From an optimization exercise on the open Yosys and OpenROAD flow, aimed at a short achievable clock period and few clock cycles; shortcuts taken in it are not production practice.
At most, simulation tests tie the RTL to the original design; equivalence was not proved.
Some runs may be left out. An edit can pass the tests and still lose a function that they never use.
No functional check of the RTL was part of run 3.
Power and IR drop assume default switching activity.

## flow/design.v

```verilog
module y86_we_gate(we, rst, dmem_we);
input we;
input rst;
output dmem_we;
assign dmem_we = we & ~rst;
endmodule
module y86_seq(clk, rst, imem_addr, imem_data, dmem_addr, dmem_wdata, dmem_we, dmem_rdata, stat);
input clk;
input rst;
output [63:0] imem_addr;
input [79:0] imem_data;
output [63:0] dmem_addr;
output [63:0] dmem_wdata;
output dmem_we;
input [63:0] dmem_rdata;
output [1:0] stat;
localparam [3:0] IHALT=4'h0, INOP=4'h1, ICMOV=4'h2, IIRMOV=4'h3, IRMMOV=4'h4, IMRMOV=4'h5,
                 IOPQ=4'h6, IJXX=4'h7, ICALL=4'h8, IRET=4'h9, IPUSH=4'hA, IPOP=4'hB;
localparam [3:0] RSP=4'h4, RNONE=4'hF;
function cond;
	input [3:0] fn;
	input zf, sf, of;
	begin
		case (fn)
			4'h0: cond = 1'b1;
			4'h1: cond = (sf ^ of) | zf;
			4'h2: cond = sf ^ of;
			4'h3: cond = zf;
			4'h4: cond = ~zf;
			4'h5: cond = ~(sf ^ of);
			default: cond = ~(sf ^ of) & ~zf;
		endcase
	end
endfunction
function [66:0] opq;
	input [1:0] fn;
	input [63:0] a, b;
	reg [63:0] r;
	reg o, z;
	begin
		case (fn)
			2'd0: begin r = b + a; o = (a[63] == b[63]) && (r[63] != a[63]); z = ((a ^ b) == {a[62:0] | b[62:0], 1'b0}); end
			2'd1: begin r = b - a; o = (a[63] != b[63]) && (r[63] != b[63]); z = (a == b); end
			2'd2: begin r = b & a; o = 1'b0; z = (r == 64'd0); end
			default: begin r = b ^ a; o = 1'b0; z = (a == b); end
		endcase
		opq = {o, r[63], z, r};
	end
endfunction
reg [1:0] stat_reg;
reg ZF, SF, OF;
wire [63:0] rf [0:15];
assign rf[15] = 64'd0;
reg [9:0] pc;           
reg pc_adr;             
reg ret_pend;           
reg [3:0] bt_v;
reg [9:0] bt_tag [0:3];
reg [3:0] bt_fn [0:3];
reg [9:0] bt_tgt [0:3];
reg bt_tadr [0:3];
reg [1:0] bt_c [0:3];   
reg bt_sk [0:3];        
reg [1:0] bt_ptr;
reg [3:0] rs_v;
reg [10:0] rs_a [0:3];
reg [1:0] rs_sp;        
reg xv;
reg [3:0] x_ic0, x_fn0, x_rA0, x_rB0;
reg [63:0] x_valC;
reg [10:0] x_valP;
reg x_rp;               
reg [10:0] x_rtgt;
reg [1:1] x_v, x_op, x_mv, x_mve;
reg [3:0] x_fn [1:1];
reg [3:0] x_rA [1:1];
reg [3:0] x_rB [1:1];
reg x_bv;               
reg [1:0] x_bi;         
reg skp;                
reg [3:0] skp_fn;
reg [3:0] x_bfn;
reg x_bpred;            
reg [9:0] x_alt;        
reg x_alt_adr;
assign stat = stat_reg;
assign imem_addr = {54'd0, pc};
wire run = (stat_reg == 2'b00);
reg [63:0] x_a0, x_b0;
reg [63:0] x_a [1:1];
reg [63:0] x_b [1:1];
wire [63:0] a0 = x_a0;
wire [63:0] b0 = x_b0;
wire [63:0] bm8 = b0 - 64'd8;
wire [63:0] bp8 = b0 + 64'd8;
wire [66:0] alu0 = opq(x_fn0[1:0], a0, b0);
reg x_c0;               
reg x_skip0;            
reg [0:0] x_selA [1:1]; 
reg [0:0] x_selB [1:1];
wire cnd0 = x_c0;
wire skip0 = x_skip0;
wire [7:0] lo_bc = {1'b0, b0[6:0]} + {1'b0, x_valC[6:0]};
wire [56:0] hx = b0[63:7] ^ x_valC[63:7];
wire hz0 = (hx == {b0[62:7] | x_valC[62:7], 1'b0});      
wire hz1 = (hx == {57{1'b1}});                              
wire bc_bad = lo_bc[7] ? !hz1 : !hz0;
wire sp_lo_ok = (b0[7:0] >= 8'd8) && (b0[7:0] <= 8'd135);
wire bm8_bad = (b0[63:8] != 56'd0) || !sp_lo_ok;
wire a0_bad = (a0[63:7] != 57'd0);
reg [63:0] e0, wdata0;
reg [6:0] addr0;
reg rd0, wr0, fault0;
reg [3:0] dE0, dM0;
reg zf0, sf0, of0;
always @(*) begin
	e0 = a0; wdata0 = a0; addr0 = lo_bc[6:0]; rd0 = 1'b0; wr0 = 1'b0; fault0 = 1'b0;
	dE0 = RNONE; dM0 = RNONE;
	zf0 = ZF; sf0 = SF; of0 = OF;
	case (x_ic0)
		ICMOV: begin if (cnd0) dE0 = x_rB0; end
		IIRMOV: begin e0 = x_valC; dE0 = x_rB0; end
		IRMMOV: begin wr0 = 1'b1; fault0 = bc_bad; end
		IMRMOV: begin rd0 = 1'b1; dM0 = x_rA0; fault0 = bc_bad; end
		IOPQ: begin e0 = alu0[63:0]; zf0 = alu0[64]; sf0 = alu0[65]; of0 = alu0[66]; dE0 = x_rB0; end
		ICALL: begin e0 = bm8; addr0 = bm8[6:0]; wr0 = 1'b1; wdata0 = {53'd0, x_valP}; dE0 = RSP; fault0 = bm8_bad; end
		IRET: begin e0 = bp8; addr0 = a0[6:0]; rd0 = 1'b1; dE0 = RSP; fault0 = a0_bad; end
		IPUSH: begin e0 = bm8; addr0 = bm8[6:0]; wr0 = 1'b1; dE0 = RSP; fault0 = bm8_bad; end
		IPOP: begin e0 = bp8; addr0 = a0[6:0]; rd0 = 1'b1; dE0 = RSP; dM0 = x_rA0; fault0 = a0_bad; end
		default: ;
	endcase
	if (dE0 == dM0) dE0 = RNONE;
	if (skip0) begin dE0 = RNONE; zf0 = ZF; sf0 = SF; of0 = OF; end
end
wire xfault = xv && fault0;
assign dmem_addr = {57'd0, addr0};
assign dmem_wdata = wdata0;
wire we_x = xv && wr0 && !fault0 && run;
y86_we_gate WE_GATE(.we(we_x), .rst(rst), .dmem_we(dmem_we));
wire [63:0] sa [0:1];
wire [3:0] sd [0:1];            
wire [63:0] se [0:1];           
wire [2:0] scc [0:1];           
assign sa[0] = a0;
assign sd[0] = dE0;
assign se[0] = e0;
assign scc[0] = {of0, sf0, zf0};
genvar gk, gj;
generate for (gk = 1; gk < 2; gk = gk + 1) begin : g_slot
	reg [63:0] a, b;
	integer j;
	always @(*) begin
		a = x_a[gk];
		b = x_b[gk];
		for (j = 0; j < gk; j = j + 1) begin
			if (x_selA[gk][j]) a = sa[j];
			if (x_selB[gk][j]) b = sa[j];
		end
	end
	wire [66:0] alu = opq(x_fn[gk][1:0], a, b);
	wire c = cond(x_fn[gk], scc[gk-1][0], scc[gk-1][1], scc[gk-1][2]);
	assign sa[gk] = a;
	assign sd[gk] = (x_v[gk] && (x_op[gk] || (x_mv[gk] && c))) ? x_rB[gk] : RNONE;
	assign se[gk] = x_op[gk] ? alu[63:0] : a;
	assign scc[gk] = (x_v[gk] && x_op[gk]) ? alu[66:64] : scc[gk-1];
end endgenerate
wire xgo = xv && run;
wire ccZ = xv ? scc[1][0] : ZF;
wire ccS = xv ? scc[1][1] : SF;
wire ccO = xv ? scc[1][2] : OF;
wire btaken = cond(x_bfn, scc[1][0], scc[1][1], scc[1][2]);
wire mispred = xv && x_bv && (btaken != x_bpred);
wire ret_bad = xv && (x_ic0 == IRET) && x_rp && !((dmem_rdata[63:11] == 53'd0) && (dmem_rdata[10:0] == x_rtgt));
genvar gi;
generate for (gi = 0; gi < 15; gi = gi + 1) begin : g_rf
	reg [63:0] r;
	assign rf[gi] = r;
	always @(posedge clk) begin
		if (xgo) begin
			if (sd[1] == gi) r <= se[1];
			else if (dM0 == gi) r <= dmem_rdata;
			else if (dE0 == gi) r <= e0;
		end
	end
end endgenerate
wire [7:0] ib [0:9];
generate for (gi = 0; gi < 10; gi = gi + 1) begin : g_ib
	assign ib[gi] = imem_data[8*gi+7:8*gi];
end endgenerate
wire [3:0] f_ic0 = ib[0][7:4];
wire [3:0] f_fn0 = ib[0][3:0];
wire [3:0] f_rA0 = ib[1][7:4];
wire [3:0] f_rB0 = ib[1][3:0];
reg f_ok0, f_regs0, f_cont0;
always @(*) begin
	f_ok0 = 1'b1; f_regs0 = 1'b0; f_cont0 = 1'b0;
	case (f_ic0)
		IHALT: ;
		INOP: ;
		ICMOV: begin f_ok0 = (f_fn0 < 4'h7); f_regs0 = 1'b1; f_cont0 = 1'b1; end
		IIRMOV, IRMMOV, IMRMOV: f_regs0 = 1'b1;
		IOPQ: begin f_ok0 = (f_fn0 < 4'h4); f_regs0 = 1'b1; f_cont0 = 1'b1; end
		IJXX: f_ok0 = (f_fn0 < 4'h7);
		ICALL: ;
		IRET: ;
		IPUSH: begin f_regs0 = 1'b1; f_cont0 = 1'b1; end
		IPOP: f_regs0 = 1'b1;
		default: f_ok0 = 1'b0;
	endcase
end
wire [63:0] f_valC = f_regs0 ? imem_data[79:16] : imem_data[71:8];
reg [3:0] f_sA0, f_sB0;
always @(*) begin
	f_sA0 = RNONE; f_sB0 = RNONE;
	case (f_ic0)
		ICMOV: f_sA0 = f_rA0;
		IRMMOV: begin f_sA0 = f_rA0; f_sB0 = f_rB0; end
		IMRMOV: f_sB0 = f_rB0;
		IOPQ: begin f_sA0 = f_rA0; f_sB0 = f_rB0; end
		ICALL: f_sB0 = RSP;
		IRET: begin f_sA0 = RSP; f_sB0 = RSP; end
		IPUSH: begin f_sA0 = f_rA0; f_sB0 = RSP; end
		IPOP: begin f_sA0 = RSP; f_sB0 = RSP; end
		default: ;
	endcase
end
wire [1:1] p_op, p_mv;
wire [3:0] p_fn [1:1];
wire [3:0] p_rA [1:1];
wire [3:0] p_rB [1:1];
generate for (gi = 1; gi < 2; gi = gi + 1) begin : g_pos
	assign p_op[gi] = (ib[2*gi][7:4] == IOPQ) && (ib[2*gi][3:0] < 4'h4);
	assign p_mv[gi] = (ib[2*gi][7:4] == ICMOV) && (ib[2*gi][3:0] < 4'h7);
	assign p_fn[gi] = ib[2*gi][3:0];
	assign p_rA[gi] = ib[2*gi+1][7:4];
	assign p_rB[gi] = ib[2*gi+1][3:0];
end endgenerate
wire [3:0] lt0 = (f_ic0 == IOPQ) ? f_rB0 : (f_ic0 == IPUSH) ? RSP : RNONE;
wire cc0 = (f_ic0 == IOPQ);
function hit3;
	input [3:0] r, l0, l1, l2;
	hit3 = (r != RNONE) && (r == l0 || r == l1 || r == l2);
endfunction
wire [1:1] p_fit;
assign p_fit[1] = (p_op[1] && !hit3(p_rA[1], lt0, RNONE, RNONE) && !hit3(p_rB[1], lt0, RNONE, RNONE))
               || (p_mv[1] && !hit3(p_rA[1], lt0, RNONE, RNONE));
wire [1:1] f_v;
assign f_v[1] = f_cont0 && p_fit[1];
wire [1:1] f_op = p_op;
wire [1:1] f_mv = p_mv;
wire [1:1] f_mve = p_mv[1] && !cc0;
wire [3:0] f_fn [1:1];
wire [3:0] f_rA [1:1];
wire [3:0] f_rB [1:1];
generate for (gi = 1; gi < 2; gi = gi + 1) begin : g_fs
	assign f_fn[gi] = p_fn[gi];
	assign f_rA[gi] = p_rA[gi];
	assign f_rB[gi] = p_rB[gi];
end endgenerate
reg [3:0] f_len;
always @(*) begin
	if (f_ic0 == IIRMOV || f_ic0 == IRMMOV || f_ic0 == IMRMOV) f_len = 4'd10;
	else if (f_ic0 == IJXX || f_ic0 == ICALL) f_len = 4'd9;
	else if (!f_regs0) f_len = 4'd1;
	else if (f_v[1]) f_len = 4'd4;
	else f_len = 4'd2;
end
wire [3:0] rid [0:3];
assign rid[0] = f_sA0;
assign rid[1] = f_sB0;
assign rid[2] = f_rA[1];
assign rid[3] = f_rB[1];
wire [63:0] rdv [0:3];
generate for (gi = 0; gi < 4; gi = gi + 1) begin : g_rd
	reg [63:0] v;
	always @(*) begin
		v = rf[rid[gi]];
		if (xgo && rid[gi] != RNONE) begin
			if (dE0 == rid[gi]) v = e0;
			if (dM0 == rid[gi]) v = dmem_rdata;
			if (sd[1] == rid[gi]) v = se[1];
		end
	end
	assign rdv[gi] = v;
end endgenerate
wire f_skip0 = skp && cond(skp_fn, ccZ, ccS, ccO);
wire f_c0 = cond(f_fn0, ccZ, ccS, ccO);
wire [3:0] f_rBs [0:1];
wire [1:0] f_byp;
assign f_rBs[0] = f_rB0;
assign f_byp[0] = (f_ic0 == ICMOV) && f_c0 && !f_skip0 && (f_rB0 != RNONE);
generate for (gi = 1; gi < 2; gi = gi + 1) begin : g_byp
	assign f_rBs[gi] = f_rB[gi];
	assign f_byp[gi] = f_v[gi] && f_mve[gi] && cond(f_fn[gi], ccZ, ccS, ccO) && (f_rB[gi] != RNONE);
end endgenerate
reg [0:0] f_selA [1:1];
reg [0:0] f_selB [1:1];
integer sk, sj;
always @(*) begin
	for (sk = 1; sk < 2; sk = sk + 1) begin
		f_selA[sk] = 1'd0; f_selB[sk] = 1'd0;
		for (sj = 0; sj < sk; sj = sj + 1) begin
			f_selA[sk][sj] = f_byp[sj] && (f_rBs[sj] == f_rA[sk]);
			f_selB[sk][sj] = f_byp[sj] && (f_rBs[sj] == f_rB[sk]);
		end
	end
end
reg [1:0] f_fault;
always @(*) begin
	if (pc_adr) f_fault = 2'b10;
	else if (!f_ok0) f_fault = 2'b11;
	else if (f_ic0 == IHALT) f_fault = 2'b01;
	else f_fault = 2'b00;
end
reg [10:1] bt_hit;
reg [1:0] bt_hi [1:10];
reg bt_self;
integer k, o;
always @(*) begin
	bt_self = 1'b0;
	for (o = 1; o <= 10; o = o + 1) begin
		bt_hit[o] = 1'b0; bt_hi[o] = 2'd0;
	end
	for (k = 0; k < 4; k = k + 1) begin
		if (bt_v[k] && bt_tag[k] == pc) bt_self = 1'b1;
		for (o = 1; o <= 10; o = o + 1)
			if (bt_v[k] && {1'b0, bt_tag[k]} == {1'b0, pc} + o) begin bt_hit[o] = 1'b1; bt_hi[o] = k; end
	end
end
wire [11:0] cn [1:10];          
wire [11:0] ca [1:10];          
wire [3:0] cf [1:10];           
wire [10:1] csk;                
wire [10:1] cp;                 
wire [10:1] ch;                 
wire [1:0] cbi [1:10];          
generate for (gi = 1; gi <= 10; gi = gi + 1) begin : g_cand
	wire [10:0] sq = {1'b0, pc} + gi;
	wire [10:0] sb = {1'b0, pc} + gi + 9;
	wire [1:0] bi = bt_hi[gi];
	wire [11:0] tg = {bt_tadr[bi], bt_tgt[bi]};
	reg [11:0] sbc;
	integer kk;
	always @(*) begin
		sbc = {1'b0, sb};
		for (kk = 0; kk < 4; kk = kk + 1)
			if (bt_v[kk] && bt_fn[kk] == 4'h0 && {1'b0, bt_tag[kk]} == sb) sbc = {bt_tadr[kk], bt_tgt[kk]};
	end
	assign cf[gi] = bt_fn[bi];
	assign csk[gi] = bt_sk[bi];
	assign cbi[gi] = bi;
	assign cp[gi] = !bt_sk[bi] && ((bt_fn[bi] == 4'h0) || bt_c[bi][1]);
	assign ch[gi] = bt_hit[gi];
	assign cn[gi] = !bt_hit[gi] ? {1'b0, sq} : cp[gi] ? tg : sbc;
	assign ca[gi] = cp[gi] ? sbc : tg;
end endgenerate
wire f_fold = ch[f_len] && (f_ic0 != IJXX) && (f_ic0 != ICALL) && (f_ic0 != IRET);
wire f_sk = f_fold && csk[f_len];
wire [3:0] f_bfn = cf[f_len];
wire f_bpred = cp[f_len];
wire f_jtaken = cond(f_fn0, ccZ, ccS, ccO);
wire f_tadr = (f_valC[63:10] != 54'd0);
wire [10:0] rs_top = rs_a[rs_sp];
wire f_rp = (f_ic0 == IRET) && rs_v[rs_sp];
reg [11:0] f_next;
always @(*) begin
	if (f_ic0 == ICALL || (f_ic0 == IJXX && f_jtaken)) f_next = {f_tadr, f_valC[9:0]};
	else if (f_ic0 == IRET) f_next = {rs_top[10], rs_top[9:0]};
	else if (f_ic0 == IJXX) f_next = {1'b0, pc} + 12'd9;
	else f_next = cn[f_len];
end
wire [9:0] f_npc = f_next[9:0];
wire f_nadr = f_next[11] | f_next[10];
wire [11:0] f_altv = ca[f_len];
wire [9:0] f_alt = f_altv[9:0];
wire f_altadr = f_altv[11] | f_altv[10];
wire f_real = run && !ret_pend && !mispred && !ret_bad && !xfault;
wire f_issue = f_real && (f_fault == 2'b00);
always @(posedge clk) begin
	if (rst) begin
		stat_reg <= 2'b00;
		ZF <= 1'b0; SF <= 1'b0; OF <= 1'b0;
		pc <= 10'd0; pc_adr <= 1'b0;
		ret_pend <= 1'b0;
		skp <= 1'b0;
		xv <= 1'b0;
		bt_v <= 4'd0;
		bt_ptr <= 2'd0;
		rs_v <= 4'd0;
		rs_sp <= 2'd0;
	end
	else if (run) begin
		if (xfault) stat_reg <= 2'b10;
		else if (f_real) stat_reg <= f_fault;
		if (xgo) begin ZF <= scc[1][0]; SF <= scc[1][1]; OF <= scc[1][2]; end
		if (ret_bad || ret_pend) begin
			pc <= dmem_rdata[9:0]; pc_adr <= (dmem_rdata[63:10] != 54'd0);
		end
		else if (mispred) begin
			pc <= x_alt; pc_adr <= x_alt_adr;
		end
		else begin
			pc <= f_npc; pc_adr <= f_nadr;
		end
		ret_pend <= f_issue && (f_ic0 == IRET) && !f_rp;
		skp <= f_issue && f_sk;
		xv <= f_issue && (f_ic0 != IJXX);
		if (!pc_adr && f_ic0 == IJXX && f_ok0 && !bt_self) begin
			bt_v[bt_ptr] <= 1'b1;
			bt_ptr <= bt_ptr + 2'd1;
			bt_c[bt_ptr] <= (!f_tadr && (f_valC[9:0] <= pc)) ? 2'b10 : 2'b01;
		end
		if (xv && x_bv) begin
			if (btaken && bt_c[x_bi] != 2'b11) bt_c[x_bi] <= bt_c[x_bi] + 2'd1;
			if (!btaken && bt_c[x_bi] != 2'b00) bt_c[x_bi] <= bt_c[x_bi] - 2'd1;
		end
		if (f_issue && f_ic0 == ICALL) begin
			rs_v[rs_sp + 2'd1] <= 1'b1;
			rs_sp <= rs_sp + 2'd1;
		end
		else if (f_issue && f_ic0 == IRET) begin
			rs_v[rs_sp] <= 1'b0;
			rs_sp <= rs_sp - 2'd1;
		end
	end
end
integer m;
always @(posedge clk) begin
	if (!pc_adr && f_ic0 == IJXX && f_ok0 && !bt_self) begin
		bt_tag[bt_ptr] <= pc;
		bt_fn[bt_ptr] <= f_fn0;
		bt_tgt[bt_ptr] <= f_valC[9:0];
		bt_tadr[bt_ptr] <= f_tadr;
		bt_sk[bt_ptr] <= (f_fn0 != 4'h0) && !f_tadr && ({1'b0, f_valC[9:0]} == {1'b0, pc} + 11'd11)
			&& (((ib[9][7:4] == IOPQ) && (ib[9][3:0] < 4'h4)) || ((ib[9][7:4] == ICMOV) && (ib[9][3:0] < 4'h7)));
	end
	if (f_issue && f_ic0 == ICALL)
		rs_a[rs_sp + 2'd1] <= {1'b0, pc} + 11'd9;
	x_ic0 <= f_ic0; x_fn0 <= f_fn0; x_rA0 <= f_rA0; x_rB0 <= f_rB0;
	x_a0 <= rdv[0]; x_b0 <= rdv[1];
	x_valC <= f_valC;
	x_valP <= {1'b0, pc} + 11'd9;
	x_rp <= f_rp;
	x_rtgt <= rs_top;
	x_v <= f_v; x_op <= f_op; x_mv <= f_mv; x_mve <= f_mve;
	for (m = 1; m < 2; m = m + 1) begin
		x_fn[m] <= f_fn[m]; x_rA[m] <= f_rA[m]; x_rB[m] <= f_rB[m];
		x_a[m] <= rdv[2*m]; x_b[m] <= rdv[2*m+1];
		x_selA[m] <= f_selA[m]; x_selB[m] <= f_selB[m];
	end
	x_bv <= f_fold && !f_sk;
	x_bi <= cbi[f_len];
	x_c0 <= f_c0;
	x_skip0 <= f_skip0;
	skp_fn <= cf[f_len];
	x_bfn <= f_bfn;
	x_bpred <= f_bpred;
	x_alt <= f_alt;
	x_alt_adr <= f_altadr;
end
endmodule
```

## flow/flow/run.sh

```bash
#!/bin/bash
# The standard layout (standard synthesis, floorplan, placement, CTS, routing), with:
#  - the port buffers made of sky130_fd_sc_hd__buf_4 cells instead of the cell buffer_ports
#    picks on its own (every port still gets its buffer);
#  - timing repair asked to leave 19 ns of setup slack where it can (the clock, its period and
#    the constraints are the design's own), free to resize cells to other footprints, without
#    cloning gates.
# Everything ORFS prints goes to standard_flow.log; each step's own log stays under orfs/logs.
set -euo pipefail
bash standard.sh 'BUFFER_PORTS_ARGS=-buffer_cell sky130_fd_sc_hd__buf_4' SETUP_SLACK_MARGIN=19 \
  SKIP_GATE_CLONING=1 MATCH_CELL_FOOTPRINT=0 finish > standard_flow.log 2>&1
```

## flow/standard.sh

```bash
#!/bin/bash
# synth_recipe.tcl (not shown) runs the flow's synth.tcl, then flattens the netlist and writes it again
# the make line also repeats each setting of config.mk as NAME=value (left out here)
make -C /OpenROAD-flow-scripts/flow DESIGN_CONFIG=/design/flow/config.mk WORK_HOME=/design/flow/orfs CLKGATE_MAP_FILE= SYNTH_SCRIPT=/design/flow/synth_recipe.tcl "${@:-finish}"
```

## flow/config.mk

```make
export PLATFORM = sky130hd
export DESIGN_NAME = y86_seq
export DESIGN_NICKNAME = y86_seq
export VERILOG_FILES = /design/flow/design.v
export SDC_FILE = /design/flow/constraint.sdc
export NUM_CORES = 4
export LEC_CHECK = 0
export CAP_MARGIN = 20
export CELL_PAD_IN_SITES_DETAIL_PLACEMENT = 1
export CELL_PAD_IN_SITES_GLOBAL_PLACEMENT = 1
export CORE_MARGIN = 2
export CORE_UTILIZATION = 22
export PLACE_DENSITY = 0.4
export SLEW_MARGIN = 20
export SYNTH_HIERARCHICAL = 1
```

## flow/constraint.sdc

```tcl
create_clock -name core_clock -period 32.0 [get_ports {clk}]
set_input_delay 6.4000 -clock core_clock [delete_from_list [all_inputs] [get_ports {clk}]]
set_output_delay 6.4000 -clock core_clock [all_outputs]
set_load 0.01 [all_outputs]
```

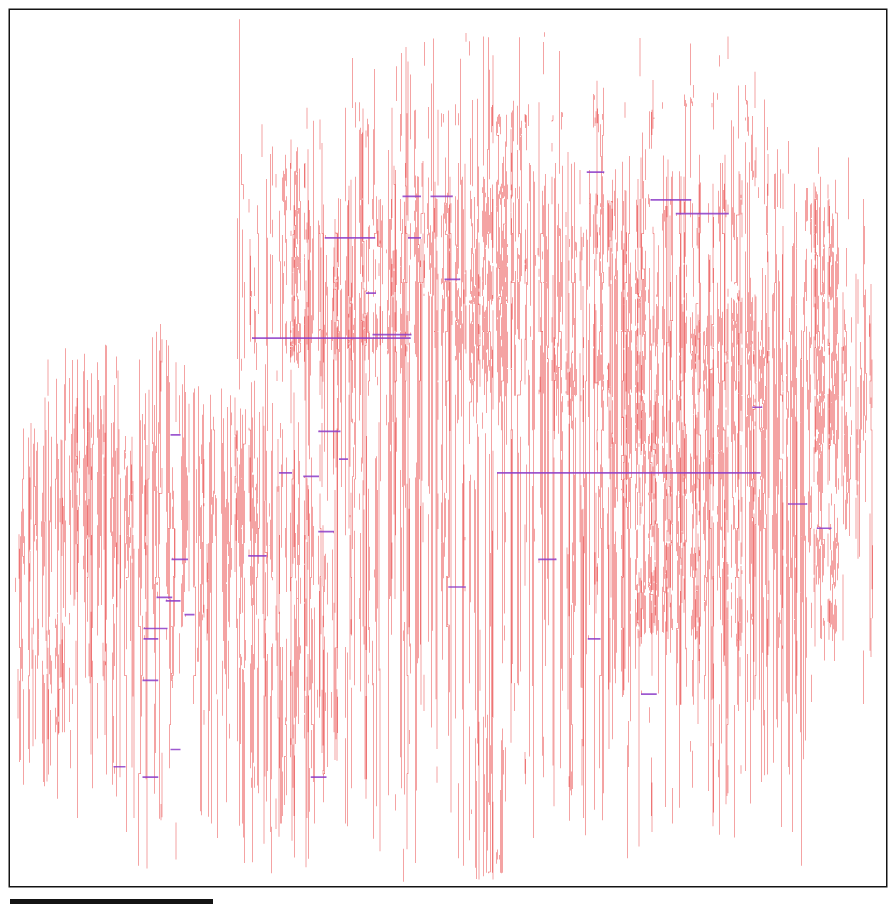
run_1/wires.png
The bar under the picture is 200 um long. Two of the layers only.
colour	layer	wire length
purple	metal 5	1000 um
red	metal 4	175 mm
routed len/inst: 52.9 um
aggregate routed wire length: 1620 mm
DR vias: 206000
GRT Overall Usage: 0.416

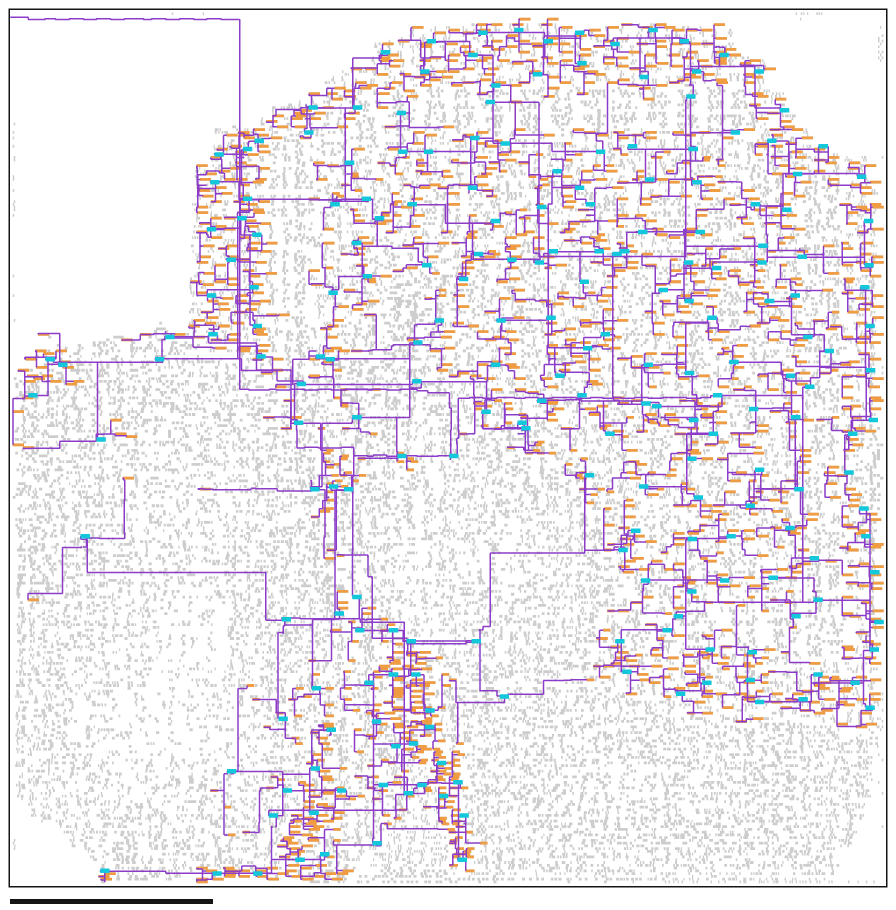
run_1/clk_routes.png
The bar under the picture is 200 um long.
[cyan] clock drivers | count: 222
[purple] clock wires | length: 36.1 mm
[orange] flip-flops | count: 1540
flops lie	widely spread
routed clock nets	223

==> run notes, run 1 <==
----------------------------------------------------
[Outcome]
  Result of the run ... failed layout checks
  Fail Reasons ... antenna rules

[Finish]
  Post-Layout Cell Count ... 30600
  Layout-stage area growth over the synthesis result ... 14.9%
  #MultiIn Comb ... 16800
  Most frequent cells in the layout ... sky130_fd_sc_hd__nand2_1, sky130_fd_sc_hd__nor2_1, sky130_fd_sc_hd__a21oi_1, sky130_fd_sc_hd__o21ai_0, sky130_fd_sc_hd__buf_4
  Clock tree buffer count of the final layout ... 312
  Total area of sequential cells ... 42100 um2
  Non-Filler Cell Area, Final ... 186000 um2
  Count of fill cells added during filler insertion ... 86500
  Max FFs per register ... 960
  Most flop-heavy register ... g_rf.r
  Multi-input combinational area share ... 0.600
  Sequential fraction of total cell area ... 0.226
  Number of signal-net buffers in the layout ... 1282
  Largest contributor to cell area by class ... multi-input combinational cells
  Most common cell after layout, fill and taps aside ... sky130_fd_sc_hd__nand2_1
  Combined area of the multi-input logic cells ... 111000 um2
  Count of inserted antenna diode cells ... 152
  Data buffer area share ... 0.0551

[Timing]
  Slew of the pin with the lowest slew margin ... 1.36 ns
  Final hold violation count ... 0
  Finish-stage setup viols ... 0
  Worst-case clock skew ... 0.166 ns
  Number of pins exceeding their max-slew limit in the final report ... 0
  Setup repair after global routing missed its margin ... yes
  Fmax ... 0.0760 GHz
  Hold slack final ... 0.476 ns
  Clock period minus final worst setup slack ... 13.15 ns
  Worst path setup slack after routing ... 18.85 ns

[Min path]
  Worst Hold Path Cells ... 2
  Classification of the worst-slack hold path ... flip-flop to flip-flop

[Place]
  Pre-CTS setup slack ... 18.51 ns
  Input/output buffers ... 229
  Placed standard-cell area ... 178000 um2
  Detailed-placement wirelength estimate ... 1130 mm

[Critical path]
  Maximum single-stage delay on the critical path ... 0.12 ns
  Number of cells on the worst reg-to-reg path ... 22
  Data required time of the critical path ... 25.60 ns
  Endpoint type of the worst setup path ... output port
  Top Family by Delay on Critical Path ... buffers and inverters
  Reg2Reg Launch Point ... x_b0[5]
  CP max FO ... 2
  Buf+Inv Stages, Crit Path ... 2
  Type of element launching the critical path ... primary input
  Arrival time of data at the critical path endpoint ... 6.75 ns
  Worst Setup Path Type ... primary input to output port
  Crit-path cells ... buf_16, nor2b_4, buf_6
  Endpoint of the most critical register-to-register path ... g_rf[8].r[37]
  Worst R2R Setup Slack ... 20.34 ns

[Yosys]
  Commonest cells in the netlist ... sky130_fd_sc_hd__nand2_1, sky130_fd_sc_hd__nor2_1, sky130_fd_sc_hd__clkbuf_1
  Number of flops mapped to enable cells by yosys ... 1116
  Synth unique cells ... 138
  Proportion of synthesized flip-flops having asynchronous set or reset ... 0
  Instance count of the mapped netlist ... 21100
  Share of the synthesized area in compound gates (AO/OA/AOI/OAI) ... 0.305
  Mean cell area of the mapped netlist ... 7.66 um2
  Yosys reg bits ... 1540
  Simple-Gate Fraction of Synth Area ... 0.188
  Area of the mapped netlist ... 162000 um2
  Fraction of the yosys area taken by sequential cells ... 0.260

[CTS]
  Quantity of hold-fixing buffers added after cts ... 0
  Clock Pin Slew Worst Setup and Hold Paths ... 0.06 ns
  CTS tree ... built
  Clock root cell ... sky130_fd_sc_hd__clkbuf_16
  Clock Path Buffers ... 4
  CTS HTree Levels ... 4

[Global routing]
  GR Overflow Total ... 0
  Pin count of the biggest net entering global routing ... 121
  Via count of the first global-routing pass ... 190000
  Global-route wire length before repair ... 2060 mm

[Route]
  First-pass detailed-route iteration total ... 12
  Number of DRC violations after detailed-routing iteration 0 ... 35600
  Detailed-route DRC error count ... 0
  Post-detailed-route count of antenna-violating nets ... 1

[Power]
  P per Cell Area ... 60.9 nW/um2
  Static leakage ... 0.0676 uW
  Worst-case vdd ir drop ... 52.8 uV
  Overall Power ... 11300 uW

[Floorplan]
  Count of boundary I/O pins ... 341
  Core Footprint ... 734000 um2
  Initial standard-cell utilization of the core ... 0.220
  Number of standard-cell rows in the floorplan ... 315
  Tap cell count ... 9827

----------------------------------------------------
Testbench counts for the RTL of run 1, summed over its fixed seeds: cycles 14,481.
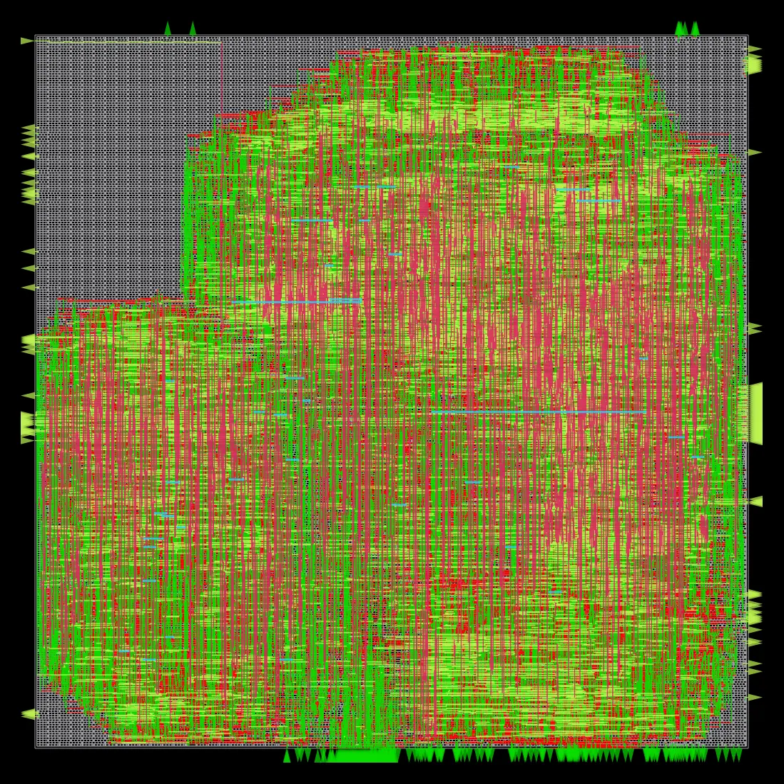
run_1/routing.png
routed metal-1 wirelength: 623 mm
met3 wire len: 173 mm
detailed route wirelength on metal2: 650 mm
highest metal layer used by the detailed router: met5

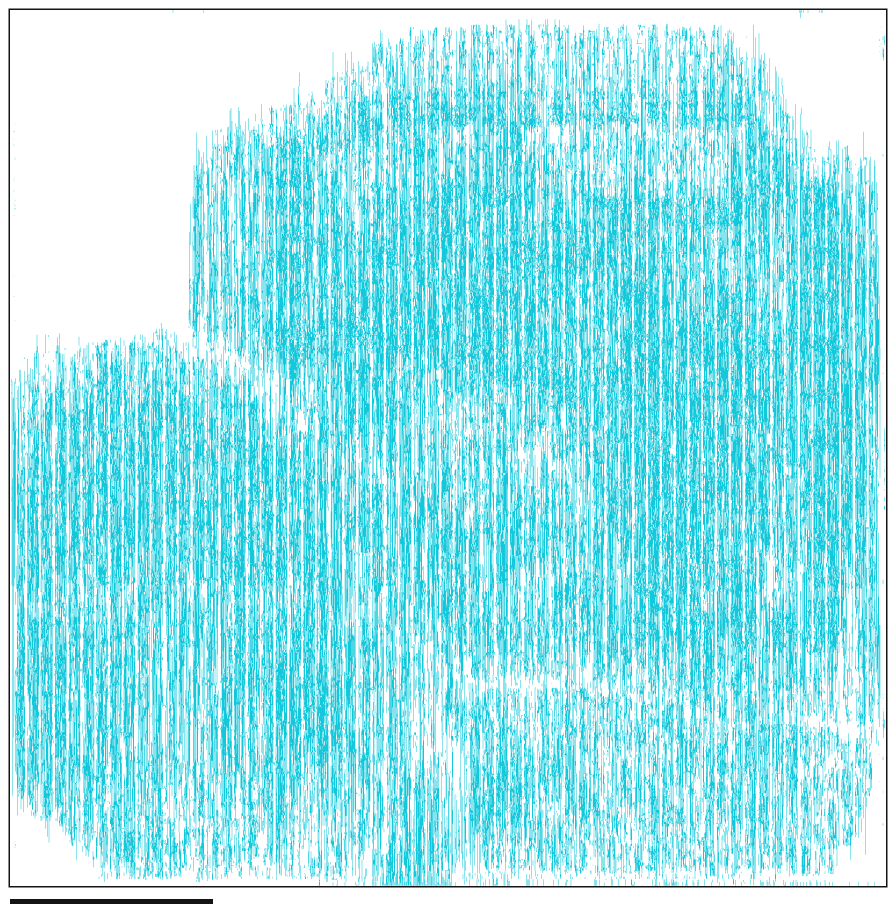
run_1/layer_met2.png
The bar under the picture is 200 um long.
nets with wire on the layer	17568
share of all routed wire	40%
longest straight run	312 um
GR Layer Usage met2: 0.590

run 1: tightest hold or removal path, cell delays in order (launching register included):
cell                      delay, ns
sky130_fd_sc_hd__dfxtp_1       0.32
sky130_fd_sc_hd__nand2_1       0.06
sky130_fd_sc_hd__a21oi_1       0.05
run 1: modules after synthesis (local to each module, per instance):
module       cells inside  times used
y86_seq             21100           1
y86_we_gate             1           1
run 1: where the power goes:
part	total, uW	internal (uW)	leakage (uW)	switching [uW]
logic	6100	1660	0.0503	4440
clock network	2670	1450	0.00354	1220
registers	2550	2300	0.0137	248
total	11300	5420	0.0676	5910
run 1: per-layer routing:
metal,track usage,vias to the layer above,share of wire
li1,-,78100,-
met1,0.513,106000,0.38
met2,0.590,16900,0.40
met3,0.121,5164,0.11
met4,0.358,74,0.11
met5,0.00115,-,0.00062
run 1: worst max path at each step:
stage	from	end	slack (ns)	depth (start not counted)
final	rst	dmem_we	18.85	3
after global routing	rst	dmem_we	18.84	3
after CTS	rst	dmem_we	18.84	3
after detailed placement	imem_data[4]	pc[4]	18.51	23
after global placement	imem_data[4]	pc[5]	18.38	23
after floorplan	rst	dmem_we	19.09	1
run_1/congestion.png
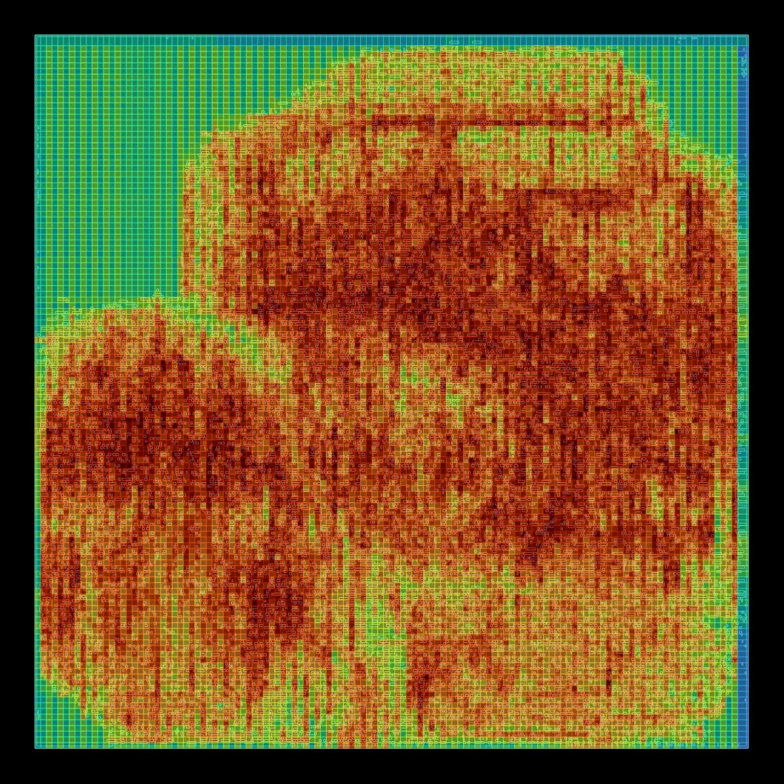

==> run 1 -> run 2 <==
--- a/flow/design.v
+++ b/flow/design.v
@@ -146,7 +146,7 @@
 assign se[0] = e0;
 assign scc[0] = {of0, sf0, zf0};
 genvar gk, gj;
-generate for (gk = 1; gk < 2; gk = gk + 1) begin : g_slot
+generate for (gk = 1; gk < 1; gk = gk + 1) begin : g_slot
 	reg [63:0] a, b;
 	integer j;
 	always @(*) begin
@@ -165,10 +165,10 @@
 	assign scc[gk] = (x_v[gk] && x_op[gk]) ? alu[66:64] : scc[gk-1];
 end endgenerate
 wire xgo = xv && run;
-wire ccZ = xv ? scc[1][0] : ZF;
-wire ccS = xv ? scc[1][1] : SF;
-wire ccO = xv ? scc[1][2] : OF;
-wire btaken = cond(x_bfn, scc[1][0], scc[1][1], scc[1][2]);
+wire ccZ = xv ? scc[0][0] : ZF;
+wire ccS = xv ? scc[0][1] : SF;
+wire ccO = xv ? scc[0][2] : OF;
+wire btaken = cond(x_bfn, scc[0][0], scc[0][1], scc[0][2]);
 wire mispred = xv && x_bv && (btaken != x_bpred);
 wire ret_bad = xv && (x_ic0 == IRET) && x_rp && !((dmem_rdata[63:11] == 53'd0) && (dmem_rdata[10:0] == x_rtgt));
 genvar gi;
@@ -177,8 +177,7 @@
 	assign rf[gi] = r;
 	always @(posedge clk) begin
 		if (xgo) begin
-			if (sd[1] == gi) r <= se[1];
-			else if (dM0 == gi) r <= dmem_rdata;
+			if (dM0 == gi) r <= dmem_rdata;
 			else if (dE0 == gi) r <= e0;
 		end
 	end
@@ -245,7 +244,7 @@
 assign p_fit[1] = (p_op[1] && !hit3(p_rA[1], lt0, RNONE, RNONE) && !hit3(p_rB[1], lt0, RNONE, RNONE))
                || (p_mv[1] && !hit3(p_rA[1], lt0, RNONE, RNONE));
 wire [1:1] f_v;
-assign f_v[1] = f_cont0 && p_fit[1];
+assign f_v[1] = 1'b0;
 wire [1:1] f_op = p_op;
 wire [1:1] f_mv = p_mv;
 wire [1:1] f_mve = p_mv[1] && !cc0;
@@ -265,20 +264,17 @@
 	else if (f_v[1]) f_len = 4'd4;
 	else f_len = 4'd2;
 end
-wire [3:0] rid [0:3];
+wire [3:0] rid [0:1];
 assign rid[0] = f_sA0;
 assign rid[1] = f_sB0;
-assign rid[2] = f_rA[1];
-assign rid[3] = f_rB[1];
-wire [63:0] rdv [0:3];
-generate for (gi = 0; gi < 4; gi = gi + 1) begin : g_rd
+wire [63:0] rdv [0:1];
+generate for (gi = 0; gi < 2; gi = gi + 1) begin : g_rd
 	reg [63:0] v;
 	always @(*) begin
 		v = rf[rid[gi]];
 		if (xgo && rid[gi] != RNONE) begin
 			if (dE0 == rid[gi]) v = e0;
 			if (dM0 == rid[gi]) v = dmem_rdata;
-			if (sd[1] == rid[gi]) v = se[1];
 		end
 	end
 	assign rdv[gi] = v;
@@ -392,7 +388,7 @@
 	else if (run) begin
 		if (xfault) stat_reg <= 2'b10;
 		else if (f_real) stat_reg <= f_fault;
-		if (xgo) begin ZF <= scc[1][0]; SF <= scc[1][1]; OF <= scc[1][2]; end
+		if (xgo) begin ZF <= scc[0][0]; SF <= scc[0][1]; OF <= scc[0][2]; end
 		if (ret_bad || ret_pend) begin
 			pc <= dmem_rdata[9:0]; pc_adr <= (dmem_rdata[63:10] != 54'd0);
 		end
@@ -445,7 +441,6 @@
 	x_v <= f_v; x_op <= f_op; x_mv <= f_mv; x_mve <= f_mve;
 	for (m = 1; m < 2; m = m + 1) begin
 		x_fn[m] <= f_fn[m]; x_rA[m] <= f_rA[m]; x_rB[m] <= f_rB[m];
-		x_a[m] <= rdv[2*m]; x_b[m] <= rdv[2*m+1];
 		x_selA[m] <= f_selA[m]; x_selB[m] <= f_selB[m];
 	end
 	x_bv <= f_fold && !f_sk;
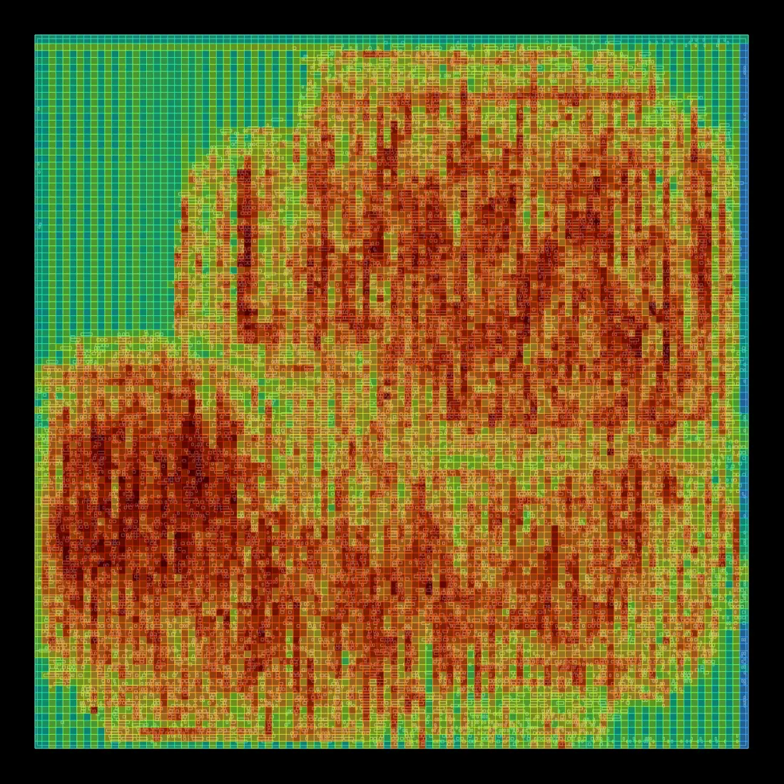
run_2/congestion.png
fin util: 0.256
GRT Overall Usage: 0.347
routed len/inst: 45.8 um
layer carrying the most global-route usage: met2
met3 layer usage reported by global route: 0.0692

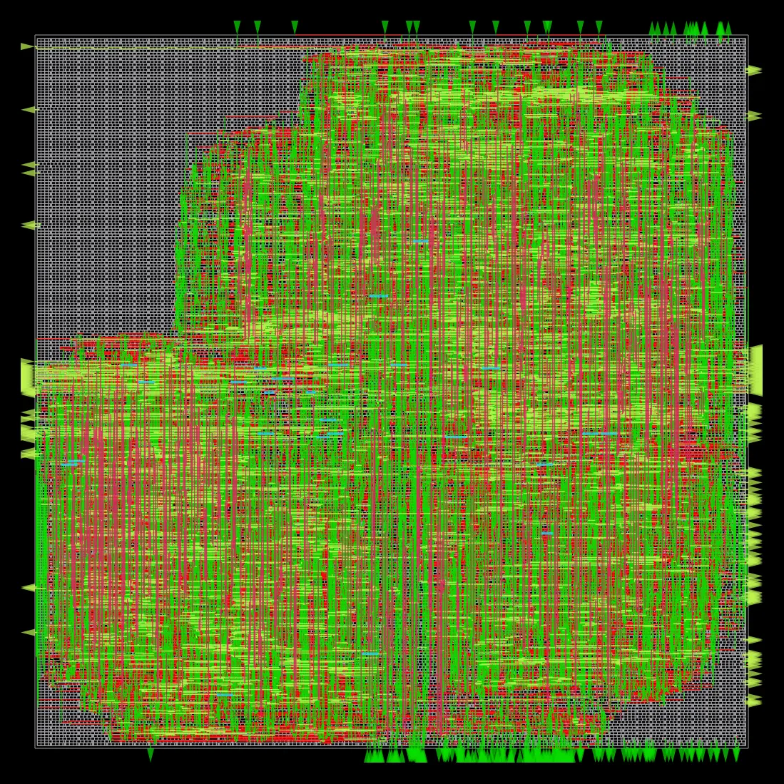
run_2/routing.png
met3 wire len: 75.3 mm
detailed route wirelength on metal2: 391 mm

==> run 2 against run 1 <==
Now clean on timing, DRC and antenna. Synthesized cell count fell by 37%. Clock-buffer cell count fell by 67. First-iteration DRC count decreased by 53%. Sequential power fell by 11%. Final area shrank 33%.
==> run notes, run 2 <==
----------------------------------------------------
[Outcome]
  Result of the run ... no timing/DRC/antenna violations

[Power]
  Portion of total power attributed to sequential cells ... 0.308
  Switch share ... 0.435
  Static leakage ... 0.0445 uW
  Worst-case vdd ir drop ... 44.3 uV
  P per Cell Area ... 59.0 nW/um2
  Int Power ... 4180 uW
  Clock network fraction of total power ... 0.313
  NetSw ... 3220 uW
  Part of the total power dissipated in combinational logic ... 0.379
  Overall Power ... 7400 uW

[Yosys]
  Adder and majority cell fraction of the synthesized area ... 0.0350
  Share of the synthesized netlist area taken by xor and xnor gates ... 0.0620
  Library cell with the highest instance count after synthesis ... sky130_fd_sc_hd__nor2_1
  Number of flops mapped to enable cells by yosys ... 1116
  Primary FF master, synth ... sky130_fd_sc_hd__edfxtp_1
  Fraction of the yosys area taken by sequential cells ... 0.362
  Share of the synthesized area in compound gates (AO/OA/AOI/OAI) ... 0.253
  Dominant combinational cell family by area after synthesis ... compound AO/OA/AOI/OAI gates
  Area share of the largest cell type after synthesis ... 0.310
  Simple-Gate Fraction of Synth Area ... 0.192
  Area of the mapped netlist ... 108000 um2
  Synth top area cells ... sky130_fd_sc_hd__edfxtp_1, sky130_fd_sc_hd__a21oi_1, sky130_fd_sc_hd__nor2_1, sky130_fd_sc_hd__dfxtp_1, sky130_fd_sc_hd__nand2_1
  Multiplexer area fraction after synthesis ... 0.0307
  Cell taking the most area after synthesis ... sky130_fd_sc_hd__edfxtp_1
  Synth unique cells ... 132
  Proportion of synthesized flip-flops having asynchronous set or reset ... 0
  Mean cell area of the mapped netlist ... 8.19 um2
  Commonest cells in the netlist ... sky130_fd_sc_hd__nor2_1, sky130_fd_sc_hd__nand2_1, sky130_fd_sc_hd__a21oi_1
  YS warnings ... 75
  Instance count of the mapped netlist ... 13200
  Yosys reg bits ... 1399

[Critical path]
  Type of element launching the critical path ... primary input
  Maximum single-stage delay on the critical path ... 0.10 ns
  Worst Setup Path Type ... primary input to output port
  Worst-path cell with the longest stage delay ... sky130_fd_sc_hd__buf_16
  Crit-path cells ... buf_16, nor2b_4, buf_6
  Top Family by Delay on Critical Path ... buffers and inverters
  Endpoint type of the worst setup path ... output port
  Data required time of the critical path ... 25.60 ns
  Buf+Inv Stages, Crit Path ... 2
  Arrival time of data at the critical path endpoint ... 6.70 ns
  CP max FO ... 2

[Finish]
  Most frequent cells in the layout ... sky130_fd_sc_hd__nor2_1, sky130_fd_sc_hd__nand2_1, sky130_fd_sc_hd__a21oi_1, sky130_fd_sc_hd__edfxtp_1, sky130_fd_sc_hd__o21ai_0
  Fraction of final layout cells sized beyond drive strength 1 ... 0.116
  Total area of sequential cells ... 39200 um2
  Post-Layout Cell Count ... 19700
  Non-Filler Cell Area, Final ... 125000 um2
  Count of fill cells added during filler insertion ... 56900
  Max FFs per register ... 960
  Most common cell after layout, fill and taps aside ... sky130_fd_sc_hd__nor2_1
  Most flop-heavy register ... g_rf.r
  Layout-stage area growth over the synthesis result ... 15.8%
  Combined area of the multi-input logic cells ... 64000 um2
  Layout net count ... 13500

[Timing]
  Setup repair after global routing missed its margin ... yes
  Worst-case clock skew ... 0.134 ns
  Slew of the pin with the lowest slew margin ... 1.31 ns
  Setup Total Neg Slack ... 0 ns
  Hold slack final ... 0.468 ns
  Worst relative slew slack ... 0.120
  Worst path setup slack after routing ... 18.90 ns
  Final hold violation count ... 0
  Number of pins exceeding their max-slew limit in the final report ... 0
  Fraction of the cycle the final worst path needs ... 0.409
  Fmax ... 0.0763 GHz
  Clock period minus final worst setup slack ... 13.10 ns
  Finish-stage setup viols ... 0

[Place]
  Pre-CTS setup slack ... 18.67 ns
  Number of instances in the placed design ... 19300
  Input/output buffers ... 229
  Placed standard-cell area ... 119000 um2
  GPL Wtd Cong ... 1.01
  Detailed-placement wirelength estimate ... 632 mm

[Floorplan]
  Number of standard-cell rows in the floorplan ... 257
  Initial standard-cell utilization of the core ... 0.221
  Floorplan die area ... 497000 um2
  Core Footprint ... 490000 um2
  Count of boundary I/O pins ... 341
  Die span in y ... 705 um
  Horizontal die dimension ... 705 um

[CTS]
  Number of setup buffers added after CTS ... 1
  Clock root cell ... sky130_fd_sc_hd__clkbuf_16
  Quantity of hold-fixing buffers added after cts ... 0
  Clock sink count ... 1399
  Clock Pin Slew Worst Setup and Hold Paths ... 0.06 ns
  Cts repair resizes ... 5
  Clock Path Buffers ... 4
  Number of buffers created by CTS ... 190
  Clock latency on the worst-skew pair ... 0.98 ns
  CTS HTree Levels ... 4
  CTS tree ... built

[Global routing]
  Pin count of the biggest net entering global routing ... 63
  GR Layer Usage met2 ... 0.534
  Via count of the first global-routing pass ... 116000
  Met1 GRT Util ... 0.435
  Number of antenna violations at the first check in global routing ... 108
  Global-route wire length before repair ... 1170 mm
  GR Overflow Total ... 0

[Route]
  Aggregate routed wire length ... 901 mm
  Post-detailed-route count of antenna-violating nets ... 0
  Number of DRC violations after detailed-routing iteration 0 ... 16600
  Routed metal-1 wirelength ... 360 mm
  Routed vias/inst ... 6.07
  DR vias ... 119000
  Detailed-route DRC error count ... 0
  Highest metal layer used by the detailed router ... met5
  First-pass detailed-route iteration total ... 6

[Flow run]
  Count of maximum capacitance violations ... 0

[Min path]
  Classification of the worst-slack hold path ... flip-flop to flip-flop

----------------------------------------------------
Testbench counts for the RTL of run 2, summed over its fixed seeds: cycles 20,231.
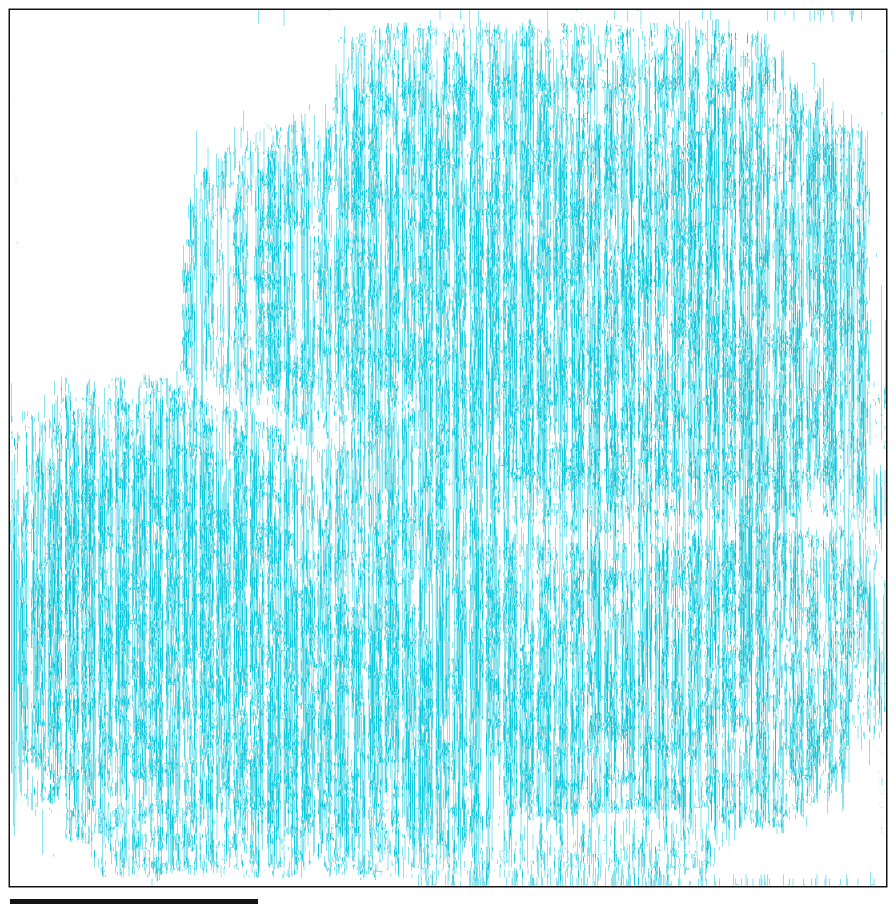
run_2/layer_met2.png
The bar under the picture is 200 um long.
main direction	vertical
wire length on this layer	391 mm
share of all routed wire	43%
longest straight run	344 um
nets with wire on the layer	11355

run 2: modules after synthesis, one instance, submodules excluded:
module | times used | cell area (um2) | cells | flip-flops and latches
y86_we_gate | 1 | 13.8 | 1 | 0
y86_seq | 1 | 108000 | 13200 | 1399
run 2: area by class of cell:
type	instances	share of cell area
Clock inverter	105	0.00930
Tap cell	6475	0.0647
Multi-Input combinational cell	10200	0.511
Clock buffer	245	0.0417
Timing Repair Buffer	793	0.0485
Antenna cell	36	0.000719
Sequential cell	1399	0.313
Inverter	377	0.0113
run 2: path summary, 6_finish.rpt:
| path | startpoint | end | slack, ns | cells after the start |
|---|---|---|---|---|
| hold reg to reg | ret_pend | ret_pend | 0.47 | 2 |
| setup / recovery | rst | dmem_we | 18.90 | 3 |
| setup reg to reg | x_b0[20] | rs_a[3][6] | 22.63 | 16 |
| hold / removal | ret_pend | ret_pend | 0.47 | 2 |
run 2: power by group through the flow:
stage                     sequential [uW]  combinational [uW]  clock (uW)
after floorplan                      2160                1480           0
after global placement               2310                2680           0
final                                2280                2800        2310
after global routing                 2270                2890        2390
after CTS                            2270                2720        2340
after detailed placement             2310                2710           0
run_2/clk_routes.png
The bar under the picture is 200 um long.
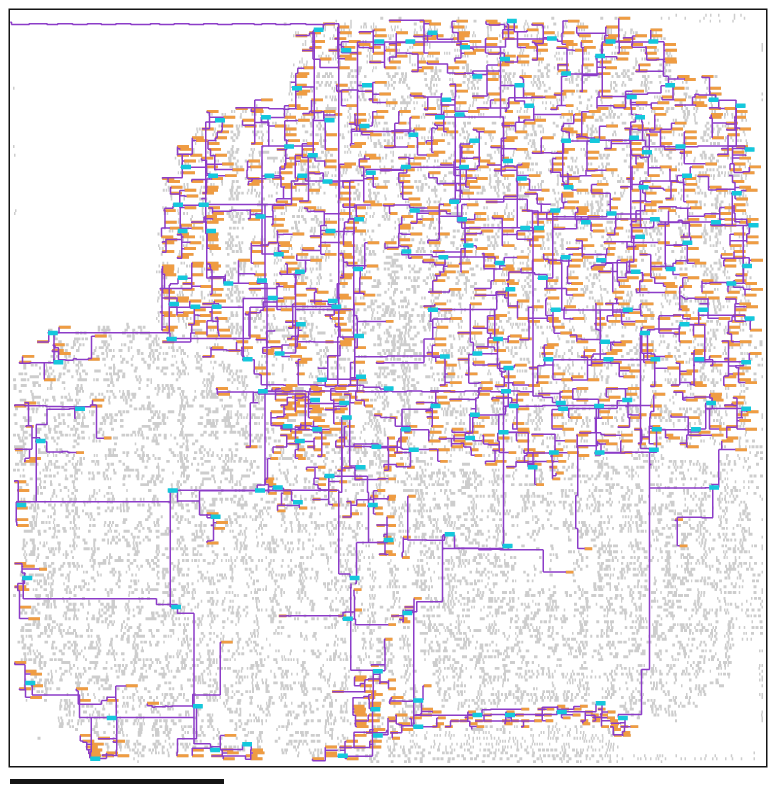

## Run 3: files that changed since run 2, shown whole
removed: flow/flow/run.sh
removed: flow/standard.sh
==> flow/design.v <==
module add(sum,carry_overflow,A,B,cin);
	input signed [63:0] A,B;
	input cin;
	output signed [63:0] sum;
	output signed carry_overflow;
	wire [18:0] carry;
	wire [2:0] t1,t2,t3;
	genvar i;
	CLA_FULL c1(sum[3:0],carry[0],A[3:0],B[3:0],cin);
	generate for(i=0;i<14;i=i+1)
		CLA_FULL c2(sum[7+4*i:4+4*i],carry[1+i],A[7+4*i:4+4*i],B[7+4*i:4+4*i],carry[0+i]);
	endgenerate
	CLA_FULL c16(sum[63:60],carry[18],A[63:60],B[63:60],carry[14]);
	generate for(i=0;i<3;i=i+1)
	begin
    		and gate2(t1[i],A[i+60],B[i+60]);
    		and gate3(t2[i],B[i+60],carry[i+14]);
    		and gate4(t3[i],A[i+60],carry[i+14]);
    		or gate5(carry[i+1+14],t1[i],t2[i],t3[i]);
	end
	endgenerate
       	xor(carry_overflow,carry[17],carry[18]);
endmodule 
module PG(p, g, a, b);
	input a, b;
	output p, g;
	and G1 (g, a, b);
	xor G2 (p, a, b);
endmodule
module CLA(g0, p0, g1, p1, g2, p2, g3, p3, c0, c1, c2, c3, c4);
	input g0, p0, g1, p1, g2, p2, g3, p3, c0;
	output c1, c2, c3, c4;
	wire t1, t2, t3, t4, t5, t6, t7, t8, t9, t10;
	and G1(t1, p0, c0);
	or G2(c1, t1, g0);
	and G3(t2, c0, p0, p1);
	and G4(t3, g0, p1);
	or G5(c2, g1, t2, t3);
	and G6(t4, c0, p0, p1, p2);
	and G7(t5, g0, p1, p2);
	and G8(t6, g1, p2);
	or G9(c3, g2, t4, t5, t6);
	and G10(t7, c0, p0, p1, p2, p3);
	and G11(t8, g0, p1, p2, p3);
	and G12(t9, g1, p2, p3);
	and G13(t10, g2, p3);
	or G14(c4, g3, t7, t8, t9, t10);
endmodule
module SUM(p0, c0, p1, c1, p2, c2, p3, c3, sum0, sum1, sum2, sum3);
	input p0, c0, p1, c1, p2, c2, p3, c3;
	output sum0, sum1, sum2, sum3;
	xor G1(sum0, p0, c0);
	xor G2(sum1, p1, c1);
	xor G3(sum2, p2, c2);
	xor G4(sum3, p3, c3);
endmodule
module CLA_FINAL(a3, b3, a2, b2, a1, b1, a0, b0, c0, c4, sum3, sum2, sum1, sum0);
	input a3, b3, a2, b2, a1, b1, a0, b0, c0;
	output c4, sum3, sum2, sum1, sum0;
	wire g0, p0, g1, p1, g2, p2, g3, p3, c1, c2, c3;
	PG B1(p0, g0, a0, b0);
	PG B2(p1, g1, a1, b1);
	PG B3(p2, g2, a2, b2);
	PG B4(p3, g3, a3, b3);
	CLA B5(g0, p0, g1, p1, g2, p2, g3, p3, c0, c1, c2, c3, c4);
	SUM B6(p0, c0, p1, c1, p2, c2, p3, c3, sum0, sum1, sum2, sum3);
endmodule
module CLA_FULL(sum,cout,a,b,cin);
	input [3:0] a,b;
	input cin;
	output [3:0] sum;
	output cout;
	CLA_FINAL F1(a[3], b[3], a[2], b[2], a[1], b[1], a[0], b[0], cin, cout, sum[3], sum[2], sum[1], sum[0]);
endmodule
module sub(sum,carry_overflow,A,B);
input signed [63:0] A,B;
output signed [63:0] sum;
output signed carry_overflow;
genvar i;
wire [63:0] Y;
generate for(i=0;i<64;i=i+1)
    not gate0(Y[i],B[i]);
endgenerate
add s1(sum, carry_overflow,A,Y,1'b1);
endmodule 
module and64(out,A,B);
input [63:0] A,B;
output [63:0] out;
genvar i;
generate for (i = 0; i <64;i=i+1)
 begin
   and g1(out[i],A[i],B[i]);
 end
endgenerate
endmodule
module xor64(out,A,B);
input [63:0] A,B;
output [63:0] out;
genvar i;
generate for (i = 0; i <64;i=i+1)
 begin
   xor g1(out[i],A[i],B[i]);
 end
endgenerate
endmodule
module alu (control,A,B,out,carry_overflow);
input [1:0] control;
input signed [63:0] A,B;
output reg[63:0] out ;
reg [1:0] x;
output reg carry_overflow;
wire [63:0] sum_out,and_out,xor_out,sub_out;
wire carry_sum,carry_sub;
   add module1(sum_out,carry_sum,A,B,1'b0);
   and64 module2(and_out,A,B);
   xor64 module3(xor_out,A,B);
   sub module4(sub_out,carry_sub,B,A);
   always@(*)
   begin
	x=control;
       if(x==2'b00)
	begin
       	out=sum_out;
	    carry_overflow=carry_sum;
	end
       else if(x==2'b01)
       begin
            out=sub_out;
            carry_overflow=carry_sub;
       end
       else if(x==2'b10)
       begin
           out=and_out;
           carry_overflow=1'b0;
       end
       else
        begin
            out=xor_out;
            carry_overflow=1'b0;
	end
   end
endmodule
module fetch(PC, ins, icode, ifun, rA, rB, valC, valP, instr_valid, imem_error);
input [63:0] PC;
input [79:0] ins;           
output reg [3:0] icode;
output reg [3:0] ifun;
output reg [3:0] rA;
output reg [3:0] rB;
output reg [63:0] valC;
output reg [63:0] valP;
output reg instr_valid;
output reg imem_error;
reg need_regids,need_valC;
always @(*)
begin
	icode=ins[7:4];
	ifun=ins[3:0];
	imem_error=(PC>64'd1023);
	if(icode==4'h0)		 
	begin
		instr_valid=1;
		need_regids=0;
		need_valC=0;
	end
	else if(icode==4'h1)	 
	begin
		instr_valid=1;
		need_regids=0;
		need_valC=0;
	end
	else if(icode==4'h2)	 
	begin
		instr_valid=(ifun<4'h7);
		need_regids=1;
		need_valC=0;
	end
	else if(icode==4'h3)	 
	begin
		instr_valid=1;
		need_regids=1;
		need_valC=1;
	end
	else if(icode==4'h4)	 
	begin
		instr_valid=1;
		need_regids=1;
		need_valC=1;
	end
	else if(icode==4'h5)	 
	begin
		instr_valid=1;
		need_regids=1;
		need_valC=1;
	end
	else if(icode==4'h6)	 
	begin
		instr_valid=(ifun<4'h4);
		need_regids=1;
		need_valC=0;
	end
	else if(icode==4'h7)	 
	begin
		instr_valid=(ifun<4'h7);
		need_regids=0;
		need_valC=1;
	end
	else if(icode==4'h8)	 
	begin
		instr_valid=1;
		need_regids=0;
		need_valC=1;
	end
	else if(icode==4'h9)	 
	begin
		instr_valid=1;
		need_regids=0;
		need_valC=0;
	end
	else if(icode==4'hA)	 
	begin
		instr_valid=1;
		need_regids=1;
		need_valC=0;
	end
	else if(icode==4'hB)	 
	begin
		instr_valid=1;
		need_regids=1;
		need_valC=0;
	end
	else
	begin
		instr_valid=0;
		need_regids=0;
		need_valC=0;
	end
	if(need_regids==0)
	begin
		rA=4'hF;
		rB=4'hF;
	end
	else
	begin
		rA=ins[15:12];
		rB=ins[11:8];
	end
	if(need_regids==1)
		valC=ins[79:16];
	else
		valC=ins[71:8];
	valP=PC+{60'b0,need_valC,2'b0,need_regids}+64'd1;
end
endmodule
module Register(icode,Cnd,rA,rB,valA,valB,valE,valM,wen,clk);
input [3:0] icode;
input Cnd;
input [3:0] rA;
input [3:0] rB;
input [63:0] valE;
input [63:0] valM;
input wen;
input clk;
output reg [63:0] valA;
output reg [63:0] valB;
reg [63:0]reg_store[14:0];
reg [3:0] srcA,srcB,destM,destE;
always @(*)
begin
	srcA=4'hF;
	srcB=4'hF;
	if(icode==4'h2)	 
	begin
		srcA=rA;
	end
	else if(icode==4'h4)	 
	begin
		srcA=rA;
		srcB=rB;
	end
	else if(icode==4'h5)	 
	begin
		srcB=rB;
	end
	else if(icode==4'h6)	 
	begin
		srcA=rA;
		srcB=rB;
	end
	else if(icode==4'h8)	 
	begin
		srcB=4;
	end
	else if(icode==4'h9)	 
	begin
		srcA=4;
		srcB=4;
	end
	else if(icode==4'hA)	 
	begin
		srcA=rA;
		srcB=4;
	end
	else if(icode==4'hB)	 
	begin
		srcA=4;
		srcB=4;
	end
	valA=(srcA!=4'hF) ? reg_store[srcA] : 64'b0;
	valB=(srcB!=4'hF) ? reg_store[srcB] : 64'b0;
end
always @(*)
begin
	destM=4'hF;
	destE=4'hF;
	if((icode==4'h2) && (Cnd==1'b1))	 
	begin
		destE=rB;
	end
	else if(icode==4'h3)	 
	begin
		destE=rB;
	end
	else if(icode==4'h5)	 
	begin
		destM=rA;
	end
	else if(icode==4'h6)	 
	begin
		destE=rB;
	end
	else if(icode==4'h8)	 
	begin
		destE=4;
	end
	else if(icode==4'h9)	 
	begin
		destE=4;
	end
	else if(icode==4'hA)	 
	begin
		destE=4;
	end
	else if(icode==4'hB)	 
	begin
		destM=rA;
		destE=4;
	end
end
always @(posedge clk)
begin
	if(wen && destE!=4'hF && destE!=destM)
		reg_store[destE]<=valE;
	if(wen && destM!=4'hF)
		reg_store[destM]<=valM;
end
endmodule
module execute(icode,ifun,valC,valA,valB,valE,Cnd,cc_en,rst,clk);
input [3:0] icode;
input [3:0] ifun;
input [63:0] valC;
input [63:0] valA;
input [63:0] valB;
input cc_en;
input rst;
input clk;
output reg [63:0] valE;
output reg Cnd;
reg [63:0] aluA, aluB;
wire [63:0] alu_out;
reg [1:0] alufun;
wire overflow;
reg ZF,SF,OF;
reg set_cc;
alu ALU(alufun,aluA,aluB,alu_out,overflow);
always @(*)
begin
	alufun=2'b00;
	aluA=64'b0;
	aluB=64'b0;
	set_cc=1'b0;
	if(icode==4'h2)	 
	begin
		aluA=valA;
	end
	else if(icode==4'h3)	 
	begin
		aluA=valC;
	end
	else if(icode==4'h4)	 
	begin
		aluA=valC;
		aluB=valB;
	end
	else if(icode==4'h5)	 
	begin
		aluA=valC;
		aluB=valB;
	end
	else if(icode==4'h6)	 
	begin
		alufun=ifun[1:0];
		aluA=valA;
		aluB=valB;
		set_cc=1'b1;
	end
	else if(icode==4'h8)	 
	begin
		aluA=-64'h8;
		aluB=valB;
	end
	else if(icode==4'h9)	 
	begin
		aluA=64'h8;
		aluB=valB;
	end
	else if(icode==4'hA)	 
	begin
		aluA=-64'h8;
		aluB=valB;
	end
	else if(icode==4'hB)	 
	begin
		aluA=64'h8;
		aluB=valB;
	end
	valE=alu_out;
	Cnd=1'b0;
	if(icode==4'h2 || icode==4'h7)
	begin
		if(ifun==4'h0)
			Cnd=1'b1;
		else if(ifun==4'h1) 
			Cnd=((SF^OF)|ZF);
		else if(ifun==4'h2) 
			Cnd=SF^OF;
		else if(ifun==4'h3) 
			Cnd=ZF;
		else if(ifun==4'h4) 
			Cnd=~ZF;
		else if(ifun==4'h5) 
			Cnd=(~SF^OF);
		else if(ifun==4'h6) 
			Cnd=((~SF^OF)&~ZF);
	end
end
always @(posedge clk)
begin
	if(rst)
	begin
		ZF<=1'b0;
		SF<=1'b0;
		OF<=1'b0;
	end
	else if(set_cc==1'b1 && cc_en==1'b1)
	begin
		ZF<=(valE==64'b0);
		SF<=valE[63];
		OF<=overflow;
	end
end
endmodule
module Memory(icode,valE,valA,valP,instr_valid,imem_error,mem_addr,mem_data,mem_write,stat);
input [3:0] icode;
input [63:0] valE;
input [63:0] valA;
input [63:0] valP;
input instr_valid;
input imem_error;
output reg [63:0] mem_addr;
output reg [63:0] mem_data;
output reg mem_write;
output reg [1:0] stat;
reg mem_read;
reg dmem_error;
always @(*)
begin
	mem_write=1'b0;
	mem_read=1'b0;
	mem_addr=valE;
	mem_data=valA;
	if(icode==4'h4)	 
	begin
		mem_write=1'b1;
		mem_addr=valE;
		mem_data=valA;
	end
	else if(icode==4'h5)	 
	begin
		mem_read=1'b1;
		mem_addr=valE;
	end
	else if(icode==4'h8)	 
	begin
		mem_write=1'b1;
		mem_addr=valE;
		mem_data=valP;
	end
	else if(icode==4'h9)	 
	begin
		mem_read=1'b1;
		mem_addr=valA;
	end
	else if(icode==4'hA)	 
	begin
		mem_write=1'b1;
		mem_addr=valE;
		mem_data=valA;
	end
	else if(icode==4'hB)	 
	begin
		mem_read=1'b1;
		mem_addr=valA;
	end
	dmem_error=(mem_read|mem_write) && (mem_addr>64'd127);
	if(imem_error==1'b1)
		stat=2'b10;
	else if(instr_valid==1'b0)
		stat=2'b11;
	else if(icode==4'h0)
		stat=2'b01;
	else if(dmem_error==1'b1)
		stat=2'b10;
	else
		stat=2'b00;
end
endmodule
module pc_update(PC,icode,Cnd,valC,valM,valP);
input [3:0]icode;
input Cnd;
input [63:0]valC;
input [63:0]valM;
input [63:0]valP;
output reg [63:0]PC;
always @(*)
begin
	if(icode==4'h7 && Cnd==1'b1)	 
        PC=valC;
	else if(icode==4'h8)	 
        PC=valC;
	else if(icode==4'h9)	 
        PC=valM;
	else
        PC=valP;
end
endmodule
module y86_seq(clk, rst, imem_addr, imem_data, dmem_addr, dmem_wdata, dmem_we, dmem_rdata, stat);
input clk;
input rst;
output [63:0] imem_addr;
input [79:0] imem_data;
output [63:0] dmem_addr;
output [63:0] dmem_wdata;
output dmem_we;
input [63:0] dmem_rdata;
output [1:0] stat;
reg [63:0] PC_in;
reg [1:0] stat_reg;
wire [63:0] PC;
wire [3:0] icode;
wire [3:0] ifun;
wire [3:0] rA;
wire [3:0] rB;
wire [63:0] valC;
wire [63:0] valP;
wire [63:0] valA;
wire [63:0] valB;
wire [63:0] valM;
wire [63:0] valE;
wire [63:0] mem_addr;
wire [63:0] mem_data;
wire mem_write;
wire instr_valid;
wire Cnd;
wire imem_error;
wire [1:0] i_stat;
wire commit = (stat_reg==2'b00) && (i_stat==2'b00) && !rst;
assign imem_addr = PC_in;
assign dmem_addr = mem_addr;
assign dmem_wdata = mem_data;
assign dmem_we = mem_write & commit;
assign valM = dmem_rdata;
assign stat = stat_reg;
fetch FETCH(.PC(PC_in),.ins(imem_data),.icode(icode),.ifun(ifun),.rA(rA),.rB(rB),.valC(valC),.valP(valP),.instr_valid(instr_valid),.imem_error(imem_error));
Register REGISTER(.icode(icode),.Cnd(Cnd),.rA(rA),.rB(rB),.valA(valA),.valB(valB),.valE(valE),.valM(valM),.wen(commit),.clk(clk));
execute EXECUTE(.icode(icode),.ifun(ifun),.valC(valC),.valA(valA),.valB(valB),.valE(valE),.Cnd(Cnd),.cc_en(commit),.rst(rst),.clk(clk));
Memory MEMORY(.icode(icode),.valE(valE),.valA(valA),.valP(valP),.instr_valid(instr_valid),.imem_error(imem_error),.mem_addr(mem_addr),.mem_data(mem_data),.mem_write(mem_write),.stat(i_stat));
pc_update PC_UPDATE(.PC(PC),.icode(icode),.Cnd(Cnd),.valC(valC),.valM(valM),.valP(valP));
always @(posedge clk)
begin
	if(rst)
	begin
		PC_in<=64'b0;
		stat_reg<=2'b00;
	end
	else if(stat_reg==2'b00)
	begin
		stat_reg<=i_stat;
		if(commit)
			PC_in<=PC;
	end
end
endmodule
==> flow/run.sh <==
#!/bin/bash
# synth_recipe.tcl (not shown) runs the flow's synth.tcl, then flattens the netlist and writes it again
# the make line also repeats each setting of config.mk as NAME=value (left out here)
make -C /OpenROAD-flow-scripts/flow DESIGN_CONFIG=/design/flow/config.mk WORK_HOME=/design/flow/orfs CLKGATE_MAP_FILE= SYNTH_SCRIPT=/design/flow/synth_recipe.tcl finish
==> flow/config.mk <==
export PLATFORM = sky130hd
export DESIGN_NAME = y86_seq
export DESIGN_NICKNAME = y86_seq
export VERILOG_FILES = /design/flow/design.v
export SDC_FILE = /design/flow/constraint.sdc
export NUM_CORES = 4
export LEC_CHECK = 0
export CAP_MARGIN = 20
export CORE_MARGIN = 2
export CORE_UTILIZATION = 25
export PLACE_DENSITY = 0.45
export SLEW_MARGIN = 20
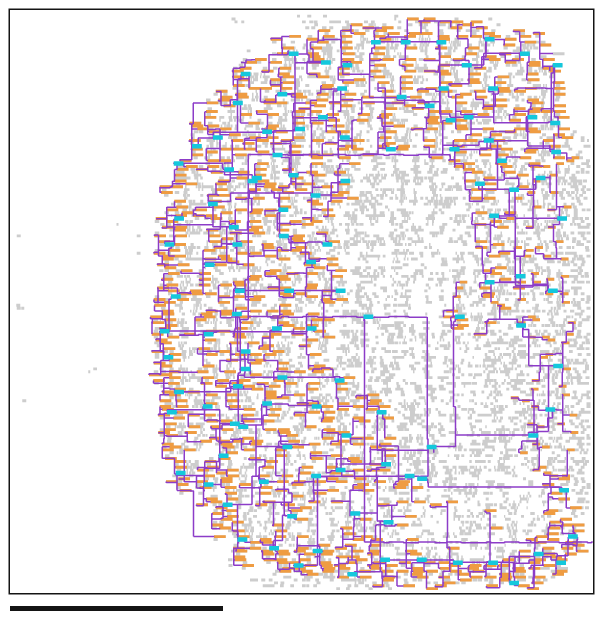
run_3/clk_routes.png
The bar under the picture is 200 um long.
[cyan] clock drivers | count: 118
[purple] clock wires | length: 17400 um
[orange] flip-flops | count: 1029
routed clock nets	119

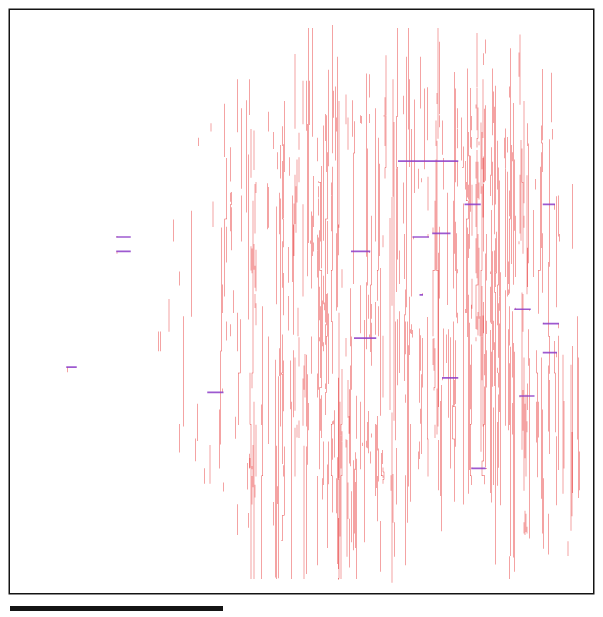
run_3/wires.png
The bar under the picture is 200 um long. Two of the layers only.
colour	layer	wire length
red	metal 4	33.0 mm
purple	metal 5	271 um

==> run 3 against run 2 <==
Largest cell class unchanged. Via count fell by 39%. Final area fell by 30%. Highest routed layer unchanged. Global-route usage fell by 5.5 points. Critical endpoint unchanged. Sequential cell count fell by 370. Critical path depth rose by 91. Combinational power fell by 34%. Clock power fell by 36%. Worst hold slack improved by 0.050 ns. Synthesized area fell by 32%. Die area fell by 40%. Sequential share of layout area rose by 3.0 points.
==> run notes, run 3 <==
----------------------------------------------------
[Critical path]
  Worst-path cell with the longest stage delay ... sky130_fd_sc_hd__a21oi_1
  Data required time of the critical path ... 25.60 ns
  Reg2Reg Launch Point ... REGISTER.reg_store[0][1]
  CP max FO ... 45
  Number of cells on the worst reg-to-reg path ... 101
  Endpoint of the most critical register-to-register path ... REGISTER.reg_store[3][11]
  Number of logic stages on the critical path including buffering ... 94

[Global routing]
  Global-route wire length before repair ... 608 mm
  Met3 layer usage reported by global route ... 0.0730
  Via count of the first global-routing pass ... 67400
  GR Overflow Total ... 0
  Number of antenna violations at the first check in global routing ... 75

[CTS]
  Number of setup buffers added after CTS ... 0
  Number of buffers created by CTS ... 118
  Clock sink count ... 1029
  CTS HTree Levels ... 3

[Outcome]
  Result of the run ... no timing/DRC/antenna violations

[Route]
  Routed metal-1 wirelength ... 180 mm
  Post-detailed-route count of antenna-violating nets ... 0
  Number of DRC violations after detailed-routing iteration 0 ... 11800
  Aggregate routed wire length ... 458 mm
  Routed len/inst ... 38.0 um
  DR vias ... 72700
  Met3 wire len ... 53.6 mm
  Detailed-route DRC error count ... 0
  Detailed route wirelength on metal2 ... 191 mm

[Place]
  Pre-CTS setup slack ... 0.184 ns
  GPL Wtd Cong ... 1.02
  Detailed-placement wirelength estimate ... 304 mm

[Power]
  Portion of total power attributed to sequential cells ... 0.325
  Part of the total power dissipated in combinational logic ... 0.373
  Biggest consumer ... combinational logic
  Seq power ... 1600 uW
  NetSw ... 1750 uW
  Overall Power ... 4930 uW
  Total combinational power ... 1840 uW
  Power dissipated in the clock network ... 1480 uW
  P per Cell Area ... 55.9 nW/um2

[Timing]
  Number of pins exceeding their max-slew limit in the final report ... 0
  Hold slack final ... 0.519 ns
  Setup repair after global routing missed its margin ... no
  Fmax ... 0.0322 GHz
  Worst-case clock skew ... 0.0635 ns
  Clock period minus final worst setup slack ... 31.02 ns

[Finish]
  Fin util ... 0.300
  Max FFs per register ... 960
  Most frequent cells in the layout ... sky130_fd_sc_hd__nand2_1, sky130_fd_sc_hd__edfxtp_1, sky130_fd_sc_hd__mux2_2, sky130_fd_sc_hd__a21oi_1, sky130_fd_sc_hd__buf_4
  Layout net count ... 8338
  Fraction of final layout cells sized beyond drive strength 1 ... 0.233

[Floorplan]
  Number of standard-cell rows in the floorplan ... 199
  Horizontal die dimension ... 548 um
  Initial standard-cell utilization of the core ... 0.252
  Die span in y ... 548 um

[Yosys]
  Area share of the largest cell type after synthesis ... 0.389
  Mean cell area of the mapped netlist ... 9.51 um2
  Share of the synthesized area in compound gates (AO/OA/AOI/OAI) ... 0.170
  Fraction of the yosys area taken by sequential cells ... 0.408
  Adder and majority cell fraction of the synthesized area ... 0.0359
  Cell taking the most area after synthesis ... sky130_fd_sc_hd__edfxtp_1
  Area of the mapped netlist ... 74100 um2
  Multiplexer area fraction after synthesis ... 0.174

[Min path]
  Classification of the worst-slack hold path ... flip-flop to flip-flop
  Source of the worst hold timing path ... EXECUTE.SF

----------------------------------------------------
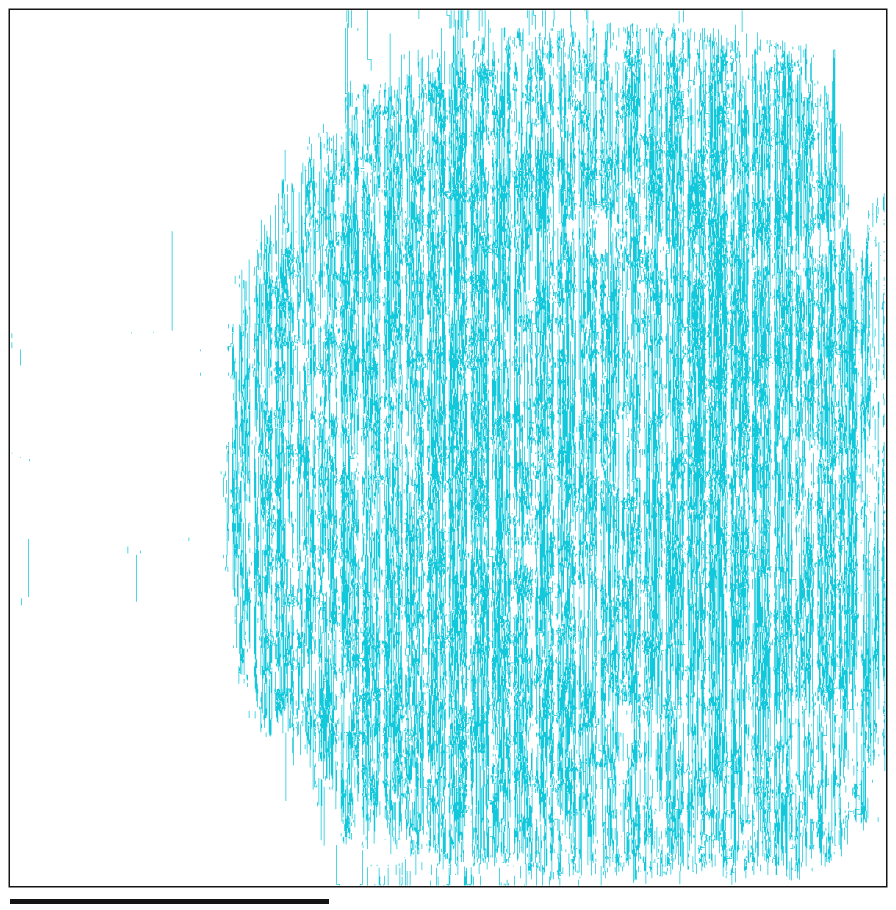
run_3/layer_met2.png
The bar under the picture is 200 um long.
share of all routed wire	42%
nets with wire on the layer	6882
longest straight run	168 um
wire length on this layer	191 mm

[run 3: changes by cell type after synthesis, moves of 213 or more]
cell,before,now
sky130_fd_sc_hd__a21oi_1,1259,559
sky130_fd_sc_hd__nor3_1,274,61
sky130_fd_sc_hd__dfxtp_1,283,69
sky130_fd_sc_hd__o21ai_0,840,204
sky130_fd_sc_hd__xnor2_1,496,55
sky130_fd_sc_hd__mux2_2,42,942
sky130_fd_sc_hd__clkbuf_1,914,509
sky130_fd_sc_hd__nor2_1,1627,473
sky130_fd_sc_hd__a22oi_1,575,62
sky130_fd_sc_hd__inv_1,362,142
[run 3: final cells by class]
class,count,area (um2)
fillers,30600,206000
well taps,3919,4900
flip-flops and latches,1029,30200
clock inverters,84,943
inverters,145,544
diodes,28,70.1
multi-input cells,5842,40800
clock buffers,136,3080
repair buffers,862,7660
[run 3: worst register-to-register path, delay by kind of cell (launching register included)]
kind	cells	cell delay, ns
AOI/OAI and AO/OA	49	8.75
and+or+nand+nor	27	4.63
adders and majority gates	16	3.29
buffers and inverters	8	3.16
muxes	1	0.51
DFF	1	0.46

static timing again, ports no longer ideal:
Ports are ideal in the flow. The routed layouts listed here were re-timed in OpenROAD.
Step 1 assumes that a clkbuf_16 drives the clock port and a buf_2 every other input.
Step 2 also shifts input and output timing later by t, the mid clock arrival at the registers, as if the neighbouring blocks saw the same clock.
Slacks: ideal / step 1 / step 2; pairs: ideal / step 1.
run | shift t [ns] | slack for setup (ns) | worst setup path after step 2 | latest minus earliest clock arrival (ns) | cell pins on the clock port's net
run 1 | 1.164 | 18.848 / 18.787 / 18.086 | input to register | 0.166 / 0.166 | 1
run 2 | 1.044 | 18.896 / 18.834 / 18.800 | input to register | 0.141 / 0.140 | 1
run 3 | 0.917 | 0.980 / 0.871 / 0.871 | input to output | 0.063 / 0.064 | 1
The setup slack of run 1, which loses most, moves by -0.061 ns with the drivers and by -0.762 ns with both steps.
